From an optimization exercise on the open Yosys and OpenROAD flow, aimed at small area, a short achievable clock period and few clock cycles per item; shortcuts taken in it are not production practice. At most, simulation tests tie the RTL to the original design; equivalence was not proved. Some runs may be left out. An edit can pass the tests and still lose a function that they never use. Function not checked in runs 3 to 6: the RTL went through the layout flow alone. Power and IR drop assume default switching activity.

### flow/run.sh
#!/bin/bash
# synth_recipe.tcl (not shown) runs the flow's synth.tcl, then flattens the netlist and writes it again
# the make line also repeats each setting of config.mk as NAME=value (left out here)
make -C /OpenROAD-flow-scripts/flow DESIGN_CONFIG=/design/flow/config.mk WORK_HOME=/design/flow/orfs CLKGATE_MAP_FILE= SYNTH_SCRIPT=/design/flow/synth_recipe.tcl finish
### flow/constraint.sdc
create_clock -name core_clock -period 70.0 [get_ports {clk}]
set_input_delay 14.0000 -clock core_clock [delete_from_list [all_inputs] [get_ports {clk}]]
set_output_delay 14.0000 -clock core_clock [all_outputs]
set_load 0.01 [all_outputs]
### flow/design.v
`timescale 1ns / 1ps
`default_nettype none
module lc4_div_steps #(parameter R = 4)
   (input  wire [15:0]  rem_in,
    input  wire [R-1:0] din,
    input  wire [15:0]  divisor,
    output wire [15:0]  rem_out,
    output wire [15:0]  rem_1,      
    output wire [R-1:0] q);
   wire [15:0] r [0:R];
   assign r[0] = rem_in;
   genvar i, j;
   generate
      for (i = 0; i < R; i = i + 1) begin : g_st
         wire [16:0] x = {r[i], din[R-1-i]};
         wire [16:0] bw;                         
         assign bw[0] = 1'b0;
         for (j = 0; j < 16; j = j + 1) begin : g_b
            assign bw[j+1] = (~x[j] & divisor[j]) | (~x[j] & bw[j]) | (divisor[j] & bw[j]);
         end
         wire [15:0] d = x[15:0] ^ divisor ^ bw[15:0];
         wire ok = x[16] | ~bw[16];
         assign q[R-1-i] = ok;
         assign r[i+1] = ok ? d : x[15:0];
      end
   endgenerate
   assign rem_out = r[R];
   assign rem_1 = r[1];
endmodule
`timescale 1ns / 1ps
`default_nettype none
module lc4_mul16(input  wire [15:0] a,
                 input  wire [15:0] b,
                 output wire [15:0] p);
   wire [15:0] pn [0:15];
   genvar gi;
   generate
      for (gi = 0; gi < 16; gi = gi + 1) begin : g_pp
         assign pn[gi] = ~(a & {16{b[gi]}});
      end
   endgenerate
   wire w1 = ~(pn[0][13] ^ pn[1][12]);
   wire w2 = pn[0][13] | pn[1][12];
   wire w3 = pn[0][14] ^ pn[1][13] ^ pn[2][12];
   wire w4 = (pn[0][14] & pn[1][13]) | (pn[0][14] & pn[2][12]) | (pn[1][13] & pn[2][12]);
   wire w5 = ~(pn[3][11] ^ pn[4][10]);
   wire w6 = pn[3][11] | pn[4][10];
   wire w7 = pn[0][15] ^ pn[1][14] ^ pn[2][13];
   wire w9 = pn[3][12] ^ pn[4][11] ^ pn[5][10];
   wire w11 = ~(pn[6][9] ^ pn[7][8]);
   wire w13 = ~(pn[0][9] ^ pn[1][8]);
   wire w14 = pn[0][9] | pn[1][8];
   wire w15 = pn[0][10] ^ pn[1][9] ^ pn[2][8];
   wire w16 = (pn[0][10] & pn[1][9]) | (pn[0][10] & pn[2][8]) | (pn[1][9] & pn[2][8]);
   wire w17 = ~(pn[3][7] ^ pn[4][6]);
   wire w18 = pn[3][7] | pn[4][6];
   wire w19 = pn[0][11] ^ pn[1][10] ^ pn[2][9];
   wire w20 = (pn[0][11] & pn[1][10]) | (pn[0][11] & pn[2][9]) | (pn[1][10] & pn[2][9]);
   wire w21 = pn[3][8] ^ pn[4][7] ^ pn[5][6];
   wire w22 = (pn[3][8] & pn[4][7]) | (pn[3][8] & pn[5][6]) | (pn[4][7] & pn[5][6]);
   wire w23 = ~(pn[6][5] ^ pn[7][4]);
   wire w24 = pn[6][5] | pn[7][4];
   wire w25 = pn[0][12] ^ pn[1][11] ^ pn[2][10];
   wire w26 = (pn[0][12] & pn[1][11]) | (pn[0][12] & pn[2][10]) | (pn[1][11] & pn[2][10]);
   wire w27 = pn[3][9] ^ pn[4][8] ^ pn[5][7];
   wire w28 = (pn[3][9] & pn[4][8]) | (pn[3][9] & pn[5][7]) | (pn[4][8] & pn[5][7]);
   wire w29 = pn[6][6] ^ pn[7][5] ^ pn[8][4];
   wire w30 = (pn[6][6] & pn[7][5]) | (pn[6][6] & pn[8][4]) | (pn[7][5] & pn[8][4]);
   wire w31 = ~(pn[9][3] ^ pn[10][2]);
   wire w32 = pn[9][3] | pn[10][2];
   wire w33 = pn[2][11] ^ pn[3][10] ^ pn[4][9];
   wire w34 = (pn[2][11] & pn[3][10]) | (pn[2][11] & pn[4][9]) | (pn[3][10] & pn[4][9]);
   wire w35 = pn[5][8] ^ pn[6][7] ^ pn[7][6];
   wire w36 = (pn[5][8] & pn[6][7]) | (pn[5][8] & pn[7][6]) | (pn[6][7] & pn[7][6]);
   wire w37 = pn[8][5] ^ pn[9][4] ^ pn[10][3];
   wire w38 = (pn[8][5] & pn[9][4]) | (pn[8][5] & pn[10][3]) | (pn[9][4] & pn[10][3]);
   wire w39 = pn[11][2] ^ pn[12][1] ^ pn[13][0];
   wire w40 = (pn[11][2] & pn[12][1]) | (pn[11][2] & pn[13][0]) | (pn[12][1] & pn[13][0]);
   wire w41 = pn[5][9] ^ pn[6][8] ^ pn[7][7];
   wire w42 = (pn[5][9] & pn[6][8]) | (pn[5][9] & pn[7][7]) | (pn[6][8] & pn[7][7]);
   wire w43 = pn[8][6] ^ pn[9][5] ^ pn[10][4];
   wire w44 = (pn[8][6] & pn[9][5]) | (pn[8][6] & pn[10][4]) | (pn[9][5] & pn[10][4]);
   wire w45 = pn[11][3] ^ pn[12][2] ^ pn[13][1];
   wire w46 = (pn[11][3] & pn[12][2]) | (pn[11][3] & pn[13][1]) | (pn[12][2] & pn[13][1]);
   wire w47 = pn[14][0] ^ w3 ^ w5;
   wire w48 = (pn[14][0] & w3) | (pn[14][0] & w5) | (w3 & w5);
   wire w49 = pn[8][7] ^ pn[9][6] ^ pn[10][5];
   wire w51 = pn[11][4] ^ pn[12][3] ^ pn[13][2];
   wire w53 = pn[14][1] ^ pn[15][0] ^ w7;
   wire w55 = w9 ^ w11 ^ w4;
   wire w57 = ~(pn[0][6] ^ pn[1][5]);
   wire w58 = pn[0][6] | pn[1][5];
   wire w59 = pn[0][7] ^ pn[1][6] ^ pn[2][5];
   wire w60 = (pn[0][7] & pn[1][6]) | (pn[0][7] & pn[2][5]) | (pn[1][6] & pn[2][5]);
   wire w61 = ~(pn[3][4] ^ pn[4][3]);
   wire w62 = pn[3][4] | pn[4][3];
   wire w63 = pn[0][8] ^ pn[1][7] ^ pn[2][6];
   wire w64 = (pn[0][8] & pn[1][7]) | (pn[0][8] & pn[2][6]) | (pn[1][7] & pn[2][6]);
   wire w65 = pn[3][5] ^ pn[4][4] ^ pn[5][3];
   wire w66 = (pn[3][5] & pn[4][4]) | (pn[3][5] & pn[5][3]) | (pn[4][4] & pn[5][3]);
   wire w67 = ~(pn[6][2] ^ pn[7][1]);
   wire w68 = pn[6][2] | pn[7][1];
   wire w69 = pn[2][7] ^ pn[3][6] ^ pn[4][5];
   wire w70 = (pn[2][7] & pn[3][6]) | (pn[2][7] & pn[4][5]) | (pn[3][6] & pn[4][5]);
   wire w71 = pn[5][4] ^ pn[6][3] ^ pn[7][2];
   wire w72 = (pn[5][4] & pn[6][3]) | (pn[5][4] & pn[7][2]) | (pn[6][3] & pn[7][2]);
   wire w73 = pn[8][1] ^ pn[9][0] ^ w13;
   wire w74 = (pn[8][1] & pn[9][0]) | (pn[8][1] & w13) | (pn[9][0] & w13);
   wire w75 = pn[5][5] ^ pn[6][4] ^ pn[7][3];
   wire w76 = (pn[5][5] & pn[6][4]) | (pn[5][5] & pn[7][3]) | (pn[6][4] & pn[7][3]);
   wire w77 = pn[8][2] ^ pn[9][1] ^ pn[10][0];
   wire w78 = (pn[8][2] & pn[9][1]) | (pn[8][2] & pn[10][0]) | (pn[9][1] & pn[10][0]);
   wire w79 = w15 ^ w17 ^ w14;
   wire w80 = (w15 & w17) | (w15 & w14) | (w17 & w14);
   wire w81 = pn[8][3] ^ pn[9][2] ^ pn[10][1];
   wire w82 = (pn[8][3] & pn[9][2]) | (pn[8][3] & pn[10][1]) | (pn[9][2] & pn[10][1]);
   wire w83 = pn[11][0] ^ w19 ^ w21;
   wire w84 = (pn[11][0] & w19) | (pn[11][0] & w21) | (w19 & w21);
   wire w85 = w23 ^ w16 ^ w18;
   wire w86 = (w23 & w16) | (w23 & w18) | (w16 & w18);
   wire w87 = pn[11][1] ^ pn[12][0] ^ w25;
   wire w88 = (pn[11][1] & pn[12][0]) | (pn[11][1] & w25) | (pn[12][0] & w25);
   wire w89 = w27 ^ w29 ^ w31;
   wire w90 = (w27 & w29) | (w27 & w31) | (w29 & w31);
   wire w91 = w20 ^ w22 ^ w24;
   wire w92 = (w20 & w22) | (w20 & w24) | (w22 & w24);
   wire w93 = w1 ^ w33 ^ w35;
   wire w94 = (w1 & w33) | (w1 & w35) | (w33 & w35);
   wire w95 = w37 ^ w39 ^ w26;
   wire w96 = (w37 & w39) | (w37 & w26) | (w39 & w26);
   wire w97 = w28 ^ w30 ^ w32;
   wire w98 = (w28 & w30) | (w28 & w32) | (w30 & w32);
   wire w99 = w2 ^ w41 ^ w43;
   wire w100 = (w2 & w41) | (w2 & w43) | (w41 & w43);
   wire w101 = w45 ^ w47 ^ w34;
   wire w102 = (w45 & w47) | (w45 & w34) | (w47 & w34);
   wire w103 = w36 ^ w38 ^ w40;
   wire w104 = (w36 & w38) | (w36 & w40) | (w38 & w40);
   wire w105 = w6 ^ w49 ^ w51;
   wire w107 = w53 ^ w55 ^ w42;
   wire w109 = w44 ^ w46 ^ w48;
   wire w111 = ~(pn[0][4] ^ pn[1][3]);
   wire w112 = pn[0][4] | pn[1][3];
   wire w113 = pn[0][5] ^ pn[1][4] ^ pn[2][3];
   wire w114 = (pn[0][5] & pn[1][4]) | (pn[0][5] & pn[2][3]) | (pn[1][4] & pn[2][3]);
   wire w115 = ~(pn[3][2] ^ pn[4][1]);
   wire w116 = pn[3][2] | pn[4][1];
   wire w117 = pn[2][4] ^ pn[3][3] ^ pn[4][2];
   wire w118 = (pn[2][4] & pn[3][3]) | (pn[2][4] & pn[4][2]) | (pn[3][3] & pn[4][2]);
   wire w119 = pn[5][1] ^ pn[6][0] ^ w57;
   wire w120 = (pn[5][1] & pn[6][0]) | (pn[5][1] & w57) | (pn[6][0] & w57);
   wire w121 = pn[5][2] ^ pn[6][1] ^ pn[7][0];
   wire w122 = (pn[5][2] & pn[6][1]) | (pn[5][2] & pn[7][0]) | (pn[6][1] & pn[7][0]);
   wire w123 = w59 ^ w61 ^ w58;
   wire w124 = (w59 & w61) | (w59 & w58) | (w61 & w58);
   wire w125 = pn[8][0] ^ w63 ^ w65;
   wire w126 = (pn[8][0] & w63) | (pn[8][0] & w65) | (w63 & w65);
   wire w127 = w67 ^ w60 ^ w62;
   wire w128 = (w67 & w60) | (w67 & w62) | (w60 & w62);
   wire w129 = w69 ^ w71 ^ w73;
   wire w130 = (w69 & w71) | (w69 & w73) | (w71 & w73);
   wire w131 = w64 ^ w66 ^ w68;
   wire w132 = (w64 & w66) | (w64 & w68) | (w66 & w68);
   wire w133 = w75 ^ w77 ^ w79;
   wire w134 = (w75 & w77) | (w75 & w79) | (w77 & w79);
   wire w135 = w70 ^ w72 ^ w74;
   wire w136 = (w70 & w72) | (w70 & w74) | (w72 & w74);
   wire w137 = w81 ^ w83 ^ w85;
   wire w138 = (w81 & w83) | (w81 & w85) | (w83 & w85);
   wire w139 = w76 ^ w78 ^ w80;
   wire w140 = (w76 & w78) | (w76 & w80) | (w78 & w80);
   wire w141 = w87 ^ w89 ^ w91;
   wire w142 = (w87 & w89) | (w87 & w91) | (w89 & w91);
   wire w143 = w82 ^ w84 ^ w86;
   wire w144 = (w82 & w84) | (w82 & w86) | (w84 & w86);
   wire w145 = w93 ^ w95 ^ w97;
   wire w146 = (w93 & w95) | (w93 & w97) | (w95 & w97);
   wire w147 = w88 ^ w90 ^ w92;
   wire w148 = (w88 & w90) | (w88 & w92) | (w90 & w92);
   wire w149 = w99 ^ w101 ^ w103;
   wire w150 = (w99 & w101) | (w99 & w103) | (w101 & w103);
   wire w151 = w94 ^ w96 ^ w98;
   wire w152 = (w94 & w96) | (w94 & w98) | (w96 & w98);
   wire w153 = w105 ^ w107 ^ w109;
   wire w155 = w100 ^ w102 ^ w104;
   wire w157 = ~(pn[0][3] ^ pn[1][2]);
   wire w158 = pn[0][3] | pn[1][2];
   wire w159 = pn[2][2] ^ pn[3][1] ^ pn[4][0];
   wire w160 = (pn[2][2] & pn[3][1]) | (pn[2][2] & pn[4][0]) | (pn[3][1] & pn[4][0]);
   wire w161 = pn[5][0] ^ w113 ^ w115;
   wire w162 = (pn[5][0] & w113) | (pn[5][0] & w115) | (w113 & w115);
   wire w163 = w117 ^ w119 ^ w114;
   wire w164 = (w117 & w119) | (w117 & w114) | (w119 & w114);
   wire w165 = w121 ^ w123 ^ w118;
   wire w166 = (w121 & w123) | (w121 & w118) | (w123 & w118);
   wire w167 = w125 ^ w127 ^ w122;
   wire w168 = (w125 & w127) | (w125 & w122) | (w127 & w122);
   wire w169 = w129 ^ w131 ^ w126;
   wire w170 = (w129 & w131) | (w129 & w126) | (w131 & w126);
   wire w171 = w133 ^ w135 ^ w130;
   wire w172 = (w133 & w135) | (w133 & w130) | (w135 & w130);
   wire w173 = w137 ^ w139 ^ w134;
   wire w174 = (w137 & w139) | (w137 & w134) | (w139 & w134);
   wire w175 = w141 ^ w143 ^ w138;
   wire w176 = (w141 & w143) | (w141 & w138) | (w143 & w138);
   wire w177 = w145 ^ w147 ^ w142;
   wire w178 = (w145 & w147) | (w145 & w142) | (w147 & w142);
   wire w179 = w149 ^ w151 ^ w146;
   wire w180 = (w149 & w151) | (w149 & w146) | (w151 & w146);
   wire w181 = w153 ^ w155 ^ w150;
   wire w183 = ~(pn[0][2] ^ pn[1][1]);
   wire w184 = pn[0][2] | pn[1][1];
   wire w185 = pn[2][1] ^ pn[3][0] ^ w157;
   wire w186 = (pn[2][1] & pn[3][0]) | (pn[2][1] & w157) | (pn[3][0] & w157);
   wire w187 = w111 ^ w159 ^ w158;
   wire w188 = (w111 & w159) | (w111 & w158) | (w159 & w158);
   wire w189 = w112 ^ w161 ^ w160;
   wire w190 = (w112 & w161) | (w112 & w160) | (w161 & w160);
   wire w191 = w116 ^ w163 ^ w162;
   wire w192 = (w116 & w163) | (w116 & w162) | (w163 & w162);
   wire w193 = w120 ^ w165 ^ w164;
   wire w194 = (w120 & w165) | (w120 & w164) | (w165 & w164);
   wire w195 = w124 ^ w167 ^ w166;
   wire w196 = (w124 & w167) | (w124 & w166) | (w167 & w166);
   wire w197 = w128 ^ w169 ^ w168;
   wire w198 = (w128 & w169) | (w128 & w168) | (w169 & w168);
   wire w199 = w132 ^ w171 ^ w170;
   wire w200 = (w132 & w171) | (w132 & w170) | (w171 & w170);
   wire w201 = w136 ^ w173 ^ w172;
   wire w202 = (w136 & w173) | (w136 & w172) | (w173 & w172);
   wire w203 = w140 ^ w175 ^ w174;
   wire w204 = (w140 & w175) | (w140 & w174) | (w175 & w174);
   wire w205 = w144 ^ w177 ^ w176;
   wire w206 = (w144 & w177) | (w144 & w176) | (w177 & w176);
   wire w207 = w148 ^ w179 ^ w178;
   wire w208 = (w148 & w179) | (w148 & w178) | (w179 & w178);
   wire w209 = w152 ^ w181 ^ w180;
   wire [15:0] ra = {w209, w207, w205, w203, w201, w199, w197, w195, w193, w191, w189, w187, w185, pn[2][0], pn[0][1], pn[0][0]};
   wire [15:0] rb = {w208, w206, w204, w202, w200, w198, w196, w194, w192, w190, w188, w186, w184, w183, pn[1][0], 1'b1};
   wire [16:0] cy;
   assign cy[0] = 1'b1;
   generate
      for (gi = 0; gi < 16; gi = gi + 1) begin : g_add
         assign cy[gi+1] = (ra[gi] & rb[gi]) | (ra[gi] & cy[gi]) | (rb[gi] & cy[gi]);
      end
   endgenerate
   assign p = ~(ra ^ rb ^ cy[15:0]);
endmodule
`timescale 1ns / 1ps
`default_nettype none
module lc4_processor
   (input  wire        clk,
    input  wire        rst,
    input  wire        gwe,
    output wire [15:0] o_cur_pc,
    input  wire [15:0] i_cur_insn,
    output wire [15:0] o_dmem_addr,
    input  wire [15:0] i_cur_dmem_data,
    output wire        o_dmem_we,
    output wire [15:0] o_dmem_towrite,
    output wire [1:0]  test_stall,
    output wire [15:0] test_cur_pc,
    output wire [15:0] test_cur_insn,
    output wire        test_regfile_we,
    output wire [2:0]  test_regfile_wsel,
    output wire [15:0] test_regfile_data,
    output wire        test_nzp_we,
    output wire [2:0]  test_nzp_new_bits,
    output wire        test_dmem_we,
    output wire [15:0] test_dmem_addr,
    output wire [15:0] test_dmem_data,
    input  wire [7:0]  switch_data,
    output wire [7:0]  led_data);
   assign led_data = switch_data;
   reg [15:0]  pc;       
   reg [15:0]  ir;
   reg         valid;    
   reg [2:0]   dcnt;     
   reg [15:0]  remr;     
   reg [14:0]  qr;       
   reg [2:0]   nzp;
   reg [127:0] rf;       
   wire [3:0] op = ir[15:12];
   wire is_br    = op == 4'h0;
   wire is_arith = op == 4'h1;
   wire is_cmp   = op == 4'h2;
   wire is_jsr   = op == 4'h4;
   wire is_logic = op == 4'h5;
   wire is_ldr   = op == 4'h6;
   wire is_str   = op == 4'h7;
   wire is_rti   = op == 4'h8;
   wire is_const = op == 4'h9;
   wire is_shift = op == 4'ha;
   wire is_jmp   = op == 4'hc;
   wire is_hic   = op == 4'hd;
   wire is_trap  = op == 4'hf;
   wire is_mul  = is_arith & ir[5:3] == 3'b001;
   wire is_div  = is_arith & ir[5:3] == 3'b011;
   wire is_mod  = is_shift & ir[5:4] == 2'b11;
   wire is_long = is_div | is_mod;
   wire dlast   = dcnt[2] & dcnt[0];
   wire busy    = is_long & ~dlast;       
   wire rf_we_d  = is_arith | is_jsr | is_logic | is_ldr | is_const |
                   is_shift | is_hic | is_trap;
   wire nzp_we_d = rf_we_d | is_cmp;
   wire link     = is_jsr | is_trap;
   wire [2:0] wsel = link ? 3'd7 : ir[11:9];
   wire [2:0] ra = (is_cmp | is_hic) ? ir[11:9] :
                   is_rti ? 3'd7 : ir[8:6];
   wire [2:0] rb = is_str ? ir[11:9] : ir[2:0];
   wire [15:0] a = rf[ra*16 +: 16];
   wire [15:0] b = rf[rb*16 +: 16];
   wire [15:0] sx5  = {{11{ir[4]}}, ir[4:0]};
   wire [15:0] sx6  = {{10{ir[5]}}, ir[5:0]};
   wire [15:0] sx7  = {{9{ir[6]}}, ir[6:0]};
   wire [15:0] zx7  = {9'd0, ir[6:0]};
   wire [15:0] sx9  = {{7{ir[8]}}, ir[8:0]};
   wire [15:0] sx11 = {{5{ir[10]}}, ir[10:0]};
   wire use_pc = is_br | is_jmp;
   wire [15:0] opa = use_pc ? pc : a;
   reg  [15:0] opb;
   reg         neg;        
   always @* begin
      neg = 1'b0;
      opb = b;
      if (is_arith) begin
         if (ir[5]) opb = sx5;
         else neg = ir[4];
      end else if (is_cmp) begin
         neg = 1'b1;
         case (ir[8:7])
           2'b10: opb = sx7;
           2'b11: opb = zx7;
           default: opb = b;
         endcase
      end else if (is_logic) begin
         if (ir[5]) opb = sx5;
         else if (ir[4:3] == 2'b01) begin
            opb = 16'd0;
            neg = 1'b1;
         end
      end else if (is_ldr | is_str) opb = sx6;
      else if (is_br) opb = sx9;
      else if (is_jmp) opb = sx11;
   end
   wire        cin = neg | use_pc;
   wire [15:0] ob = opb ^ {16{neg}};
   wire [15:0] ap = opa ^ ob;            
   wire [15:0] ag = opa & ob;            
   wire [16:0] cy;
   assign cy[0] = cin;
   genvar gj;
   generate
      for (gj = 0; gj < 16; gj = gj + 1) begin : g_add
         assign cy[gj+1] = ag[gj] | (ap[gj] & cy[gj]);
      end
   endgenerate
   wire [15:0] s = ap ^ cy[15:0];
   wire lt = ir[7] ? ~cy[16] : ((opa[15] ^ opb[15]) ? opa[15] : s[15]);
   wire [15:0] addres = is_cmp ? {lt, s[14:1], s[0] | s[15]} : s;
   wire [15:0] logres = (~ir[5] & ir[3]) ? ap : (~ir[5] & ir[4]) ? (ap | ag) : ag;
   wire shr = is_shift & (ir[5] ^ ir[4]);        
   wire [15:0] a_rev, m_rev;
   wire [15:0] onehot = 16'd1 << ir[3:0];
   wire [15:0] ma = shr ? a_rev : a;
   wire [15:0] mb = is_shift ? onehot : b;
   wire [15:0] mul;
   lc4_mul16 mu(.a(ma), .b(mb), .p(mul));
   wire [15:0] fill;
   generate
      for (gj = 0; gj < 16; gj = gj + 1) begin : g_rev
         assign a_rev[gj] = a[15-gj];
         assign m_rev[gj] = mul[15-gj];
         assign fill[gj] = ~ir[5] & a[15] & (ir[3:0] > 15 - gj);
      end
   endgenerate
   wire [15:0] shres = shr ? (m_rev | fill) : mul;
   wire [15:0] pc1 = pc + 16'd1;
   reg [2:0] din;
   always @* begin
      case (dcnt)
        3'd0: din = a[15:13];
        3'd1: din = a[12:10];
        3'd2: din = a[9:7];
        3'd3: din = a[6:4];
        3'd4: din = a[3:1];
        default: din = {a[0], 2'b00};
      endcase
   end
   wire [15:0] rem_in = (dcnt == 3'd0) ? 16'd0 : remr;
   wire [15:0] rem_out, rem_1;
   wire [2:0]  q3;
   lc4_div_steps #(.R(3)) div(.rem_in(rem_in), .din(din), .divisor(b),
                              .rem_out(rem_out), .rem_1(rem_1), .q(q3));
   wire [15:0] divres = (b == 16'd0) ? 16'd0 : is_div ? {qr, q3[2]} : rem_1;
   reg [15:0] res;
   always @* begin
      case (op)
        4'h1: res = is_mul ? mul : addres;
        4'h2: res = addres;
        4'h5: res = logres;
        4'h9: res = sx9;
        4'ha: res = shres;
        4'hd: res = {ir[7:0], a[7:0]};
        4'h4, 4'hf: res = pc1;
        default: res = addres;
      endcase
      if (is_long) res = divres;
   end
   wire [15:0] wdata = is_ldr ? i_cur_dmem_data : res;
   wire ld_z  = i_cur_dmem_data == 16'd0;
   wire res_z = res == 16'd0;
   wire [2:0] nzp_new = is_ldr ? {i_cur_dmem_data[15], ld_z, ~i_cur_dmem_data[15] & ~ld_z}
                               : {res[15], res_z, ~res[15] & ~res_z};
   wire taken = is_br & |(ir[11:9] & nzp);
   reg [15:0] npc;
   always @* begin
      npc = pc1;
      if (valid) begin
         if (taken | (is_jmp & ir[11])) npc = s;
         else if (is_jsr & ir[11]) npc = {pc[15], ir[10:0], 4'd0};
         else if (is_jsr | is_jmp | is_rti) npc = a;
         else if (is_trap) npc = {8'h80, ir[7:0]};
      end
   end
   assign o_cur_pc = npc;
   wire adv = ~(valid & busy);       
   wire rf_we = valid & rf_we_d & ~busy;
   wire [15:0] rf_wd = wdata;
   always @(posedge clk) begin
      if (gwe) begin
         if (rst) begin
            pc    <= 16'h81ff;
            valid <= 1'b0;
            dcnt  <= 3'd0;
            nzp   <= 3'b000;
         end else begin
            if (adv) begin
               pc    <= npc;
               ir    <= i_cur_insn;
               valid <= 1'b1;
            end
            if (valid & is_long) begin
               dcnt <= dlast ? 3'd0 : dcnt + 3'd1;
               if (busy) begin
                  remr <= rem_out;
                  qr   <= {qr[11:0], q3};
               end
            end
            if (valid & nzp_we_d & ~busy) nzp <= nzp_new;
         end
      end
   end
   wire [15:0] rf_in = rst ? 16'd0 : rf_wd;
   genvar gi;
   generate
      for (gi = 0; gi < 8; gi = gi + 1) begin : g_rf
         always @(posedge clk)
            if (gwe & (rst | (rf_we & wsel == gi)))
               rf[gi*16 +: 16] <= rf_in;
      end
   endgenerate
   assign o_dmem_addr    = s;
   assign o_dmem_we      = valid & is_str;
   assign o_dmem_towrite = b;
   assign test_stall        = {1'b0, ~valid | busy};
   assign test_cur_pc       = pc;
   assign test_cur_insn     = ir;
   assign test_regfile_we   = rf_we_d;
   assign test_regfile_wsel = wsel;
   assign test_regfile_data = wdata;
   assign test_nzp_we       = nzp_we_d;
   assign test_nzp_new_bits = nzp_new;
   assign test_dmem_we      = is_str;
   assign test_dmem_addr    = (is_ldr | is_str) ? s : 16'd0;
   assign test_dmem_data    = is_ldr ? i_cur_dmem_data : is_str ? b : 16'd0;
endmodule
### flow/config.mk
export PLATFORM = sky130hd
export DESIGN_NAME = lc4_processor
export DESIGN_NICKNAME = lc4_processor
export VERILOG_FILES = /design/flow/design.v
export SDC_FILE = /design/flow/constraint.sdc
export NUM_CORES = 4
export LEC_CHECK = 0
export ABC_AREA = 1
export CAP_MARGIN = 20
export CORE_MARGIN = 2
export CORE_UTILIZATION = 30
export SLEW_MARGIN = 20
==> flow_summary.json, run 1 <==
{
  "max_freq_mhz": 33.52,
  "fp.coreArea_um2": 67280,
  "syn_nets": 2936,
  "hold_violations": 0,
  "final_max_slew_viol_count": 0,
  "hpwl_um": 64860,
  "dp_cells": 3639,
  "maxSlewHeadroom_pct": 24.51,
  "grt_max_degree": 65,
  "synthTopCellsByArea": "edfxtp_1 29%, fa_1 15%, nand2_1 11%",
  "synth.largest_area_cell": "edfxtp_1",
  "path_class": "input pin to output pin",
  "rsz0062_at_grt": "false",
  "slowest_stage": "clkdlybuf4s50_1",
  "syn_area_um2": 20380,
  "ys_warn_count": 3,
  "root_buffer": "clkbuf_16",
  "total_power_mw": 0.8165,
  "cp.depth": 9,
  "endpoint_kind": "output pin",
  "clock_latency_ns": 0.48,
  "start_util_pct": 30.30,
  "power.density_nw_per_um2": 34.67,
  "status": "finished clean",
  "cap_violations": 0,
  "min_path_type": "flip-flop to flip-flop",
  "htreeDepth": 4,
  "synthMuxAreaShare_pct": 0.8348,
  "path_cells": "clkdlybuf4s50_1, nor4_1, nand2_1, nor2_1, nor2_1, inv_1, nand3_2, inv_1, clkdlybuf4s50_1",
  "r2r_cells": 87,
  "critPathArrivalTime_ns": 15.84,
  "drt-initial-drc-count": 2908,
  "cts_setup_buffers": 0,
  "crit_fanout": 2,
  "synth.most_common_cell": "nand2_1",
  "clk_pin_slew_ns": 0.08,
  "cts-buffers-inserted": 17,
  "setup_viol": 0,
  "synth-simple-area-share_pct": 26.96,
  "ys_async_sr_fraction_pct": 0,
  "postLayoutCoreUtil_pct": 35.01,
  "yosysTopAreaCellShare_pct": 29.17,
  "synth_compound_area_share_pct": 13.33,
  "worstSetupStartpointType": "input pin",
  "final_net_count": 3037,
  "ys_types": 54,
  "stdcell_count": 3673,
  "cts_hold_buf": 0,
  "crit_buf_inv": 4,
  "die_width_um": 264.7,
  "synthXorXnorAreaFrac_pct": 1.498,
  "tns_ns": 0,
  "pin_count": 191,
  "hold_depth": 0,
  "ctsResizeCount": 0,
  "cpPeakStageDelay_ns": 0.54,
  "tightestPinTransition_ns": 1.132,
  "cts_buffer_depth": 2,
  "cts_tree": "done",
  "gp_congestion": 1.035,
  "required_ns": 56.00,
  "critPathTopFamily": "buffers and inverters",
  "grt_pass1_wl_um": 127000,
  "numClockSinks": 198,
  "ys_seq_area_share_pct": 29.17,
  "synth_fa_ha_area_share_pct": 18.43,
  "num_rows": 95,
  "grt_overflow": 0,
  "vdd.ir_drop.worst_v": 0.00004018,
  "viasPerCell": 5.516,
  "die_h_um": 264.7,
  "syn_inst": 2684,
  "antenna_found_initial": 4,
  "first_pass_iters": 6,
  "synth_area_per_cell_um2": 7.594,
  "die_area_um2": 70040,
  "grt_pass1_vias": 19012,
  "placement.io_buffers": 173,
  "drc": 0,
  "min_period_over_period_pct": 42.62,
  "fin_skew_ns": 0.02680,
  "ys.flop_type": "edfxtp_1",
  "ys_ff_latch": 198,
  "area_delta_synth_final_pct": 15.54,
  "p_leak_nw": 10.13,
  "fin_crit_ns": 29.84,
  "ant_nets": 0,
  "synth_top_family_by_area": "simple AND/OR/NAND/NOR gates",
  "drive_gt1_share_pct": 6.183,
  "post_synth_most_frequent_cells": "603 x nand2_1, 344 x nand3_1, 325 x inv_1, 245 x nor2_1, 198 x edfxtp_1",
  "synth-edff-count": 198
}
Testbench counts for the RTL of run 1, summed over its fixed seeds: cycles 176,615, insns 160,000.
[run 1: cell families after synthesis]
group                      after synthesis
buffers and inverters                  486
other                                    1
adders and majority gates              209
AOI/OAI and AO/OA                      461
and+or+nand+nor                       1278
muxes                                   17
xor gates and xnor gates                34
DFF                                    198
[run 1: path summary, 6_finish.rpt]
kind | slack (ns) | start | end
worst min-delay path | 0.46 | qr[5] | qr[8]
worst min register to register | 0.46 | qr[5] | qr[8]
worst max-delay path | 40.16 | i_cur_dmem_data[10] | test_nzp_new_bits[1]
worst max register to register | 44.37 | ir[13] | remr[0]
[run 1: stage by stage]
step | hold slack [ns] | worst slack [ns] | area, um2
after detailed placement | 0.4281 | 40.16 | 22910
after global placement | 0.4241 | 40.14 | 22910
after CTS | 0.4511 | 40.15 | 23540
after global routing | 0.4589 | 40.05 | 23550
after floorplan | 0.4208 | 41.29 | 20380
final | 0.4554 | 40.16 | 23550
[run 1: worst reg2reg max path: cells and delay by family (launching register included)]
family	cells	cell delay [ns]
buffers and inverters	24	2.56
AND/OR/NAND/NOR	13	3.78
flip-flops	1	0.50
AO/OA/AOI/OAI	3	0.56
adder cells (fa/ha/maj)	45	17.45
multiplexers	2	0.47
[run 1: registers in the layout, summed over array words and instances, names as in the netlist]
name   flops
qr        15
remr      16
rf       128
nzp        3
ir        16
dcnt       3
valid      1
pc        16
[run 1: per-layer routing]
layer	vias to the layer above	track usage, %	share of wire (%)
li1	9103	-	-
met1	9689	33.99	41
met2	1285	36.19	42
met3	182	5.982	13
met4	0	10.03	4.3
met5	-	0	0
[run 1: cell usage in the layout (no fill, tap or decap), types with 8 or more instances in the layout]
cell type / instances
ha_1: 57
nand4_1: 12
xor2_1: 29
buf_4: 47
o21ai_1: 12
o21ai_0: 190
mux2i_1: 17
inv_2: 14
a21oi_1: 114
clkinv_1: 9
o221ai_1: 9
or2_2: 13
nor2_1: 244
nand2_1: 603
clkbuf_16: 17
nand2_2: 28
a21oi_2: 10
nand3_1: 344
inv_1: 325
o211ai_1: 70
a22oi_1: 8
edfxtp_1: 198
clkdlybuf4s50_1: 173
fa_1: 152
[run 1: final cells by class]
cell class / instances / area (um2)
Clock inverter: 15 / 205.2
Multi-Input combinational cell: 2000 / 12480
Inverter: 348 / 1309
Tap cell: 873 / 1092
Fill cell: 7120 / 43730
Antenna cell: 2 / 5.005
Clock buffer: 17 / 425.4
Timing Repair Buffer: 220 / 2085
Sequential cell: 198 / 5946
[run 1: power by group]
| part | internal, mW | leakage (nW) | switching [mW] |
|---|---|---|---|
| registers | 0.150 | 1.88 | 0.00513 |
| logic | 0.198 | 7.94 | 0.357 |
| clock network | 0.0551 | 0.304 | 0.0516 |
| total | 0.403 | 10.1 | 0.414 |
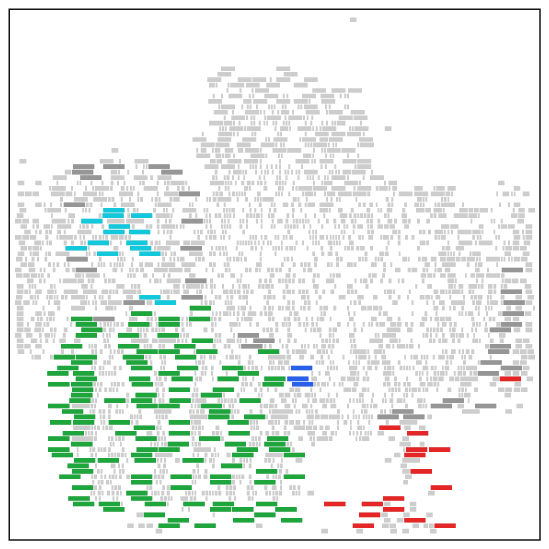
*Sequential cells grouped by signal name, run 1*
Drawn at 2 px/um. Other sequential cells in the stronger grey, the rest of the logic in the fainter grey.
[green] `rf` | flops: 128
[blue] `nzp` | flops: 3
[red] `ir` | flops: 16 | where: lower right
[cyan] `qr` | flops: 15 | where: middle left
Seq. pwr: 0.155 mW
Reg area: 5946 um2

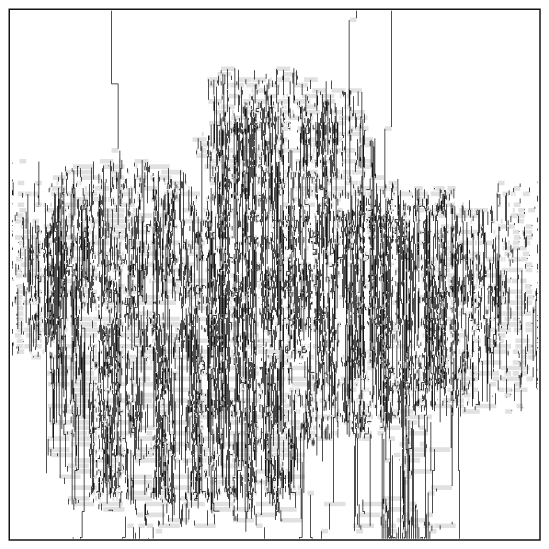
*Metal 2, run 1*
Drawn at 2 px/um.
longest straight run: 84.6 um
main direction: vertical
nets with wire on the layer: 2372

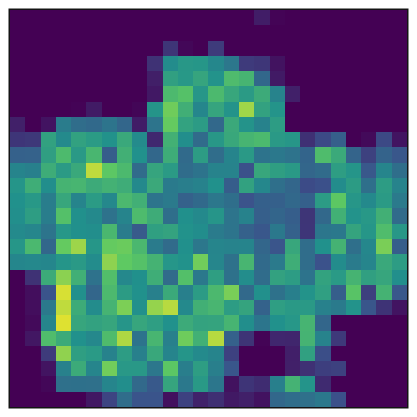
*Cell area per tile, run 1*
Drawn at 1.5 px/um. 26 x 26 tiles, from dark purple (low) to yellow (high), 0 to 100% covered.
densest ninth of the die: middle left
fullest tile: 95%
mean over tiles: 32%

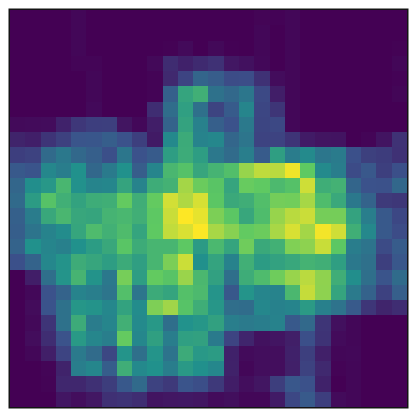
*Wire density map, run 1*
Drawn at 1.5 px/um. 26 x 26 tiles, from dark purple (low) to yellow (high), scaled to the fullest tile. Values are wire area over tile area, all layers added.
tiles over half the peak: 28%
fullest tile: 0.71
densest ninth of the die: centre
mean over tiles: 0.21
emptiest ninth of the die: upper right
nearly empty tiles: 30%
Routed WL per cell: 23.59 um
GR Util All Layers: 24.43%
final WL: 86660 um
routed via count: 20259

==> run 1 -> run 2 <==
==> flow/flow/run.sh (new file) <==
#!/bin/bash
# The standard layout, except that the ports are buffered with buf_1
# cells instead of the delay buffers buffer_ports picks by default. Each
# make run's full output goes to a log file of its own here.
set -euo pipefail
bash standard.sh synth > flow_synth.log 2>&1
bash standard.sh "BUFFER_PORTS_ARGS=-buffer_cell sky130_fd_sc_hd__buf_1" finish > flow_finish.log 2>&1
==> flow/standard.sh (new file) <==
#!/bin/bash
# synth_recipe.tcl (not shown) runs the flow's synth.tcl, then flattens the netlist and writes it again
# the make line also repeats each setting of config.mk as NAME=value (left out here)
make -C /OpenROAD-flow-scripts/flow DESIGN_CONFIG=/design/flow/config.mk WORK_HOME=/design/flow/orfs CLKGATE_MAP_FILE= SYNTH_SCRIPT=/design/flow/synth_recipe.tcl "${@:-finish}"
removed: flow/run.sh
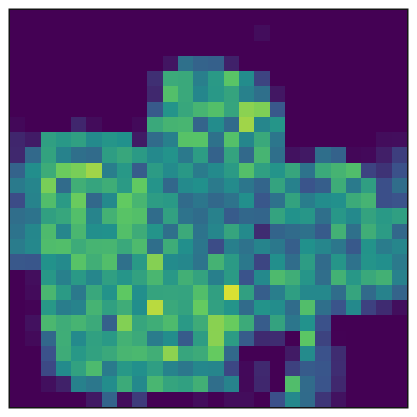
*Cell area per tile, run 2*
Drawn at 1.5 px/um. 26 x 26 tiles, from dark purple (low) to yellow (high), 0 to 100% covered.
nearly empty tiles: 33%
fullest tile: 94%
mean over tiles: 31%
densest ninth of the die: middle left
emptiest ninth of the die: upper right
final core area utilization: 33.36%
Initial Utilization: 30.30%

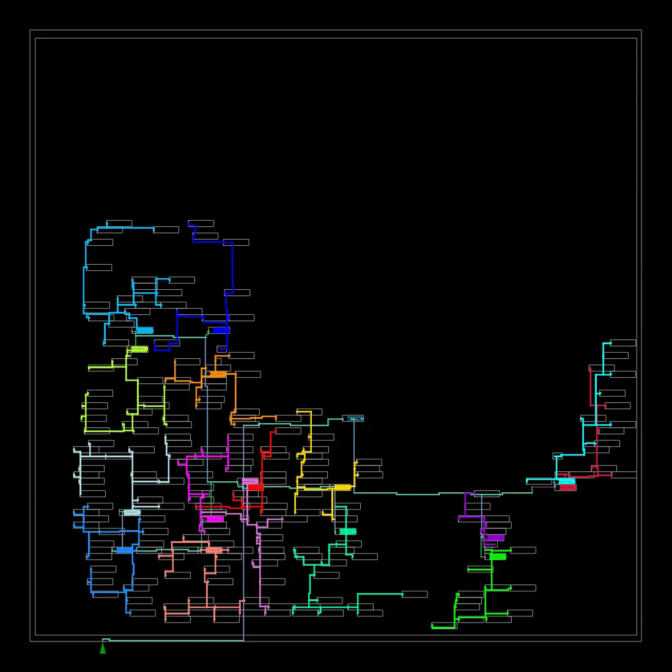
*The clock tree on the layout, run 2*
CTS sink count: 198
TritonCTS buffer count: 17

==> run 2 against run 1 <==
Still clean. Combinational power decreased by 3%. Clock power is 5% lower. Clock-buffer cell count is 2 higher. Cell count stayed put. Wire length shrank 0.86%. Largest cell class unchanged. Largest power group unchanged. Highest routed layer is now met5.
==> flow_summary.json, run 2 <==
{
  "status": "finished clean",
  "mostFrequentLayoutCells": "603 x nand2_1, 344 x nand3_1, 325 x inv_1",
  "grt_max_degree": 61,
  "cts_setup_buffers": 0,
  "synth-edff-count": 198,
  "max_freq_mhz": 34.39,
  "min_to": "qr[10]",
  "drc": 0,
  "power.density_nw_per_um2": 35.37,
  "rrSetupSlack_ns": 43.80,
  "fp.coreArea_um2": 67280,
  "htreeDepth": 4,
  "yosysTopAreaCellShare_pct": 29.17,
  "path_class": "input pin to output pin",
  "grt_pass1_vias": 18842,
  "vdd.ir_drop.worst_v": 0.00003813,
  "tightestPinTransition_ns": 1.100,
  "tns_ns": 0,
  "maxSlewHeadroom_pct": 26.67,
  "endpoint_kind": "output pin",
  "cts_buffer_depth": 2,
  "fin_skew_ns": 0.02317,
  "r2r_end": "remr[10]",
  "clock_latency_ns": 0.46,
  "wl_per_cell_um": 23.39,
  "die_width_um": 264.7,
  "antenna_found_initial": 7,
  "grt_overflow": 0,
  "die_area_um2": 70040,
  "p_leak_nw": 9.658,
  "grt_pass1_wl_um": 125900,
  "placement.io_buffers": 173,
  "synthTopCellsByArea": "edfxtp_1 29%, fa_1 15%, nand2_1 11%",
  "hpwl_um": 64150,
  "ys_types": 54,
  "largest_register_ffs": 128,
  "ys_seq_area_share_pct": 29.17,
  "hp-start": "qr[7]",
  "fin_crit_ns": 29.08,
  "ant_nets": 0,
  "min_period_over_period_pct": 41.54,
  "gr-usage-all-layers_pct": 24.14,
  "syn_area_um2": 20380,
  "worstSetupStartpointType": "input pin",
  "final_max_slew_viol_count": 0,
  "hold_violations": 0,
  "post_synth_most_frequent_cells": "603 x nand2_1, 344 x nand3_1, 325 x inv_1, 245 x nor2_1, 198 x edfxtp_1",
  "drive_gt1_share_pct": 6.114,
  "critPathArrivalTime_ns": 15.08,
  "min_path_type": "flip-flop to flip-flop",
  "required_ns": 56.00,
  "stdcell_count": 3673,
  "final_common_cell": "nand2_1",
  "ys_warn_count": 3,
  "rsz0062_at_grt": "false",
  "num_rows": 95,
  "hold_depth": 0,
  "reg2reg_from": "ir[13]",
  "crit_fanout": 2,
  "syn_inst": 2684,
  "clk_pin_slew_ns": 0.08,
  "ys_async_sr_fraction_pct": 0,
  "cap_violations": 0,
  "ys_ff_latch": 198,
  "hold_slack_ns": 0.4480,
  "area_delta_synth_final_pct": 10.12,
  "first_pass_iters": 6,
  "cts_hold_buf": 0,
  "ys.flop_type": "edfxtp_1",
  "cts_tree": "done",
  "root_buffer": "clkbuf_16",
  "setup_viol": 0,
  "die_h_um": 264.7,
  "drt-initial-drc-count": 2940,
  "ctsResizeCount": 0,
  "pin_count": 191,
  "r2r_cells": 89,
  "synth.most_common_cell": "nand2_1",
  "final_net_count": 3037,
  "gp_congestion": 1.034,
  "synth_area_per_cell_um2": 7.594,
  "dp_cells": 3639,
  "synth.largest_area_cell": "edfxtp_1",
  "max_flop_register": "rf",
  "viasPerCell": 5.542,
  "syn_nets": 2936
}
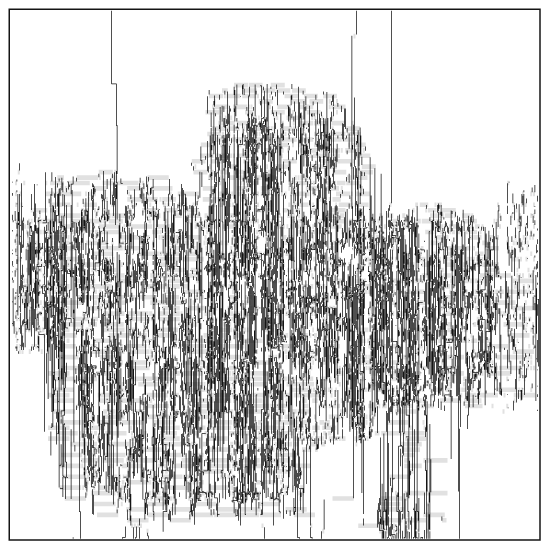
*Metal 2, run 2*
Drawn at 2 px/um.
final WL: 85910 um
routed via count: 20355
met2 GRT Util: 35.38%

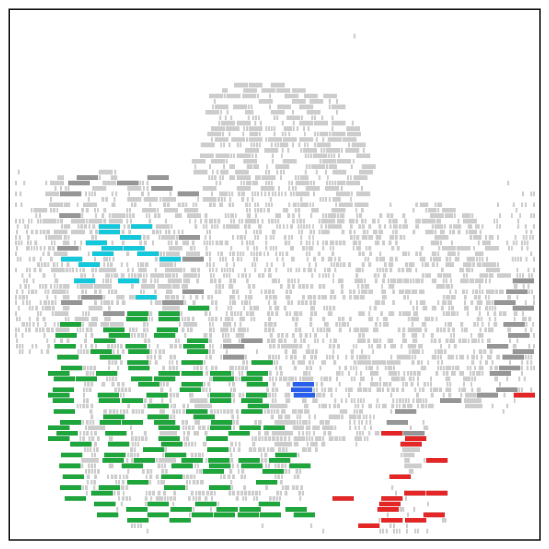
*Sequential cells grouped by signal name, run 2*
Drawn at 2 px/um. Other sequential cells in the stronger grey, the rest of the logic in the fainter grey.
[red] `ir` | flops: 16 | where: lower right
[cyan] `qr` | flops: 15 | where: middle left
[blue] `nzp` | flops: 3
[green] `rf` | flops: 128
Seq/total area: 26.49%

[run 2: cell count changes in the layout (fill, tap and decap cells not counted), sizes merged]
cell | before | now
clkdlybuf4s50 | 173 | 0
inv | 348 | 345
buf | 47 | 219
clkbuf | 17 | 20
diode | 2 | 3
[run 2: critical path, cell delays in order]
cell and delay, ns:
buf_1 0.09, nor4_1 0.33, nand2_1 0.09, nor2_1 0.10
nor2_1 0.05, inv_1 0.09, nand3_2 0.09, inv_1 0.07
buf_1 0.16
[run 2: worst max path at each step]
stage	start	to	slack (ns)
final	i_cur_dmem_data[10]	test_nzp_new_bits[1]	40.92
after global routing	i_cur_dmem_data[3]	test_nzp_new_bits[1]	40.73
after CTS	i_cur_dmem_data[11]	test_nzp_new_bits[1]	40.91
after detailed placement	i_cur_dmem_data[11]	test_nzp_new_bits[1]	40.91
after global placement	i_cur_dmem_data[11]	test_nzp_new_bits[1]	40.87
after floorplan	i_cur_dmem_data[7]	test_nzp_new_bits[0]	41.29
[run 2: routing by layer]
metal	vias up	share of wire [%]	track usage, %
li1	9090	-	-
met1	9642	40	33.33
met2	1413	42	35.38
met3	206	14	6.902
met4	4	4.2	9.788
met5	-	0.040	0
[run 2: where the power goes]
part	internal [mW]	total (mW)	switching [mW]
clock	0.0539	0.102	0.0483
sequential	0.150	0.155	0.00518
combinational	0.178	0.537	0.359
total	0.382	0.794	0.412
[run 2: cells by family (layout without fill, tap and decap cells)]
logic type               after synthesis  in the layout  synth area share (%)
AO/OA/AOI/OAI                        461            461                 13.33
XOR/XNOR                              34             34                 1.498
adder cells (fa/ha/maj)              209            209                 18.43
buffers and inverters                486            599                 9.760
flip-flops                           198            198                 29.17
multiplexers                          17             17                0.8348
other                                  1              4               0.01840
AND/OR/NAND/NOR                     1278           1278                 26.96
[run 2: through the flow]
stage	setup slack (ns)	utilization (%)	cell area, um2	total power, mW
2_1_floorplan	41.29	-	20380	0.4916
3_3_place_gp	40.87	32.47	21840	0.6813
3_5_place_dp	40.91	32.47	21840	0.6878
4_1_cts	40.91	33.35	22440	0.7907
5_1_grt	40.73	33.35	22440	0.8549
6_report	40.92	33.36	22450	0.7938
[run 2: area by class of cell]
cell class / instances / area [um2]
Sequential cell: 198 / 5946
Tap cell: 873 / 1092
Antenna cell: 3 / 7.507
Multi-Input combinational cell: 2000 / 12490
Clock buffer: 19 / 432.9
Timing Repair Buffer: 220 / 1003
Inverter: 348 / 1309
Fill cell: 7146 / 44830
Clock inverter: 12 / 162.7
==> run 3: a larger rewrite; changed files in full <==
removed: flow/flow/run.sh
removed: flow/standard.sh
==> flow/design.v <==
`timescale 1ns / 1ps
`default_nettype none
module lc4_div_steps #(parameter R = 4)
   (input  wire [15:0]  rem_in,
    input  wire [R-1:0] din,
    input  wire [15:0]  divisor,
    output wire [15:0]  rem_out,
    output wire [15:0]  rem_1,      
    output wire [R-1:0] q);
   wire [15:0] r [0:R];
   assign r[0] = rem_in;
   genvar i, j;
   generate
      for (i = 0; i < R; i = i + 1) begin : g_st
         wire [16:0] x = {r[i], din[R-1-i]};
         wire [16:0] bw;                         
         assign bw[0] = 1'b0;
         for (j = 0; j < 16; j = j + 1) begin : g_b
            assign bw[j+1] = (~x[j] & divisor[j]) | (~x[j] & bw[j]) | (divisor[j] & bw[j]);
         end
         wire [15:0] d = x[15:0] ^ divisor ^ bw[15:0];
         wire ok = x[16] | ~bw[16];
         assign q[R-1-i] = ok;
         assign r[i+1] = ok ? d : x[15:0];
      end
   endgenerate
   assign rem_out = r[R];
   assign rem_1 = r[1];
endmodule
`timescale 1ns / 1ps
`default_nettype none
module lc4_processor
   (input  wire        clk,
    input  wire        rst,
    input  wire        gwe,
    output wire [15:0] o_cur_pc,
    input  wire [15:0] i_cur_insn,
    output wire [15:0] o_dmem_addr,
    input  wire [15:0] i_cur_dmem_data,
    output wire        o_dmem_we,
    output wire [15:0] o_dmem_towrite,
    output wire [1:0]  test_stall,
    output wire [15:0] test_cur_pc,
    output wire [15:0] test_cur_insn,
    output wire        test_regfile_we,
    output wire [2:0]  test_regfile_wsel,
    output wire [15:0] test_regfile_data,
    output wire        test_nzp_we,
    output wire [2:0]  test_nzp_new_bits,
    output wire        test_dmem_we,
    output wire [15:0] test_dmem_addr,
    output wire [15:0] test_dmem_data,
    input  wire [7:0]  switch_data,
    output wire [7:0]  led_data);
   assign led_data = switch_data;
   reg [15:0]  pc;       
   reg [15:0]  ir;
   reg         valid;    
   reg [2:0]   dcnt;     
   reg [15:0]  remr;     
   reg [14:0]  qr;       
   reg [2:0]   nzp;
   reg [127:0] rf;       
   wire [3:0] op = ir[15:12];
   wire is_br    = op == 4'h0;
   wire is_arith = op == 4'h1;
   wire is_cmp   = op == 4'h2;
   wire is_jsr   = op == 4'h4;
   wire is_logic = op == 4'h5;
   wire is_ldr   = op == 4'h6;
   wire is_str   = op == 4'h7;
   wire is_rti   = op == 4'h8;
   wire is_const = op == 4'h9;
   wire is_shift = op == 4'ha;
   wire is_jmp   = op == 4'hc;
   wire is_hic   = op == 4'hd;
   wire is_trap  = op == 4'hf;
   wire is_mul  = is_arith & ir[5:3] == 3'b001;
   wire is_div  = is_arith & ir[5:3] == 3'b011;
   wire is_mod  = is_shift & ir[5:4] == 2'b11;
   wire is_long = is_div | is_mod;
   wire dlast   = dcnt[2] & dcnt[0];
   wire busy    = is_long & ~dlast;       
   wire rf_we_d  = is_arith | is_jsr | is_logic | is_ldr | is_const |
                   is_shift | is_hic | is_trap;
   wire nzp_we_d = rf_we_d | is_cmp;
   wire link     = is_jsr | is_trap;
   wire [2:0] wsel = link ? 3'd7 : ir[11:9];
   wire [2:0] ra = (is_cmp | is_hic) ? ir[11:9] :
                   is_rti ? 3'd7 : ir[8:6];
   wire [2:0] rb = is_str ? ir[11:9] : ir[2:0];
   wire [15:0] a = rf[ra*16 +: 16];
   wire [15:0] b = rf[rb*16 +: 16];
   wire [15:0] sx5  = {{11{ir[4]}}, ir[4:0]};
   wire [15:0] sx6  = {{10{ir[5]}}, ir[5:0]};
   wire [15:0] sx7  = {{9{ir[6]}}, ir[6:0]};
   wire [15:0] zx7  = {9'd0, ir[6:0]};
   wire [15:0] sx9  = {{7{ir[8]}}, ir[8:0]};
   wire [15:0] sx11 = {{5{ir[10]}}, ir[10:0]};
   wire use_pc = is_br | is_jmp;
   wire [15:0] opa = use_pc ? pc : a;
   reg  [15:0] opb;
   reg         neg;        
   always @* begin
      neg = 1'b0;
      opb = b;
      if (is_arith) begin
         if (ir[5]) opb = sx5;
         else neg = ir[4];
      end else if (is_cmp) begin
         neg = 1'b1;
         case (ir[8:7])
           2'b10: opb = sx7;
           2'b11: opb = zx7;
           default: opb = b;
         endcase
      end else if (is_ldr | is_str) opb = sx6;
      else if (is_br) opb = sx9;
      else if (is_jmp) opb = sx11;
   end
   wire        cin = neg | use_pc;
   wire [16:0] sum = {1'b0, opa} + {1'b0, opb ^ {16{neg}}} + {16'd0, cin};
   wire [15:0] s = sum[15:0];
   wire lt = ir[7] ? ~sum[16] : ((opa[15] ^ opb[15]) ? opa[15] : s[15]);
   wire [15:0] addres = is_cmp ? {lt, s[14:1], s[0] | s[15]} : s;
   wire [15:0] mul = a * b;
   wire [15:0] lb = ir[5] ? sx5 : b;
   reg  [15:0] logres;
   always @* begin
      case (ir[5] ? 2'b00 : ir[4:3])
        2'b00: logres = a & lb;
        2'b01: logres = ~a;
        2'b10: logres = a | b;
        default: logres = a ^ b;
      endcase
   end
   reg [15:0] shres;
   always @* begin
      case (ir[5:4])
        2'b00: shres = a << ir[3:0];
        2'b01: shres = $signed(a) >>> ir[3:0];
        default: shres = a >> ir[3:0];
      endcase
   end
   wire [15:0] pc1 = pc + 16'd1;
   reg [2:0] din;
   always @* begin
      case (dcnt)
        3'd0: din = a[15:13];
        3'd1: din = a[12:10];
        3'd2: din = a[9:7];
        3'd3: din = a[6:4];
        3'd4: din = a[3:1];
        default: din = {a[0], 2'b00};
      endcase
   end
   wire [15:0] rem_in = (dcnt == 3'd0) ? 16'd0 : remr;
   wire [15:0] rem_out, rem_1;
   wire [2:0]  q3;
   lc4_div_steps #(.R(3)) div(.rem_in(rem_in), .din(din), .divisor(b),
                              .rem_out(rem_out), .rem_1(rem_1), .q(q3));
   wire [15:0] divres = (b == 16'd0) ? 16'd0 : is_div ? {qr, q3[2]} : rem_1;
   reg [15:0] res;
   always @* begin
      case (op)
        4'h1: res = is_mul ? mul : addres;
        4'h2: res = addres;
        4'h5: res = logres;
        4'h9: res = sx9;
        4'ha: res = shres;
        4'hd: res = {ir[7:0], a[7:0]};
        4'h4, 4'hf: res = pc1;
        default: res = addres;
      endcase
      if (is_long) res = divres;
   end
   wire [15:0] wdata = is_ldr ? i_cur_dmem_data : res;
   wire [2:0]  nzp_new = {wdata[15], wdata == 16'd0, ~wdata[15] & (wdata != 16'd0)};
   wire taken = is_br & |(ir[11:9] & nzp);
   reg [15:0] npc;
   always @* begin
      npc = pc1;
      if (valid) begin
         if (taken | (is_jmp & ir[11])) npc = s;
         else if (is_jsr & ir[11]) npc = {pc[15], ir[10:0], 4'd0};
         else if (is_jsr | is_jmp | is_rti) npc = a;
         else if (is_trap) npc = {8'h80, ir[7:0]};
      end
   end
   assign o_cur_pc = npc;
   wire adv = ~(valid & busy);       
   wire rf_we = valid & rf_we_d & ~busy;
   wire [15:0] rf_wd = wdata;
   always @(posedge clk) begin
      if (gwe) begin
         if (rst) begin
            pc    <= 16'h81ff;
            valid <= 1'b0;
            dcnt  <= 3'd0;
            nzp   <= 3'b000;
         end else begin
            if (adv) begin
               pc    <= npc;
               ir    <= i_cur_insn;
               valid <= 1'b1;
            end
            if (valid & is_long) begin
               dcnt <= dlast ? 3'd0 : dcnt + 3'd1;
               if (busy) begin
                  remr <= rem_out;
                  qr   <= {qr[11:0], q3};
               end
            end
            if (valid & nzp_we_d & ~busy) nzp <= nzp_new;
         end
      end
   end
   wire [15:0] rf_in = rst ? 16'd0 : rf_wd;
   genvar gi;
   generate
      for (gi = 0; gi < 8; gi = gi + 1) begin : g_rf
         always @(posedge clk)
            if (gwe & (rst | (rf_we & wsel == gi)))
               rf[gi*16 +: 16] <= rf_in;
      end
   endgenerate
   assign o_dmem_addr    = s;
   assign o_dmem_we      = valid & is_str;
   assign o_dmem_towrite = b;
   assign test_stall        = {1'b0, ~valid | busy};
   assign test_cur_pc       = pc;
   assign test_cur_insn     = ir;
   assign test_regfile_we   = rf_we_d;
   assign test_regfile_wsel = wsel;
   assign test_regfile_data = wdata;
   assign test_nzp_we       = nzp_we_d;
   assign test_nzp_new_bits = nzp_new;
   assign test_dmem_we      = is_str;
   assign test_dmem_addr    = (is_ldr | is_str) ? s : 16'd0;
   assign test_dmem_data    = is_ldr ? i_cur_dmem_data : is_str ? b : 16'd0;
endmodule
==> flow/run.sh <==
#!/bin/bash
# synth_recipe.tcl (not shown) runs the flow's synth.tcl, then flattens the netlist and writes it again
# the make line also repeats each setting of config.mk as NAME=value (left out here)
make -C /OpenROAD-flow-scripts/flow DESIGN_CONFIG=/design/flow/config.mk WORK_HOME=/design/flow/orfs CLKGATE_MAP_FILE= SYNTH_SCRIPT=/design/flow/synth_recipe.tcl finish
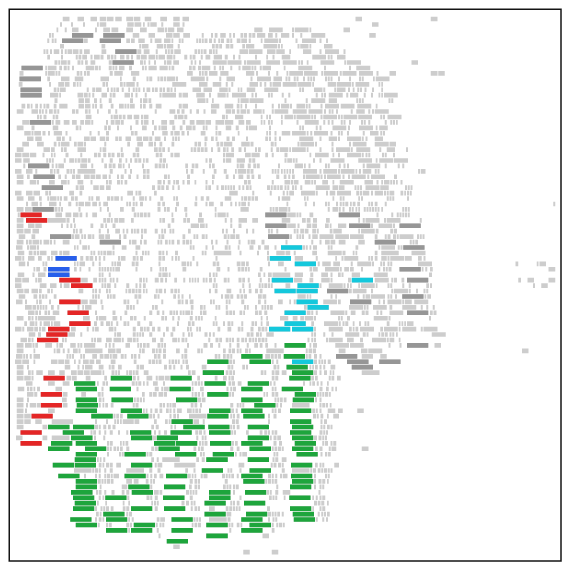
*Sequential cells grouped by signal name, run 3*
Drawn at 2 px/um. Other sequential cells in the stronger grey, the rest of the logic in the fainter grey.
[blue] `nzp` | flops: 3
[cyan] `qr` | flops: 15 | where: centre
[green] `rf` | flops: 128
[red] `ir` | flops: 16
not coloured: 36
final core area utilization: 34.81%
Seq/total area: 23.45%
Seq. pwr: 0.154 mW

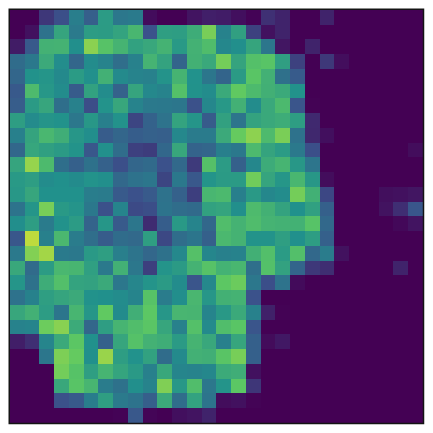
*Cell area per tile, run 3*
Drawn at 1.5 px/um. 28 x 28 tiles, from dark purple (low) to yellow (high), 0 to 100% covered.
mean over tiles: 32%
nearly empty tiles: 32%
emptiest ninth of the die: lower right
fullest tile: 90%

==> run 3 against run 2 <==
Highest routed layer unchanged. Clock-buffer cell count down 2. Utilization rose by 1.4 points. Critical path type unchanged. Clock skew rose by 0.014 ns. Register-to-register slack gained 0.42 ns. Critical endpoint unchanged.
==> flow_summary.json, run 3 <==
{
  "final_net_count": 3463,
  "min_to": "qr[6]",
  "wl_met2_um": 42050,
  "min_period_over_period_pct": 43.44,
  "placed_area_um2": 24740,
  "total_power_mw": 0.8815,
  "wl_per_cell_um": 23.23,
  "fin_skew_ns": 0.03757,
  "crit_buf_inv": 4,
  "yosysTopAreaCellShare_pct": 26.96,
  "cp.depth": 11,
  "ys_warn_count": 2,
  "setup_viol": 0,
  "synth_top_family_by_area": "simple AND/OR/NAND/NOR gates",
  "cts_buffer_depth": 2,
  "grt_overflow": 0,
  "hp-start": "qr[3]",
  "path_cells": "clkdlybuf4s50_1, inv_1, nor2_1, a21oi_1, nand2_1, nor2_2, nand3_1, nor2_1, nand2_1, inv_1, clkdlybuf4s50_1",
  "grt_pass1_vias": 21565,
  "ys_async_sr_fraction_pct": 0,
  "final_max_slew_viol_count": 0,
  "r2r_cells": 92,
  "synth.largest_area_cell": "edfxtp_1",
  "hpwl_um": 71360,
  "numClockSinks": 198,
  "worstSetupStartpointType": "input pin",
  "first_pass_iters": 7,
  "wl_met3_um": 10380,
  "ys_seq_area_share_pct": 26.96,
  "ctsResizeCount": 0,
  "synthTopCellsByArea": "edfxtp_1 27%, nand2_1 15%, fa_1 12%",
  "crit_fanout": 3,
  "fin_crit_ns": 30.41,
  "hold_violations": 0,
  "synth-simple-area-share_pct": 30.04,
  "required_ns": 56.00,
  "die_h_um": 275.2,
  "antenna_found_initial": 3,
  "dp_cells": 4136,
  "synthXorXnorAreaFrac_pct": 1.747,
  "status": "finished clean",
  "ys_types": 54,
  "drc": 0,
  "placement.io_buffers": 173
}
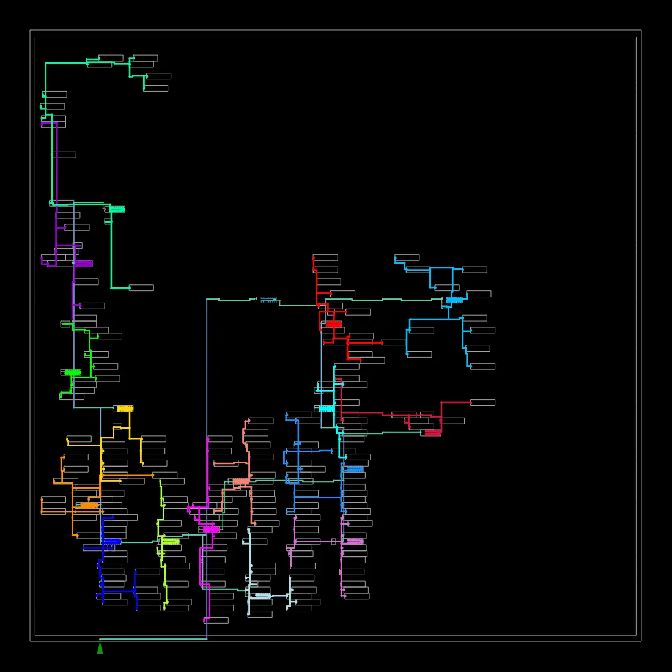
*The clock tree on the layout, run 3*
Root Buffer Master: clkbuf_16
Seq cells: 198
H-tree levels: 4

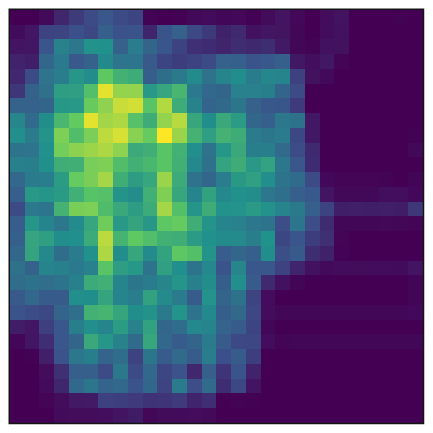
*Wire density map, run 3*
Drawn at 1.5 px/um. 28 x 28 tiles, from dark purple (low) to yellow (high), scaled to the fullest tile. Values are wire area over tile area, all layers added.
densest ninth of the die: middle left
nearly empty tiles: 29%
fullest tile: 0.81

[run 3: area by class of cell]
| cell class | count | area, um2 |
|---|---|---|
| diodes | 2 | 5.005 |
| clock buffers | 17 | 425.4 |
| clock inverters | 15 | 182.7 |
| flip-flops and latches | 198 | 5946 |
| fillers | 7809 | 47480 |
| inverters | 401 | 1506 |
| well taps | 959 | 1200 |
| multi-input cells | 2337 | 13840 |
| repair buffers | 241 | 2242 |
[run 3: report_power, final]
part           internal [mW]  total, mW  switching, mW  leakage [nW]
clock network         0.0541      0.105         0.0505         0.300
registers              0.149      0.154        0.00469          1.88
logic                  0.227      0.623          0.397          9.29
total                  0.430      0.881          0.452          11.5
[run 3: metal layers]
| metal | GRT usage, % | vias to the layer above |
|---|---|---|
| li1 | - | 10383 |
| met1 | 33.60 | 10788 |
| met2 | 39.82 | 1363 |
| met3 | 4.809 | 265 |
| met4 | 12.77 | 4 |
| met5 | 0 | - |
[run 3: kinds of logic after synthesis]
logic type / after synthesis
AOI/OAI and AO/OA: 491
xor gates and xnor gates: 44
adders and majority gates: 225
buffers and inverters: 558
DFF: 198
muxes: 11
other: 1
and+or+nand+nor: 1565
[run 3: stage by stage]
stage | setup slack [ns] | hold slack (ns)
6_report | 39.59 | 0.4586
5_1_grt | 39.46 | 0.4628
4_1_cts | 39.62 | 0.4511
3_5_place_dp | 39.65 | 0.4313
3_3_place_gp | 39.63 | 0.4343
2_1_floorplan | 41.21 | 0.4208
[run 3: worst reg2reg max path: cells and delay by family, from the launching register on]
family	cells	cell delay [ns]
muxes	1	0.29
adders and majority gates	46	17.65
buffers and inverters	25	2.59
and+or+nand+nor	15	3.84
AOI/OAI and AO/OA	5	0.62
DFF	1	0.55
[run 3: how the worst max path moves through the flow]
stage                      endpoint  slack (ns)
6_report       test_nzp_new_bits[1]       39.59
5_1_grt        test_nzp_new_bits[1]       39.46
4_1_cts        test_nzp_new_bits[1]       39.62
3_5_place_dp   test_nzp_new_bits[1]       39.65
3_3_place_gp   test_nzp_new_bits[1]       39.63
2_1_floorplan  test_nzp_new_bits[1]       41.21
--- run 4 (changed files replaced; the others as in run 3) ---
removed: flow/run.sh
==> flow/design.v <==
`timescale 1ns / 1ps
`default_nettype none
module lc4_ldout(input  wire [15:0] dmem,
                 input  wire [15:0] res,
                 input  wire [15:0] b,
                 input  wire        is_ldr,
                 input  wire        is_str,
                 output wire [15:0] wdata,
                 output wire [2:0]  nzp,
                 output wire [15:0] dmem_data);
   assign wdata = is_ldr ? dmem : res;
   wire ld_z  = dmem == 16'd0;
   wire res_z = res == 16'd0;
   assign nzp = is_ldr ? {dmem[15], ld_z, ~dmem[15] & ~ld_z}
                       : {res[15], res_z, ~res[15] & ~res_z};
   assign dmem_data = is_ldr ? dmem : is_str ? b : 16'd0;
endmodule
`timescale 1ns / 1ps
`default_nettype none
module lc4_addlog(input  wire [15:0] ir,
                  input  wire [15:0] opa,
                  input  wire [15:0] opb,
                  input  wire        neg,
                  input  wire        cin,
                  output wire [15:0] s,
                  output wire [15:0] addres,    
                  output wire [15:0] logres);
   wire [15:0] ob = opb ^ {16{neg}};
   wire [15:0] ap = opa ^ ob;            
   wire [15:0] ag = opa & ob;            
   wire [16:0] cy;
   assign cy[0] = cin;
   genvar gj;
   generate
      for (gj = 0; gj < 16; gj = gj + 1) begin : g_add
         assign cy[gj+1] = ag[gj] | (ap[gj] & cy[gj]);
      end
   endgenerate
   assign s = ap ^ cy[15:0];
   wire lt = ir[7] ? ~cy[16] : ((opa[15] ^ opb[15]) ? opa[15] : s[15]);
   assign addres = (ir[15:12] == 4'h2) ? {lt, s[14:1], s[0] | s[15]} : s;
   assign logres = (~ir[5] & ir[3]) ? ap : (~ir[5] & ir[4]) ? (ap | ag) : ag;
endmodule
`timescale 1ns / 1ps
`default_nettype none
module lc4_div_steps #(parameter R = 4)
   (input  wire [15:0]  rem_in,
    input  wire [R-1:0] din,
    input  wire [15:0]  divisor,
    output wire [15:0]  rem_out,
    output wire [15:0]  rem_1,      
    output wire [R-1:0] q);
   wire [15:0] r [0:R];
   assign r[0] = rem_in;
   genvar i, j;
   generate
      for (i = 0; i < R; i = i + 1) begin : g_st
         wire [16:0] x = {r[i], din[R-1-i]};
         wire [16:0] bw;                         
         assign bw[0] = 1'b0;
         for (j = 0; j < 16; j = j + 1) begin : g_b
            assign bw[j+1] = (~x[j] & divisor[j]) | (~x[j] & bw[j]) | (divisor[j] & bw[j]);
         end
         wire [15:0] d = x[15:0] ^ divisor ^ bw[15:0];
         wire ok = x[16] | ~bw[16];
         assign q[R-1-i] = ok;
         assign r[i+1] = ok ? d : x[15:0];
      end
   endgenerate
   assign rem_out = r[R];
   assign rem_1 = r[1];
endmodule
`timescale 1ns / 1ps
`default_nettype none
module lc4_mul16(input  wire [15:0] an,    
                 input  wire [15:0] bn,    
                 output wire [15:0] p);
   wire [15:0] pp [0:15];
   genvar gi;
   generate
      for (gi = 0; gi < 16; gi = gi + 1) begin : g_pp
         assign pp[gi] = ~(an | {16{bn[gi]}});
      end
   endgenerate
   wire w1 = pp[0][13] ^ pp[1][12];
   wire w2 = pp[0][13] & pp[1][12];
   wire w3 = pp[0][14] ^ pp[1][13] ^ pp[2][12];
   wire w4 = (pp[0][14] & pp[1][13]) | (pp[0][14] & pp[2][12]) | (pp[1][13] & pp[2][12]);
   wire w5 = pp[3][11] ^ pp[4][10];
   wire w6 = pp[3][11] & pp[4][10];
   wire w7 = pp[0][15] ^ pp[1][14] ^ pp[2][13];
   wire w9 = pp[3][12] ^ pp[4][11] ^ pp[5][10];
   wire w11 = pp[6][9] ^ pp[7][8];
   wire w13 = pp[0][9] ^ pp[1][8];
   wire w14 = pp[0][9] & pp[1][8];
   wire w15 = pp[0][10] ^ pp[1][9] ^ pp[2][8];
   wire w16 = (pp[0][10] & pp[1][9]) | (pp[0][10] & pp[2][8]) | (pp[1][9] & pp[2][8]);
   wire w17 = pp[3][7] ^ pp[4][6];
   wire w18 = pp[3][7] & pp[4][6];
   wire w19 = pp[0][11] ^ pp[1][10] ^ pp[2][9];
   wire w20 = (pp[0][11] & pp[1][10]) | (pp[0][11] & pp[2][9]) | (pp[1][10] & pp[2][9]);
   wire w21 = pp[3][8] ^ pp[4][7] ^ pp[5][6];
   wire w22 = (pp[3][8] & pp[4][7]) | (pp[3][8] & pp[5][6]) | (pp[4][7] & pp[5][6]);
   wire w23 = pp[6][5] ^ pp[7][4];
   wire w24 = pp[6][5] & pp[7][4];
   wire w25 = pp[0][12] ^ pp[1][11] ^ pp[2][10];
   wire w26 = (pp[0][12] & pp[1][11]) | (pp[0][12] & pp[2][10]) | (pp[1][11] & pp[2][10]);
   wire w27 = pp[3][9] ^ pp[4][8] ^ pp[5][7];
   wire w28 = (pp[3][9] & pp[4][8]) | (pp[3][9] & pp[5][7]) | (pp[4][8] & pp[5][7]);
   wire w29 = pp[6][6] ^ pp[7][5] ^ pp[8][4];
   wire w30 = (pp[6][6] & pp[7][5]) | (pp[6][6] & pp[8][4]) | (pp[7][5] & pp[8][4]);
   wire w31 = pp[9][3] ^ pp[10][2];
   wire w32 = pp[9][3] & pp[10][2];
   wire w33 = pp[2][11] ^ pp[3][10] ^ pp[4][9];
   wire w34 = (pp[2][11] & pp[3][10]) | (pp[2][11] & pp[4][9]) | (pp[3][10] & pp[4][9]);
   wire w35 = pp[5][8] ^ pp[6][7] ^ pp[7][6];
   wire w36 = (pp[5][8] & pp[6][7]) | (pp[5][8] & pp[7][6]) | (pp[6][7] & pp[7][6]);
   wire w37 = pp[8][5] ^ pp[9][4] ^ pp[10][3];
   wire w38 = (pp[8][5] & pp[9][4]) | (pp[8][5] & pp[10][3]) | (pp[9][4] & pp[10][3]);
   wire w39 = pp[11][2] ^ pp[12][1] ^ pp[13][0];
   wire w40 = (pp[11][2] & pp[12][1]) | (pp[11][2] & pp[13][0]) | (pp[12][1] & pp[13][0]);
   wire w41 = pp[5][9] ^ pp[6][8] ^ pp[7][7];
   wire w42 = (pp[5][9] & pp[6][8]) | (pp[5][9] & pp[7][7]) | (pp[6][8] & pp[7][7]);
   wire w43 = pp[8][6] ^ pp[9][5] ^ pp[10][4];
   wire w44 = (pp[8][6] & pp[9][5]) | (pp[8][6] & pp[10][4]) | (pp[9][5] & pp[10][4]);
   wire w45 = pp[11][3] ^ pp[12][2] ^ pp[13][1];
   wire w46 = (pp[11][3] & pp[12][2]) | (pp[11][3] & pp[13][1]) | (pp[12][2] & pp[13][1]);
   wire w47 = pp[14][0] ^ w3 ^ w5;
   wire w48 = (pp[14][0] & w3) | (pp[14][0] & w5) | (w3 & w5);
   wire w49 = pp[8][7] ^ pp[9][6] ^ pp[10][5];
   wire w51 = pp[11][4] ^ pp[12][3] ^ pp[13][2];
   wire w53 = pp[14][1] ^ pp[15][0] ^ w7;
   wire w55 = w9 ^ w11 ^ w4;
   wire w57 = pp[0][6] ^ pp[1][5];
   wire w58 = pp[0][6] & pp[1][5];
   wire w59 = pp[0][7] ^ pp[1][6] ^ pp[2][5];
   wire w60 = (pp[0][7] & pp[1][6]) | (pp[0][7] & pp[2][5]) | (pp[1][6] & pp[2][5]);
   wire w61 = pp[3][4] ^ pp[4][3];
   wire w62 = pp[3][4] & pp[4][3];
   wire w63 = pp[0][8] ^ pp[1][7] ^ pp[2][6];
   wire w64 = (pp[0][8] & pp[1][7]) | (pp[0][8] & pp[2][6]) | (pp[1][7] & pp[2][6]);
   wire w65 = pp[3][5] ^ pp[4][4] ^ pp[5][3];
   wire w66 = (pp[3][5] & pp[4][4]) | (pp[3][5] & pp[5][3]) | (pp[4][4] & pp[5][3]);
   wire w67 = pp[6][2] ^ pp[7][1];
   wire w68 = pp[6][2] & pp[7][1];
   wire w69 = pp[2][7] ^ pp[3][6] ^ pp[4][5];
   wire w70 = (pp[2][7] & pp[3][6]) | (pp[2][7] & pp[4][5]) | (pp[3][6] & pp[4][5]);
   wire w71 = pp[5][4] ^ pp[6][3] ^ pp[7][2];
   wire w72 = (pp[5][4] & pp[6][3]) | (pp[5][4] & pp[7][2]) | (pp[6][3] & pp[7][2]);
   wire w73 = pp[8][1] ^ pp[9][0] ^ w13;
   wire w74 = (pp[8][1] & pp[9][0]) | (pp[8][1] & w13) | (pp[9][0] & w13);
   wire w75 = pp[5][5] ^ pp[6][4] ^ pp[7][3];
   wire w76 = (pp[5][5] & pp[6][4]) | (pp[5][5] & pp[7][3]) | (pp[6][4] & pp[7][3]);
   wire w77 = pp[8][2] ^ pp[9][1] ^ pp[10][0];
   wire w78 = (pp[8][2] & pp[9][1]) | (pp[8][2] & pp[10][0]) | (pp[9][1] & pp[10][0]);
   wire w79 = w15 ^ w17 ^ w14;
   wire w80 = (w15 & w17) | (w15 & w14) | (w17 & w14);
   wire w81 = pp[8][3] ^ pp[9][2] ^ pp[10][1];
   wire w82 = (pp[8][3] & pp[9][2]) | (pp[8][3] & pp[10][1]) | (pp[9][2] & pp[10][1]);
   wire w83 = pp[11][0] ^ w19 ^ w21;
   wire w84 = (pp[11][0] & w19) | (pp[11][0] & w21) | (w19 & w21);
   wire w85 = w23 ^ w16 ^ w18;
   wire w86 = (w23 & w16) | (w23 & w18) | (w16 & w18);
   wire w87 = pp[11][1] ^ pp[12][0] ^ w25;
   wire w88 = (pp[11][1] & pp[12][0]) | (pp[11][1] & w25) | (pp[12][0] & w25);
   wire w89 = w27 ^ w29 ^ w31;
   wire w90 = (w27 & w29) | (w27 & w31) | (w29 & w31);
   wire w91 = w20 ^ w22 ^ w24;
   wire w92 = (w20 & w22) | (w20 & w24) | (w22 & w24);
   wire w93 = w1 ^ w33 ^ w35;
   wire w94 = (w1 & w33) | (w1 & w35) | (w33 & w35);
   wire w95 = w37 ^ w39 ^ w26;
   wire w96 = (w37 & w39) | (w37 & w26) | (w39 & w26);
   wire w97 = w28 ^ w30 ^ w32;
   wire w98 = (w28 & w30) | (w28 & w32) | (w30 & w32);
   wire w99 = w2 ^ w41 ^ w43;
   wire w100 = (w2 & w41) | (w2 & w43) | (w41 & w43);
   wire w101 = w45 ^ w47 ^ w34;
   wire w102 = (w45 & w47) | (w45 & w34) | (w47 & w34);
   wire w103 = w36 ^ w38 ^ w40;
   wire w104 = (w36 & w38) | (w36 & w40) | (w38 & w40);
   wire w105 = w6 ^ w49 ^ w51;
   wire w107 = w53 ^ w55 ^ w42;
   wire w109 = w44 ^ w46 ^ w48;
   wire w111 = pp[0][4] ^ pp[1][3];
   wire w112 = pp[0][4] & pp[1][3];
   wire w113 = pp[0][5] ^ pp[1][4] ^ pp[2][3];
   wire w114 = (pp[0][5] & pp[1][4]) | (pp[0][5] & pp[2][3]) | (pp[1][4] & pp[2][3]);
   wire w115 = pp[3][2] ^ pp[4][1];
   wire w116 = pp[3][2] & pp[4][1];
   wire w117 = pp[2][4] ^ pp[3][3] ^ pp[4][2];
   wire w118 = (pp[2][4] & pp[3][3]) | (pp[2][4] & pp[4][2]) | (pp[3][3] & pp[4][2]);
   wire w119 = pp[5][1] ^ pp[6][0] ^ w57;
   wire w120 = (pp[5][1] & pp[6][0]) | (pp[5][1] & w57) | (pp[6][0] & w57);
   wire w121 = pp[5][2] ^ pp[6][1] ^ pp[7][0];
   wire w122 = (pp[5][2] & pp[6][1]) | (pp[5][2] & pp[7][0]) | (pp[6][1] & pp[7][0]);
   wire w123 = w59 ^ w61 ^ w58;
   wire w124 = (w59 & w61) | (w59 & w58) | (w61 & w58);
   wire w125 = pp[8][0] ^ w63 ^ w65;
   wire w126 = (pp[8][0] & w63) | (pp[8][0] & w65) | (w63 & w65);
   wire w127 = w67 ^ w60 ^ w62;
   wire w128 = (w67 & w60) | (w67 & w62) | (w60 & w62);
   wire w129 = w69 ^ w71 ^ w73;
   wire w130 = (w69 & w71) | (w69 & w73) | (w71 & w73);
   wire w131 = w64 ^ w66 ^ w68;
   wire w132 = (w64 & w66) | (w64 & w68) | (w66 & w68);
   wire w133 = w75 ^ w77 ^ w79;
   wire w134 = (w75 & w77) | (w75 & w79) | (w77 & w79);
   wire w135 = w70 ^ w72 ^ w74;
   wire w136 = (w70 & w72) | (w70 & w74) | (w72 & w74);
   wire w137 = w81 ^ w83 ^ w85;
   wire w138 = (w81 & w83) | (w81 & w85) | (w83 & w85);
   wire w139 = w76 ^ w78 ^ w80;
   wire w140 = (w76 & w78) | (w76 & w80) | (w78 & w80);
   wire w141 = w87 ^ w89 ^ w91;
   wire w142 = (w87 & w89) | (w87 & w91) | (w89 & w91);
   wire w143 = w82 ^ w84 ^ w86;
   wire w144 = (w82 & w84) | (w82 & w86) | (w84 & w86);
   wire w145 = w93 ^ w95 ^ w97;
   wire w146 = (w93 & w95) | (w93 & w97) | (w95 & w97);
   wire w147 = w88 ^ w90 ^ w92;
   wire w148 = (w88 & w90) | (w88 & w92) | (w90 & w92);
   wire w149 = w99 ^ w101 ^ w103;
   wire w150 = (w99 & w101) | (w99 & w103) | (w101 & w103);
   wire w151 = w94 ^ w96 ^ w98;
   wire w152 = (w94 & w96) | (w94 & w98) | (w96 & w98);
   wire w153 = w105 ^ w107 ^ w109;
   wire w155 = w100 ^ w102 ^ w104;
   wire w157 = pp[0][3] ^ pp[1][2];
   wire w158 = pp[0][3] & pp[1][2];
   wire w159 = pp[2][2] ^ pp[3][1] ^ pp[4][0];
   wire w160 = (pp[2][2] & pp[3][1]) | (pp[2][2] & pp[4][0]) | (pp[3][1] & pp[4][0]);
   wire w161 = pp[5][0] ^ w113 ^ w115;
   wire w162 = (pp[5][0] & w113) | (pp[5][0] & w115) | (w113 & w115);
   wire w163 = w117 ^ w119 ^ w114;
   wire w164 = (w117 & w119) | (w117 & w114) | (w119 & w114);
   wire w165 = w121 ^ w123 ^ w118;
   wire w166 = (w121 & w123) | (w121 & w118) | (w123 & w118);
   wire w167 = w125 ^ w127 ^ w122;
   wire w168 = (w125 & w127) | (w125 & w122) | (w127 & w122);
   wire w169 = w129 ^ w131 ^ w126;
   wire w170 = (w129 & w131) | (w129 & w126) | (w131 & w126);
   wire w171 = w133 ^ w135 ^ w130;
   wire w172 = (w133 & w135) | (w133 & w130) | (w135 & w130);
   wire w173 = w137 ^ w139 ^ w134;
   wire w174 = (w137 & w139) | (w137 & w134) | (w139 & w134);
   wire w175 = w141 ^ w143 ^ w138;
   wire w176 = (w141 & w143) | (w141 & w138) | (w143 & w138);
   wire w177 = w145 ^ w147 ^ w142;
   wire w178 = (w145 & w147) | (w145 & w142) | (w147 & w142);
   wire w179 = w149 ^ w151 ^ w146;
   wire w180 = (w149 & w151) | (w149 & w146) | (w151 & w146);
   wire w181 = w153 ^ w155 ^ w150;
   wire w183 = pp[0][2] ^ pp[1][1];
   wire w184 = pp[0][2] & pp[1][1];
   wire w185 = pp[2][1] ^ pp[3][0] ^ w157;
   wire w186 = (pp[2][1] & pp[3][0]) | (pp[2][1] & w157) | (pp[3][0] & w157);
   wire w187 = w111 ^ w159 ^ w158;
   wire w188 = (w111 & w159) | (w111 & w158) | (w159 & w158);
   wire w189 = w112 ^ w161 ^ w160;
   wire w190 = (w112 & w161) | (w112 & w160) | (w161 & w160);
   wire w191 = w116 ^ w163 ^ w162;
   wire w192 = (w116 & w163) | (w116 & w162) | (w163 & w162);
   wire w193 = w120 ^ w165 ^ w164;
   wire w194 = (w120 & w165) | (w120 & w164) | (w165 & w164);
   wire w195 = w124 ^ w167 ^ w166;
   wire w196 = (w124 & w167) | (w124 & w166) | (w167 & w166);
   wire w197 = w128 ^ w169 ^ w168;
   wire w198 = (w128 & w169) | (w128 & w168) | (w169 & w168);
   wire w199 = w132 ^ w171 ^ w170;
   wire w200 = (w132 & w171) | (w132 & w170) | (w171 & w170);
   wire w201 = w136 ^ w173 ^ w172;
   wire w202 = (w136 & w173) | (w136 & w172) | (w173 & w172);
   wire w203 = w140 ^ w175 ^ w174;
   wire w204 = (w140 & w175) | (w140 & w174) | (w175 & w174);
   wire w205 = w144 ^ w177 ^ w176;
   wire w206 = (w144 & w177) | (w144 & w176) | (w177 & w176);
   wire w207 = w148 ^ w179 ^ w178;
   wire w208 = (w148 & w179) | (w148 & w178) | (w179 & w178);
   wire w209 = w152 ^ w181 ^ w180;
   wire [15:0] ra = {w209, w207, w205, w203, w201, w199, w197, w195, w193, w191, w189, w187, w185, pp[2][0], pp[0][1], pp[0][0]};
   wire [15:0] rb = {w208, w206, w204, w202, w200, w198, w196, w194, w192, w190, w188, w186, w184, w183, pp[1][0], 1'b0};
   wire [16:0] cy;
   assign cy[0] = 1'b0;
   generate
      for (gi = 0; gi < 16; gi = gi + 1) begin : g_add
         assign cy[gi+1] = (ra[gi] & rb[gi]) | (ra[gi] & cy[gi]) | (rb[gi] & cy[gi]);
      end
   endgenerate
   assign p = ra ^ rb ^ cy[15:0];
endmodule
`timescale 1ns / 1ps
`default_nettype none
module lc4_rd8(input  wire [127:0] rf,
               input  wire [2:0]   sel,
               output reg  [15:0]  d);
   always @* begin
      case (sel)
        3'd0: d = rf[15:0];
        3'd1: d = rf[31:16];
        3'd2: d = rf[47:32];
        3'd3: d = rf[63:48];
        3'd4: d = rf[79:64];
        3'd5: d = rf[95:80];
        3'd6: d = rf[111:96];
        default: d = rf[127:112];
      endcase
   end
endmodule
`timescale 1ns / 1ps
`default_nettype none
module lc4_opsel(input  wire [15:0] ir,
                 input  wire [15:0] pc,
                 input  wire [15:0] a,
                 input  wire [15:0] b,
                 output wire [15:0] opa,
                 output reg  [15:0] opb,
                 output reg         neg,     
                 output wire        cin);
   wire [3:0] op = ir[15:12];
   wire [15:0] sx5  = {{11{ir[4]}}, ir[4:0]};
   wire [15:0] sx6  = {{10{ir[5]}}, ir[5:0]};
   wire [15:0] sx7  = {{9{ir[6]}}, ir[6:0]};
   wire [15:0] zx7  = {9'd0, ir[6:0]};
   wire [15:0] sx9  = {{7{ir[8]}}, ir[8:0]};
   wire [15:0] sx11 = {{5{ir[10]}}, ir[10:0]};
   wire use_pc = op == 4'h0 || op == 4'hc;
   assign opa = use_pc ? pc : a;
   always @* begin
      neg = 1'b0;
      opb = b;
      case (op)
        4'h1: begin
           if (ir[5]) opb = sx5;
           else neg = ir[4];
        end
        4'h2: begin
           neg = 1'b1;
           case (ir[8:7])
             2'b10: opb = sx7;
             2'b11: opb = zx7;
             default: opb = b;
           endcase
        end
        4'h5: begin
           if (ir[5]) opb = sx5;
           else if (ir[4:3] == 2'b01) begin
              opb = 16'd0;
              neg = 1'b1;
           end
        end
        4'h6, 4'h7: opb = sx6;
        4'h0: opb = sx9;
        4'hc: opb = sx11;
        default: opb = b;
      endcase
   end
   assign cin = neg | use_pc;
endmodule
`timescale 1ns / 1ps
`default_nettype none
module lc4_processor
   (input  wire        clk,
    input  wire        rst,
    input  wire        gwe,
    output wire [15:0] o_cur_pc,
    input  wire [15:0] i_cur_insn,
    output wire [15:0] o_dmem_addr,
    input  wire [15:0] i_cur_dmem_data,
    output wire        o_dmem_we,
    output wire [15:0] o_dmem_towrite,
    output wire [1:0]  test_stall,
    output wire [15:0] test_cur_pc,
    output wire [15:0] test_cur_insn,
    output wire        test_regfile_we,
    output wire [2:0]  test_regfile_wsel,
    output wire [15:0] test_regfile_data,
    output wire        test_nzp_we,
    output wire [2:0]  test_nzp_new_bits,
    output wire        test_dmem_we,
    output wire [15:0] test_dmem_addr,
    output wire [15:0] test_dmem_data,
    input  wire [7:0]  switch_data,
    output wire [7:0]  led_data);
   assign led_data = switch_data;
   reg [15:0]  pc;       
   reg [15:0]  ir;
   reg         valid;    
   reg [2:0]   dcnt;     
   reg [15:0]  remr;     
   reg [14:0]  qr;       
   reg [2:0]   nzp;
   reg [127:0] rf;       
   wire [3:0] op = ir[15:12];
   wire is_br    = op == 4'h0;
   wire is_arith = op == 4'h1;
   wire is_cmp   = op == 4'h2;
   wire is_jsr   = op == 4'h4;
   wire is_logic = op == 4'h5;
   wire is_ldr   = op == 4'h6;
   wire is_str   = op == 4'h7;
   wire is_rti   = op == 4'h8;
   wire is_const = op == 4'h9;
   wire is_shift = op == 4'ha;
   wire is_jmp   = op == 4'hc;
   wire is_hic   = op == 4'hd;
   wire is_trap  = op == 4'hf;
   wire is_mul  = is_arith & ir[5:3] == 3'b001;
   wire is_div  = is_arith & ir[5:3] == 3'b011;
   wire is_mod  = is_shift & ir[5:4] == 2'b11;
   wire is_long = is_div | is_mod;
   wire dlast   = dcnt[2] & dcnt[0];
   wire busy    = is_long & ~dlast;       
   wire rf_we_d  = is_arith | is_jsr | is_logic | is_ldr | is_const |
                   is_shift | is_hic | is_trap;
   wire nzp_we_d = rf_we_d | is_cmp;
   wire link     = is_jsr | is_trap;
   wire [2:0] wsel = link ? 3'd7 : ir[11:9];
   wire [2:0] ra = (is_cmp | is_hic) ? ir[11:9] :
                   is_rti ? 3'd7 : ir[8:6];
   wire [2:0] rb = is_str ? ir[11:9] : ir[2:0];
   wire [15:0] a, b;
   lc4_rd8 rda(.rf(rf), .sel(ra), .d(a));
   lc4_rd8 rdb(.rf(rf), .sel(rb), .d(b));
   wire [15:0] opa, opb, s, addres, logres;
   wire        neg, cin;
   lc4_opsel  os(.ir(ir), .pc(pc), .a(a), .b(b), .opa(opa), .opb(opb), .neg(neg), .cin(cin));
   lc4_addlog al(.ir(ir), .opa(opa), .opb(opb), .neg(neg), .cin(cin),
                 .s(s), .addres(addres), .logres(logres));
   wire [15:0] sx9  = {{7{ir[8]}}, ir[8:0]};
   wire shr = is_shift & (ir[5] ^ ir[4]);        
   wire [15:0] a_rev, m_rev;
   wire [15:0] onehot = 16'd1 << ir[3:0];
   wire [15:0] ma = shr ? a_rev : a;
   wire [15:0] mb = is_shift ? onehot : b;
   wire [15:0] mul;
   lc4_mul16 mu(.an(~ma), .bn(~mb), .p(mul));
   wire [15:0] fill;
   genvar gj;
   generate
      for (gj = 0; gj < 16; gj = gj + 1) begin : g_rev
         assign a_rev[gj] = a[15-gj];
         assign m_rev[gj] = mul[15-gj];
         assign fill[gj] = ~ir[5] & a[15] & (ir[3:0] > 15 - gj);
      end
   endgenerate
   wire [15:0] shres = shr ? (m_rev | fill) : mul;
   wire [15:0] pc1 = pc + 16'd1;
   reg [2:0] din;
   always @* begin
      case (dcnt)
        3'd0: din = a[15:13];
        3'd1: din = a[12:10];
        3'd2: din = a[9:7];
        3'd3: din = a[6:4];
        3'd4: din = a[3:1];
        default: din = {a[0], 2'b00};
      endcase
   end
   wire [15:0] rem_in = (dcnt == 3'd0) ? 16'd0 : remr;
   wire [15:0] rem_out, rem_1;
   wire [2:0]  q3;
   lc4_div_steps #(.R(3)) div(.rem_in(rem_in), .din(din), .divisor(b),
                              .rem_out(rem_out), .rem_1(rem_1), .q(q3));
   wire [15:0] divres = (b == 16'd0) ? 16'd0 : is_div ? {qr, q3[2]} : rem_1;
   reg [15:0] res;
   always @* begin
      case (op)
        4'h1: res = is_mul ? mul : addres;
        4'h2: res = addres;
        4'h5: res = logres;
        4'h9: res = sx9;
        4'ha: res = shres;
        4'hd: res = {ir[7:0], a[7:0]};
        4'h4, 4'hf: res = pc1;
        default: res = addres;
      endcase
      if (is_long) res = divres;
   end
   wire [15:0] wdata, dmem_data;
   wire [2:0]  nzp_new;
   lc4_ldout ld(.dmem(i_cur_dmem_data), .res(res), .b(b), .is_ldr(is_ldr), .is_str(is_str),
                .wdata(wdata), .nzp(nzp_new), .dmem_data(dmem_data));
   wire taken = is_br & |(ir[11:9] & nzp);
   reg [15:0] npc;
   always @* begin
      npc = pc1;
      if (valid) begin
         if (taken | (is_jmp & ir[11])) npc = s;
         else if (is_jsr & ir[11]) npc = {pc[15], ir[10:0], 4'd0};
         else if (is_jsr | is_jmp | is_rti) npc = a;
         else if (is_trap) npc = {8'h80, ir[7:0]};
      end
   end
   assign o_cur_pc = npc;
   wire adv = ~(valid & busy);       
   wire rf_we = valid & rf_we_d & ~busy;
   wire [15:0] rf_wd = wdata;
   always @(posedge clk) begin
      if (gwe) begin
         if (rst) begin
            pc    <= 16'h81ff;
            valid <= 1'b0;
            dcnt  <= 3'd0;
            nzp   <= 3'b000;
         end else begin
            if (adv) begin
               pc    <= npc;
               ir    <= i_cur_insn;
               valid <= 1'b1;
            end
            if (valid & is_long) begin
               dcnt <= dlast ? 3'd0 : dcnt + 3'd1;
               if (busy) begin
                  remr <= rem_out;
                  qr   <= {qr[11:0], q3};
               end
            end
            if (valid & nzp_we_d & ~busy) nzp <= nzp_new;
         end
      end
   end
   wire [15:0] rf_in = rst ? 16'd0 : rf_wd;
   genvar gi;
   generate
      for (gi = 0; gi < 8; gi = gi + 1) begin : g_rf
         always @(posedge clk)
            if (gwe & (rst | (rf_we & wsel == gi)))
               rf[gi*16 +: 16] <= rf_in;
      end
   endgenerate
   assign o_dmem_addr    = s;
   assign o_dmem_we      = valid & is_str;
   assign o_dmem_towrite = b;
   assign test_stall        = {1'b0, ~valid | busy};
   assign test_cur_pc       = pc;
   assign test_cur_insn     = ir;
   assign test_regfile_we   = rf_we_d;
   assign test_regfile_wsel = wsel;
   assign test_regfile_data = wdata;
   assign test_nzp_we       = nzp_we_d;
   assign test_nzp_new_bits = nzp_new;
   assign test_dmem_we      = is_str;
   assign test_dmem_addr    = (is_ldr | is_str) ? s : 16'd0;
   assign test_dmem_data    = dmem_data;
endmodule
==> flow/flow/run.sh <==
#!/bin/bash
# The standard layout, except that the ports are buffered with buf_1
# cells instead of the delay buffers buffer_ports picks by default. Each
# make run's full output goes to a log file of its own here.
set -euo pipefail
bash standard.sh synth > flow_synth.log 2>&1
bash standard.sh "BUFFER_PORTS_ARGS=-buffer_cell sky130_fd_sc_hd__buf_1" finish > flow_finish.log 2>&1
==> flow/standard.sh <==
#!/bin/bash
# synth_recipe.tcl (not shown) runs the flow's synth.tcl, then flattens the netlist and writes it again
# the make line also repeats each setting of config.mk as NAME=value (left out here)
make -C /OpenROAD-flow-scripts/flow DESIGN_CONFIG=/design/flow/config.mk WORK_HOME=/design/flow/orfs CLKGATE_MAP_FILE= SYNTH_SCRIPT=/design/flow/synth_recipe.tcl "${@:-finish}"
==> flow/config.mk <==
export PLATFORM = sky130hd
export DESIGN_NAME = lc4_processor
export DESIGN_NICKNAME = lc4_processor
export VERILOG_FILES = /design/flow/design.v
export SDC_FILE = /design/flow/constraint.sdc
export NUM_CORES = 4
export LEC_CHECK = 0
export CAP_MARGIN = 20
export CORE_MARGIN = 2
export CORE_UTILIZATION = 30
export SLEW_MARGIN = 20
export SYNTH_HIERARCHICAL = 1
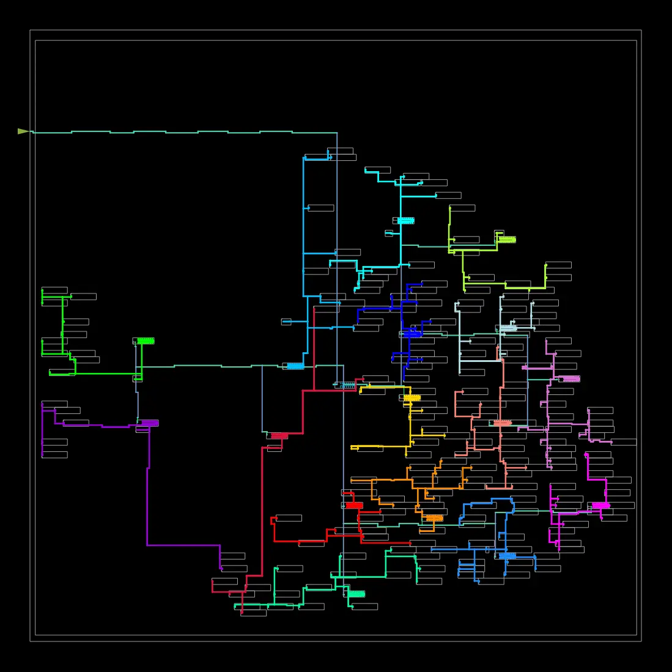
*The clock tree on the layout, run 4*

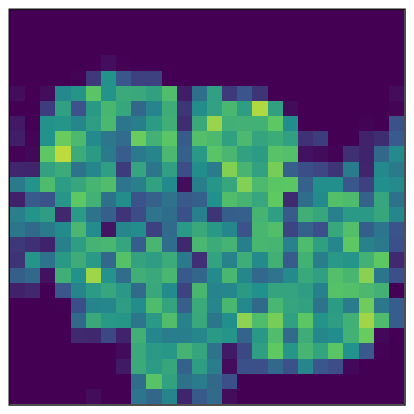
*Cell area per tile, run 4*
Drawn at 1.5 px/um. 26 x 26 tiles, from dark purple (low) to yellow (high), 0 to 100% covered.
Initial Utilization: 30.42%
final core area utilization: 33.45%
Core Area: 66100 um2

==> run 4 against run 3 <==
Global-route usage decreased by 2.5 points. Total power increased by 34%. Largest cell class unchanged. Synthesized cell count decreased by 33%. Critical endpoint unchanged. Via count decreased by 22%. Register-to-register slack about the same. Setup slack improved by 1.4 ns. Clock power about the same. Area after synthesis decreased by 8.9%. Highest routed layer is now met4. Clock-buffer cell count unchanged. First-iteration DRC count decreased by 31%. Sequential share of layout area increased by 3.4 points. Sequential power increased by 5%.
==> flow_summary.json, run 4 <==
{
  "rsz0062_at_grt": "false",
  "die_h_um": 262.9,
  "grt_pass1_vias": 17332,
  "required_ns": 56.00,
  "ys_async_sr_fraction_pct": 0,
  "grt_overflow": 0,
  "gr-usage-all-layers_pct": 22.93,
  "clk_pin_slew_ns": 0.08,
  "tns_ns": 0,
  "drive_gt1_share_pct": 12.04,
  "area_delta_synth_final_pct": 9.989,
  "ys.flop_type": "edfxtp_1",
  "grt_max_degree": 46,
  "wl_per_cell_um": 26.41,
  "hold_violations": 0,
  "syn_inst": 2079,
  "grt_most_used_layer": "met2",
  "critPathArrivalTime_ns": 15.04,
  "fin_crit_ns": 29.04,
  "worstSetupStartpointType": "flip-flop",
  "cts_buffer_depth": 2,
  "final_max_slew_viol_count": 0,
  "syn_area_um2": 20100,
  "root_buffer": "clkbuf_16",
  "largest_register_ffs": 128,
  "final_common_cell": "edfxtp_1",
  "max_freq_mhz": 34.43,
  "rrSetupSlack_ns": 44.22,
  "gp_congestion": 0.9801,
  "p_leak_nw": 8.234,
  "path_class": "flip-flop to output pin",
  "cap_violations": 0,
  "status": "finished clean",
  "first_pass_iters": 6,
  "htreeDepth": 4,
  "yosysTopAreaCellShare_pct": 29.57,
  "die_area_um2": 69100,
  "ys_seq_area_share_pct": 29.57,
  "setup_viol": 0,
  "vdd.ir_drop.worst_v": 0.0001049,
  "ys_warn_count": 11,
  "crit_fanout": 33,
  "endpoint_kind": "output pin",
  "min_period_over_period_pct": 41.49,
  "fin_ws_ns": 40.96,
  "synthTopCellsByArea": "edfxtp_1 30%, fa_1 15%, nor2_1 3.7%",
  "maxSlewHeadroom_pct": 25.37,
  "ant_nets": 0,
  "final_net_count": 2430,
  "cts_tree": "done",
  "clock_latency_ns": 0.50,
  "cts_setup_buffers": 0,
  "drt-initial-drc-count": 2076,
  "slowest_stage": "mux2_2",
  "grt_pass1_wl_um": 116800,
  "cts-buffers-inserted": 17,
  "antenna_found_initial": 2,
  "use_met1_pct": 30.36,
  "crit_top_cell": "fa_1",
  "fin_skew_ns": 0.01545,
  "viasPerCell": 5.818,
  "tightestPinTransition_ns": 1.117,
  "ys_ff_latch": 198,
  "pin_count": 191,
  "die_width_um": 262.9,
  "synth.most_common_cell": "edfxtp_1",
  "mostFrequentLayoutCells": "198 x edfxtp_1, 195 x nor2_1, 192 x inv_1",
  "synth_area_per_cell_um2": 9.670,
  "syn_nets": 2329,
  "placement.io_buffers": 173,
  "cts_hold_buf": 0,
  "pre_cts_ws_ns": 40.97,
  "num_rows": 94,
  "numClockSinks": 198,
  "use_met3_pct": 6.466,
  "power.density_nw_per_um2": 53.41,
  "max_flop_register": "rf",
  "hpwl_um": 59860,
  "dp_cells": 3025,
  "min_path_type": "flip-flop to flip-flop",
  "stdcell_count": 3056,
  "ctsResizeCount": 0,
  "ys_types": 107,
  "cpPeakStageDelay_ns": 0.89,
  "synth-edff-count": 198,
  "drc": 0,
  "post_synth_most_frequent_cells": "198 x edfxtp_1, 197 x nor2_1, 192 x inv_1, 151 x fa_1, 125 x a21oi_1",
  "synth.largest_area_cell": "edfxtp_1",
  "insertedDiodeCount": 0
}
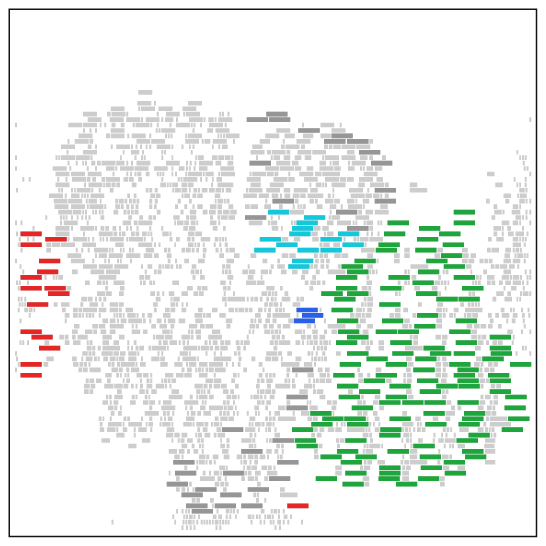
*Sequential cells grouped by signal name, run 4*
Drawn at 2 px/um. Other sequential cells in the stronger grey, the rest of the logic in the fainter grey.
Seq/total area: 26.89%
Seq. pwr: 0.162 mW

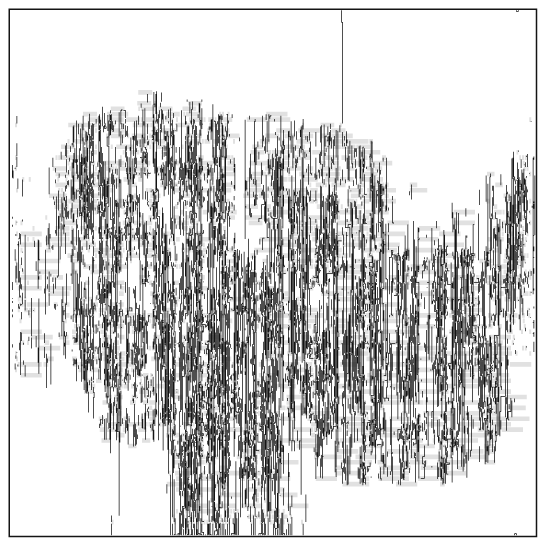
*Metal 2, run 4*
Drawn at 2 px/um.
wire length on this layer: 34.8 mm
nets with wire on the layer: 2106
longest straight run: 78.8 um
main direction: vertical
final WL: 80720 um
met2 GRT Util: 34.46%
routed via count: 17780

run 4: final cells by class:
class                   instances  area, um2
fillers                      6811      43990
multi-input cells            1521      12560
flip-flops and latches        198       5946
repair buffers                248       1217
well taps                     864       1081
inverters                     194      728.2
clock buffers                  17      425.4
clock inverters                14      157.7
run 4: worst paths after layout:
| path | start | endpoint | cells past startpoint |
|---|---|---|---|
| min reg2reg | qr[2] | qr[5] | 0 |
| min | qr[2] | qr[5] | 0 |
| max reg2reg | ir[14] | remr[4] | 68 |
| max | ir[14] | test_nzp_new_bits[1] | 39 |
run 4: report_power, final:
group	switching (mW)	total (mW)	internal (mW)	leakage (nW)
Sequential	0.00737	0.162	0.155	1.88
Clock	0.0548	0.105	0.0505	0.281
Combinational	0.556	0.913	0.357	6.08
Total	0.618	1.18	0.563	8.23
run 4: kinds of logic after synthesis:
group | share of synthesized area [%]
xor gates and xnor gates | 2.770
adders and majority gates | 18.57
DFF | 29.57
muxes | 7.611
buffers and inverters | 8.451
AOI/OAI and AO/OA | 17.23
and+or+nand+nor | 15.77
other | 0.01865
run 4: per-module statistics from Yosys (local to each module, per instance), a selection:
module,area [um2],cells inside
lc4_addlog,1627,210
lc4_mul16,3214,367
lc4_rd8,1026,154
lc4_processor,10190,876
lc4_ldout,495.5,54
lc4_opsel,787.0,108
run 4: critical path, delay by kind of cell (launching register included):
kind | cells | cell delay [ns]
buf+inv | 5 | 1.36
compound gates | 10 | 2.84
xor+xnor | 1 | 0.20
mux | 3 | 1.28
simple gates | 5 | 1.95
fa+ha+maj | 15 | 6.25
flops | 1 | 0.62
run 4: metal layers:
layer | up-vias | wire (um)
li1 | 7557 | -
met1 | 8949 | 32880
met2 | 1057 | 34800
met3 | 217 | 8928
met4 | 0 | 4113
met5 | - | 0
run 4: through the flow:
stage	total power, mW	area (um2)	hold slack [ns]
floorplan	0.7385	20100	0.4261
global placement	1.058	21510	0.4300
detailed placement	1.068	21520	0.4337
CTS	1.179	22100	0.4538
global route	1.258	22110	0.4606
finish	1.181	22110	0.4541
==> run 4 -> run 5 <==
--- a/flow/design.v
+++ b/flow/design.v
@@ -35,3 +35,7 @@
       for (gj = 0; gj < 16; gj = gj + 1) begin : g_add
-         assign cy[gj+1] = ag[gj] | (ap[gj] & cy[gj]);
+         if (gj % 2 == 1) begin : g_la
+            assign cy[gj+1] = ag[gj] | (ap[gj] & ag[gj-1]) | (ap[gj] & ap[gj-1] & cy[gj-1]);
+         end else begin : g_r
+            assign cy[gj+1] = ag[gj] | (ap[gj] & cy[gj]);
+         end
       end
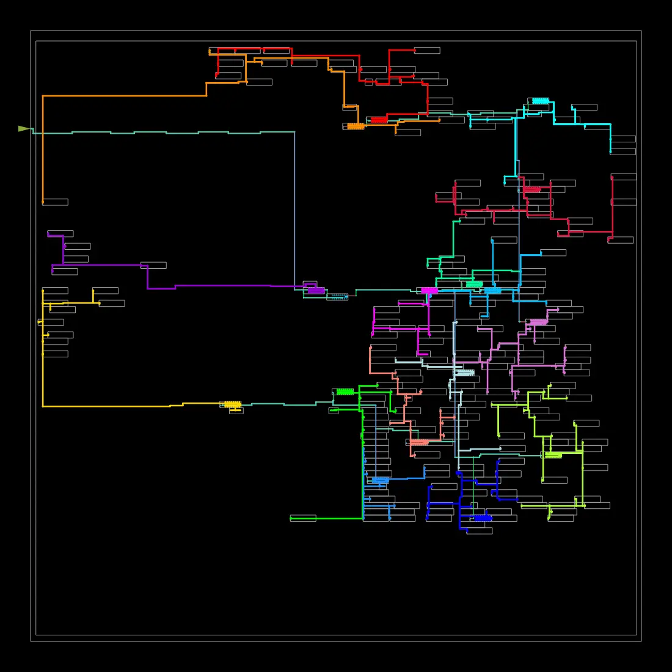
*The clock tree on the layout, run 5*

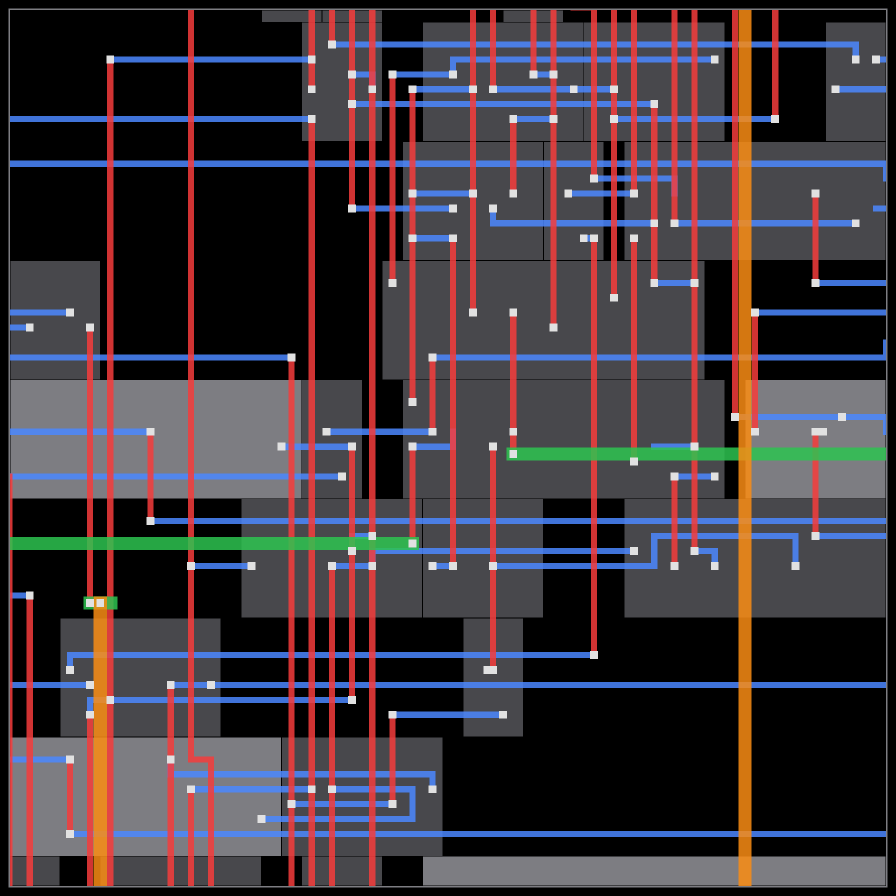
*Close-up of the layout, run 5*
Region (187, 187) to (207, 207) um. Cells in grey, sequential cells in the stronger grey; small squares are vias.
[blue] met1
[orange] met4
[green] met3
[red] met2
sequential cells in the window: 2
most frequent: inv_1 (3), fa_1 (3)
cells with their middle in the window: 18
netlist names of flops here include: `qr` (2)

==> run 5 against run 4 <==
Still clean. Setup slack worse by 0.048 ns. Synthesized cell count up 1.3%. Register-to-register slack better by 0.16 ns. Final area up 0.61%. Area after synthesis about the same. Fmax down 0.16%. First-iteration DRC count up 3.0%. Highest routed layer is now met5.
==> flow_summary.json, run 5 <==
{
  "status": "finished clean",
  "hold_depth": 0,
  "syn_area_um2": 20110,
  "cts_tree": "done",
  "num-fill-cells": 6799,
  "path_class": "input pin to output pin",
  "synth.most_common_cell": "nor2_1",
  "postLayoutCellArea_um2": 22250,
  "tns_ns": 0,
  "hold_slack_ns": 0.4594,
  "synthMuxAreaShare_pct": 7.611,
  "endpoint_kind": "output pin",
  "final_max_slew_viol_count": 0,
  "synth-edff-count": 198,
  "syn_nets": 2348,
  "setup_viol": 0,
  "final_net_count": 2461,
  "ant_nets": 0,
  "max_flop_register": "rf",
  "hold_violations": 0,
  "viasPerCell": 5.811,
  "root_buffer": "clkbuf_16",
  "fin_skew_ns": 0.03082,
  "multiInputGateArea_um2": 12610,
  "clk_pin_slew_ns": 0.09,
  "critPathArrivalTime_ns": 15.09,
  "rsz0062_at_grt": "false",
  "p_leak_nw": 8.343,
  "die_area_um2": 69110,
  "wl_per_cell_um": 25.37,
  "die_width_um": 262.9,
  "clock_latency_ns": 0.50,
  "cts_buffer_depth": 2,
  "ys_seq_area_share_pct": 29.57,
  "ys_warn_count": 11,
  "fin_crit_ns": 29.09,
  "synth_fa_ha_area_share_pct": 17.84,
  "post_synth_most_frequent_cells": "215 x nor2_1, 198 x edfxtp_1, 184 x inv_1, 143 x fa_1, 131 x a21oi_1",
  "placement.io_buffers": 173,
  "required_ns": 56.00,
  "wl_um": 78550,
  "synthXorXnorAreaFrac_pct": 3.118,
  "vdd.ir_drop.worst_v": 0.00008912,
  "start_util_pct": 30.42,
  "pin_count": 191,
  "maxSlewHeadroom_pct": 23.14,
  "gp_congestion": 1.012,
  "placed_area_um2": 21610,
  "worstSetupStartpointType": "input pin",
  "grt_pass1_wl_um": 116500,
  "synth-simple-area-share_pct": 15.81,
  "syn_inst": 2105,
  "synthTopCellsByArea": "edfxtp_1 30%, fa_1 14%, nor2_1 4.0%",
  "cts_hold_buf": 0,
  "vias": 17992,
  "synth_compound_area_share_pct": 17.88,
  "mostFrequentLayoutCells": "213 x nor2_1, 198 x edfxtp_1, 184 x inv_1",
  "min_path_type": "flip-flop to flip-flop"
}
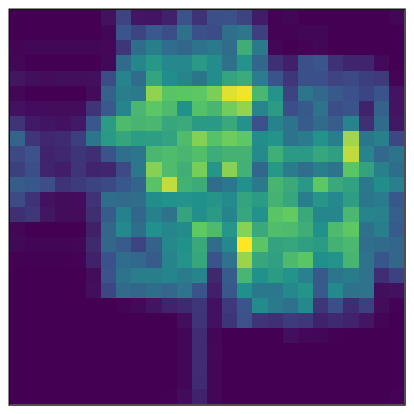
*Wire density map, run 5*
Drawn at 1.5 px/um. 26 x 26 tiles, from dark purple (low) to yellow (high), scaled to the fullest tile. Values are wire area over tile area, all layers added.
densest ninth of the die: centre
mean over tiles: 0.20
nearly empty tiles: 33%
fullest tile: 0.78

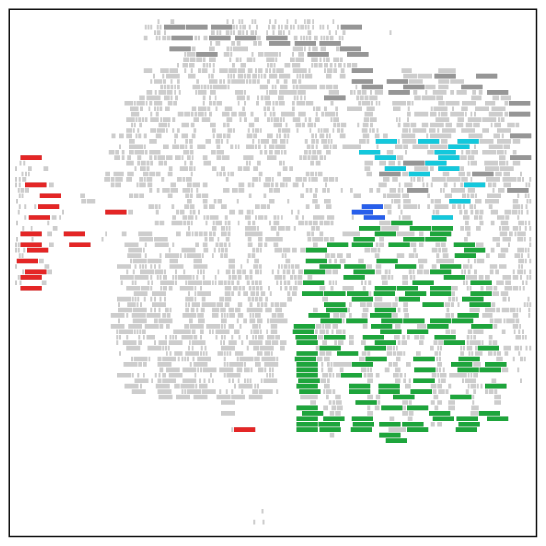
*Sequential cells grouped by signal name, run 5*
Drawn at 2 px/um. Other sequential cells in the stronger grey, the rest of the logic in the fainter grey.
[blue] `nzp` | flops: 3
[cyan] `qr` | flops: 15 | where: upper right
[red] `ir` | flops: 16 | where: middle left
[green] `rf` | flops: 128
not coloured: 36

[run 5: changes by cell type in the layout (fill, tap and decap cells not counted), moves of 7 or more]
cell,delta
buf_4,+11
fa_1,-8
inv_1,-8
nor2_1,+18
nor3b_1,-16
o21ai_0,+7
or2_1,-15
or2_2,+16
[run 5: cell type report]
class                           instances  share of cell area, %
Tap cell                              864                  4.859
Antenna cell                            2                0.02250
Inverter                              186                  3.138
Sequential cell                       198                  26.73
Clock buffer                           17                  1.912
Clock inverter                         14                 0.8773
Multi-Input combinational cell       1557                  56.67
Timing Repair Buffer                  258                  5.793
[run 5: path summary, 6_finish.rpt]
check | endpoint | from | slack [ns]
setup / recovery | test_nzp_new_bits[0] | i_cur_dmem_data[0] | 40.91
hold / removal | qr[13] | qr[10] | 0.46
setup reg to reg | remr[15] | ir[15] | 44.38
hold reg to reg | qr[13] | qr[10] | 0.46
[run 5: metrics by stage]
step / cells / total power [mW] / setup slack (ns)
after floorplan: 2105 / 0.7519 / 41.33
after global placement: 3063 / 1.079 / 40.89
after detailed placement: 3063 / 1.093 / 40.90
after CTS: 3094 / 1.204 / 40.89
after global routing: 3095 / 1.297 / 40.85
final: 3096 / 1.218 / 40.91
[run 5: Yosys stat by module (local to each module, per instance), excerpt]
module,flip-flops and latches,cells inside
lc4_mul16,0,367
lc4_processor,198,876
lc4_opsel,0,108
lc4_ldout,0,54
lc4_rd8,0,154
lc4_addlog,0,236
[run 5: logic make-up after synthesis]
group           after synthesis
other cells                   1
buf+inv                     350
flops                       198
mux                         140
simple gates                624
fa+ha+maj                   201
xor+xnor                     70
compound gates              521
[run 5: critical path, stage by stage]
cell	delay, ns
buf_1	0.11
nor4_2	0.37
nand4_1	0.17
a32o_2	0.30
buf_1	0.13
[run 5: power breakdown]
group / total [mW] / leakage, nW / switching, mW / internal (mW)
combinational: 0.948 / 6.17 / 0.591 / 0.357
sequential: 0.162 / 1.88 / 0.00687 / 0.156
clock: 0.108 / 0.297 / 0.0563 / 0.0519
total: 1.22 / 8.34 / 0.654 / 0.564
[run 5: routing by layer]
layer	GRT usage, %	wire [um]
met2	33.79	33720
met3	6.606	9169
met4	10.07	3666
met1	29.92	31960
met5	0.1386	28
==> run 5 -> run 6 <==
--- a/flow/config.mk
+++ b/flow/config.mk
@@ -7,6 +7,6 @@
 export LEC_CHECK = 0
-export CAP_MARGIN = 20
+export CAP_MARGIN = 0
 export CORE_MARGIN = 2
-export CORE_UTILIZATION = 30
-export SLEW_MARGIN = 20
+export CORE_UTILIZATION = 50
+export SLEW_MARGIN = 0
 export SYNTH_HIERARCHICAL = 1
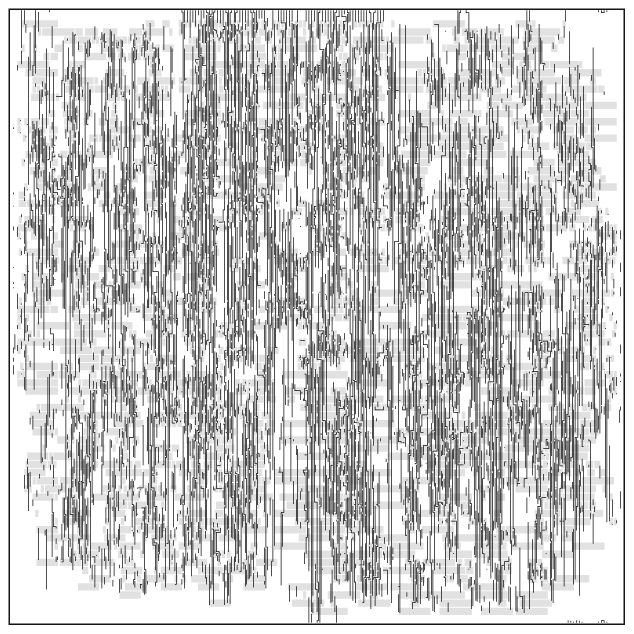
*Metal 2, run 6*
Drawn at 3 px/um.
final WL: 74480 um
met2 GRT Util: 54.06%
routed via count: 17594

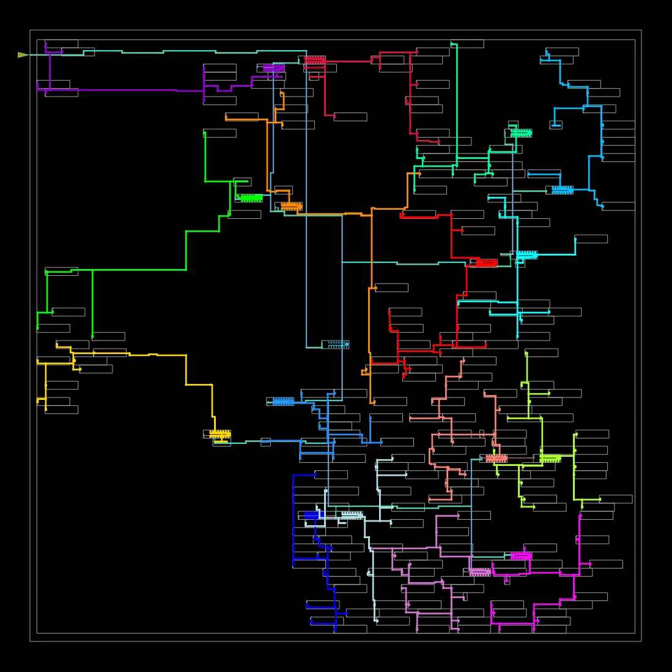
*The clock tree on the layout, run 6*

==> run 6 against run 5 <==
Still clean. Non-clock buffer count decreased by 11. Register-to-register slack got worse by 0.54 ns. Sequential power about the same. Final area decreased by 2.5%. Critical path type unchanged.
==> flow_summary.json, run 6 <==
{
  "status": "finished clean",
  "crit_fanout": 3,
  "clk_pin_slew_ns": 0.07,
  "hold_violations": 0,
  "viasPerCell": 6.407,
  "num-fill-cells": 3695,
  "grt_overflow": 0,
  "path_class": "input pin to output pin",
  "ant_nets": 0,
  "syn_inst": 2105,
  "numClockSinks": 198,
  "final_net_count": 2450,
  "synthTopCellsByArea": "edfxtp_1 30%, fa_1 14%, nor2_1 4.0%",
  "drc": 0,
  "drt-initial-drc-count": 2238,
  "total_power_mw": 1.190,
  "num_rows": 73,
  "cts-buffers-inserted": 17,
  "die_area_um2": 41830,
  "drive_gt1_share_pct": 12.48,
  "critPathArrivalTime_ns": 15.34,
  "mostFrequentLayoutCells": "213 x nor2_1, 198 x edfxtp_1, 184 x inv_1",
  "fp.coreArea_um2": 39730,
  "rsz0062_at_grt": "false",
  "final_common_cell": "nor2_1",
  "cap_violations": 0,
  "endpoint_kind": "output pin",
  "min_path_type": "flip-flop to flip-flop",
  "syn_area_um2": 20110,
  "gp_congestion": 0.9885,
  "synth.most_common_cell": "nor2_1",
  "placement.io_buffers": 173,
  "first_pass_iters": 9,
  "tns_ns": 0,
  "cts_buffer_depth": 2,
  "syn_nets": 2348,
  "tightestPinTransition_ns": 1.225,
  "largest_register_ffs": 128,
  "clock_latency_ns": 0.48,
  "cts_hold_buf": 0,
  "worstSetupStartpointType": "input pin",
  "synth-edff-count": 198,
  "root_buffer": "clkbuf_16",
  "yosysTopAreaCellShare_pct": 29.57,
  "pin_count": 191,
  "synth.largest_area_cell": "edfxtp_1",
  "grt_pass1_wl_um": 109200,
  "ys_seq_area_share_pct": 29.57,
  "fin_crit_ns": 29.34,
  "max_flop_register": "rf",
  "stdcell_count": 2746,
  "ys.flop_type": "edfxtp_1",
  "hold_slack_ns": 0.4580,
  "power.density_nw_per_um2": 54.87,
  "maxSlewHeadroom_pct": 18.32,
  "fin_skew_ns": 0.01592,
  "area_delta_synth_final_pct": 7.916,
  "p_leak_nw": 8.284,
  "ys_types": 107,
  "dp_cells": 2713,
  "final_max_slew_viol_count": 0,
  "grt_pass1_vias": 16656,
  "max_freq_mhz": 34.08,
  "die_h_um": 204.5,
  "fin_ws_ns": 40.66,
  "antenna_found_initial": 4,
  "min_period_over_period_pct": 41.92,
  "required_ns": 56.00,
  "start_util_pct": 50.60,
  "ys_async_sr_fraction_pct": 0,
  "post_synth_most_frequent_cells": "215 x nor2_1, 198 x edfxtp_1, 184 x inv_1, 143 x fa_1, 131 x a21oi_1",
  "grt_max_degree": 54,
  "vdd.ir_drop.worst_v": 0.0001475,
  "hpwl_um": 54030,
  "pre_cts_ws_ns": 40.70,
  "htreeDepth": 4,
  "setup_viol": 0,
  "cts_tree": "done",
  "die_width_um": 204.5,
  "ctsResizeCount": 0,
  "synth_area_per_cell_um2": 9.551,
  "ys_ff_latch": 198,
  "cts_setup_buffers": 0,
  "ys_warn_count": 11
}
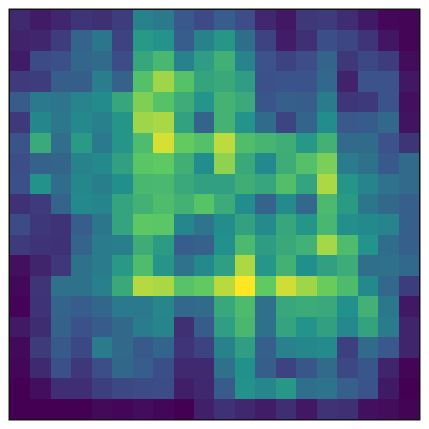
*Wire density map, run 6*
Drawn at 2 px/um. 20 x 20 tiles, from dark purple (low) to yellow (high), scaled to the fullest tile. Values are wire area over tile area, all layers added.
GR Util All Layers: 35.81%
Routed WL per cell: 27.12 um

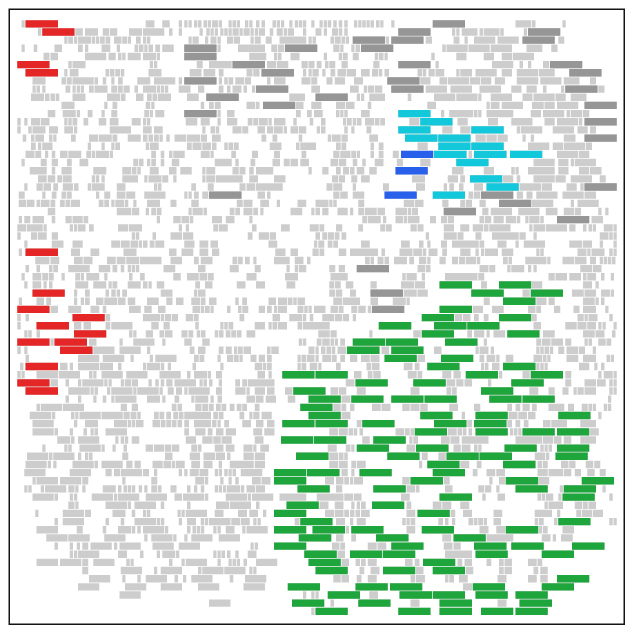
*Sequential cells grouped by signal name, run 6*
Drawn at 3 px/um. Other sequential cells in the stronger grey, the rest of the logic in the fainter grey.
[green] `rf` | flops: 128
[blue] `nzp` | flops: 3
[red] `ir` | flops: 16
[cyan] `qr` | flops: 15 | where: upper right
not coloured: 36
Seq/total area: 27.40%
final core area utilization: 54.61%
Seq. pwr: 0.163 mW

==> run 6: per-module statistics from Yosys (local to each module, per instance), excerpt <==
| module | flops+latches | times used | area [um2] | cells |
|---|---|---|---|---|
| lc4_processor | 198 | 1 | 10190 | 876 |
| lc4_mul16 | 0 | 1 | 3222 | 367 |
| lc4_addlog | 0 | 1 | 1620 | 236 |
| lc4_rd8 | 0 | 2 | 1026 | 154 |
| lc4_opsel | 0 | 1 | 787.0 | 108 |
| lc4_ldout | 0 | 1 | 495.5 | 54 |
==> run 6: final cells by class <==
type	count	area [um2]	share of cell area (%)
well taps	525	656.9	3.028
multi-input cells	1557	12590	58.05
clock buffers	18	429.2	1.978
flip-flops and latches	198	5946	27.40
clock inverters	14	163.9	0.7554
inverters	186	698.2	3.218
repair buffers	247	1206	5.559
diodes	1	2.502	0.01153
==> run 6: final timing paths <==
check,slack [ns],from,cells past startpoint,endpoint
worst max-delay path,40.66,i_cur_dmem_data[8],5,test_nzp_new_bits[1]
worst min-delay path,0.46,qr[3],0,qr[6]
worst max register to register,43.84,ir[14],71,remr[15]
worst min register to register,0.46,qr[3],0,qr[6]
==> run 6: power breakdown <==
group / internal, mW / switching, mW
Sequential: 0.156 / 0.00743
Clock: 0.0508 / 0.0532
Combinational: 0.360 / 0.564
Total: 0.566 / 0.624
==> run 6: per-layer routing <==
metal,track usage (%),part of all wire (%),vias to the layer above
li1,-,-,7672
met4,15.94,4.8,4
met5,1.786,0.15,-
met1,49.01,40,8666
met3,8.272,11,203
met2,54.06,44,1049
==> run 6: kinds of logic (layout without fill, tap and decap cells) <==
group | Yosys count | in the layout | synth area share (%)
other | 1 | 2 | 0.01865
XOR/XNOR | 70 | 70 | 3.118
flip-flops | 198 | 198 | 29.57
multiplexers | 140 | 140 | 7.611
adder cells (fa/ha/maj) | 201 | 201 | 17.84
buffers and inverters | 350 | 465 | 8.152
AO/OA/AOI/OAI | 521 | 521 | 17.88
AND/OR/NAND/NOR | 624 | 624 | 15.81
==> run 6: worst max-delay path: stages <==
cell and delay, ns:
buf_1 0.11, nor4_2 0.34, nand4_1 0.30, mux2i_1 0.39, buf_1 0.21
==> run 6: stage by stage <==
stage | utilization (%) | instance area, um2
global placement | 53.11 | 21100
global route | 54.61 | 21700
CTS | 54.60 | 21690
detailed placement | 53.11 | 21100
floorplan | - | 20110
finish | 54.61 | 21700

afterwards: timing with drivers on the ports:
No port has a modelled driver above. Below, the same layouts with a new extraction and two added sets of constraints. Step 1: set_driving_cell puts a clkbuf_16 on clk and a buf_2 on each other input, an assumption about the parent block. Step 2, shift: input delay + t, output delay - t, t = (earliest + latest rising clock arrival at the registers) / 2. This alone moves slack from input paths to output paths. Slacks: ideal / step 1 / step 2; pairs: ideal / step 1.
run | t (ns) | slack for setup (ns) | worst hold slack (ns) | worst setup path at the end | clock arrival spread, ns
run 1 | 0.518 | 40.163 / 40.142 / 40.142 | 0.455 / 0.455 / 0.455 | input to output | 0.027 / 0.027
run 2 | 0.508 | 40.924 / 40.900 / 40.900 | 0.448 / 0.448 / 0.448 | input to output | 0.023 / 0.023
run 3 | 0.555 | 39.589 / 39.568 / 39.568 | 0.459 / 0.459 / 0.459 | input to output | 0.038 / 0.038
run 4 | 0.555 | 40.956 / 40.895 / 40.953 | 0.454 / 0.454 / 0.454 | input to output | 0.015 / 0.015
run 5 | 0.540 | 40.909 / 40.882 / 40.882 | 0.459 / 0.459 / 0.459 | input to output | 0.030 / 0.031
run 6 | 0.535 | 40.659 / 40.638 / 40.638 | 0.458 / 0.458 / 0.458 | input to output | 0.016 / 0.016
After both steps setup and hold are still met in every run listed. The setup slack of run 5, which loses most, moves by -0.027 ns with the drivers and by -0.027 ns with both steps.
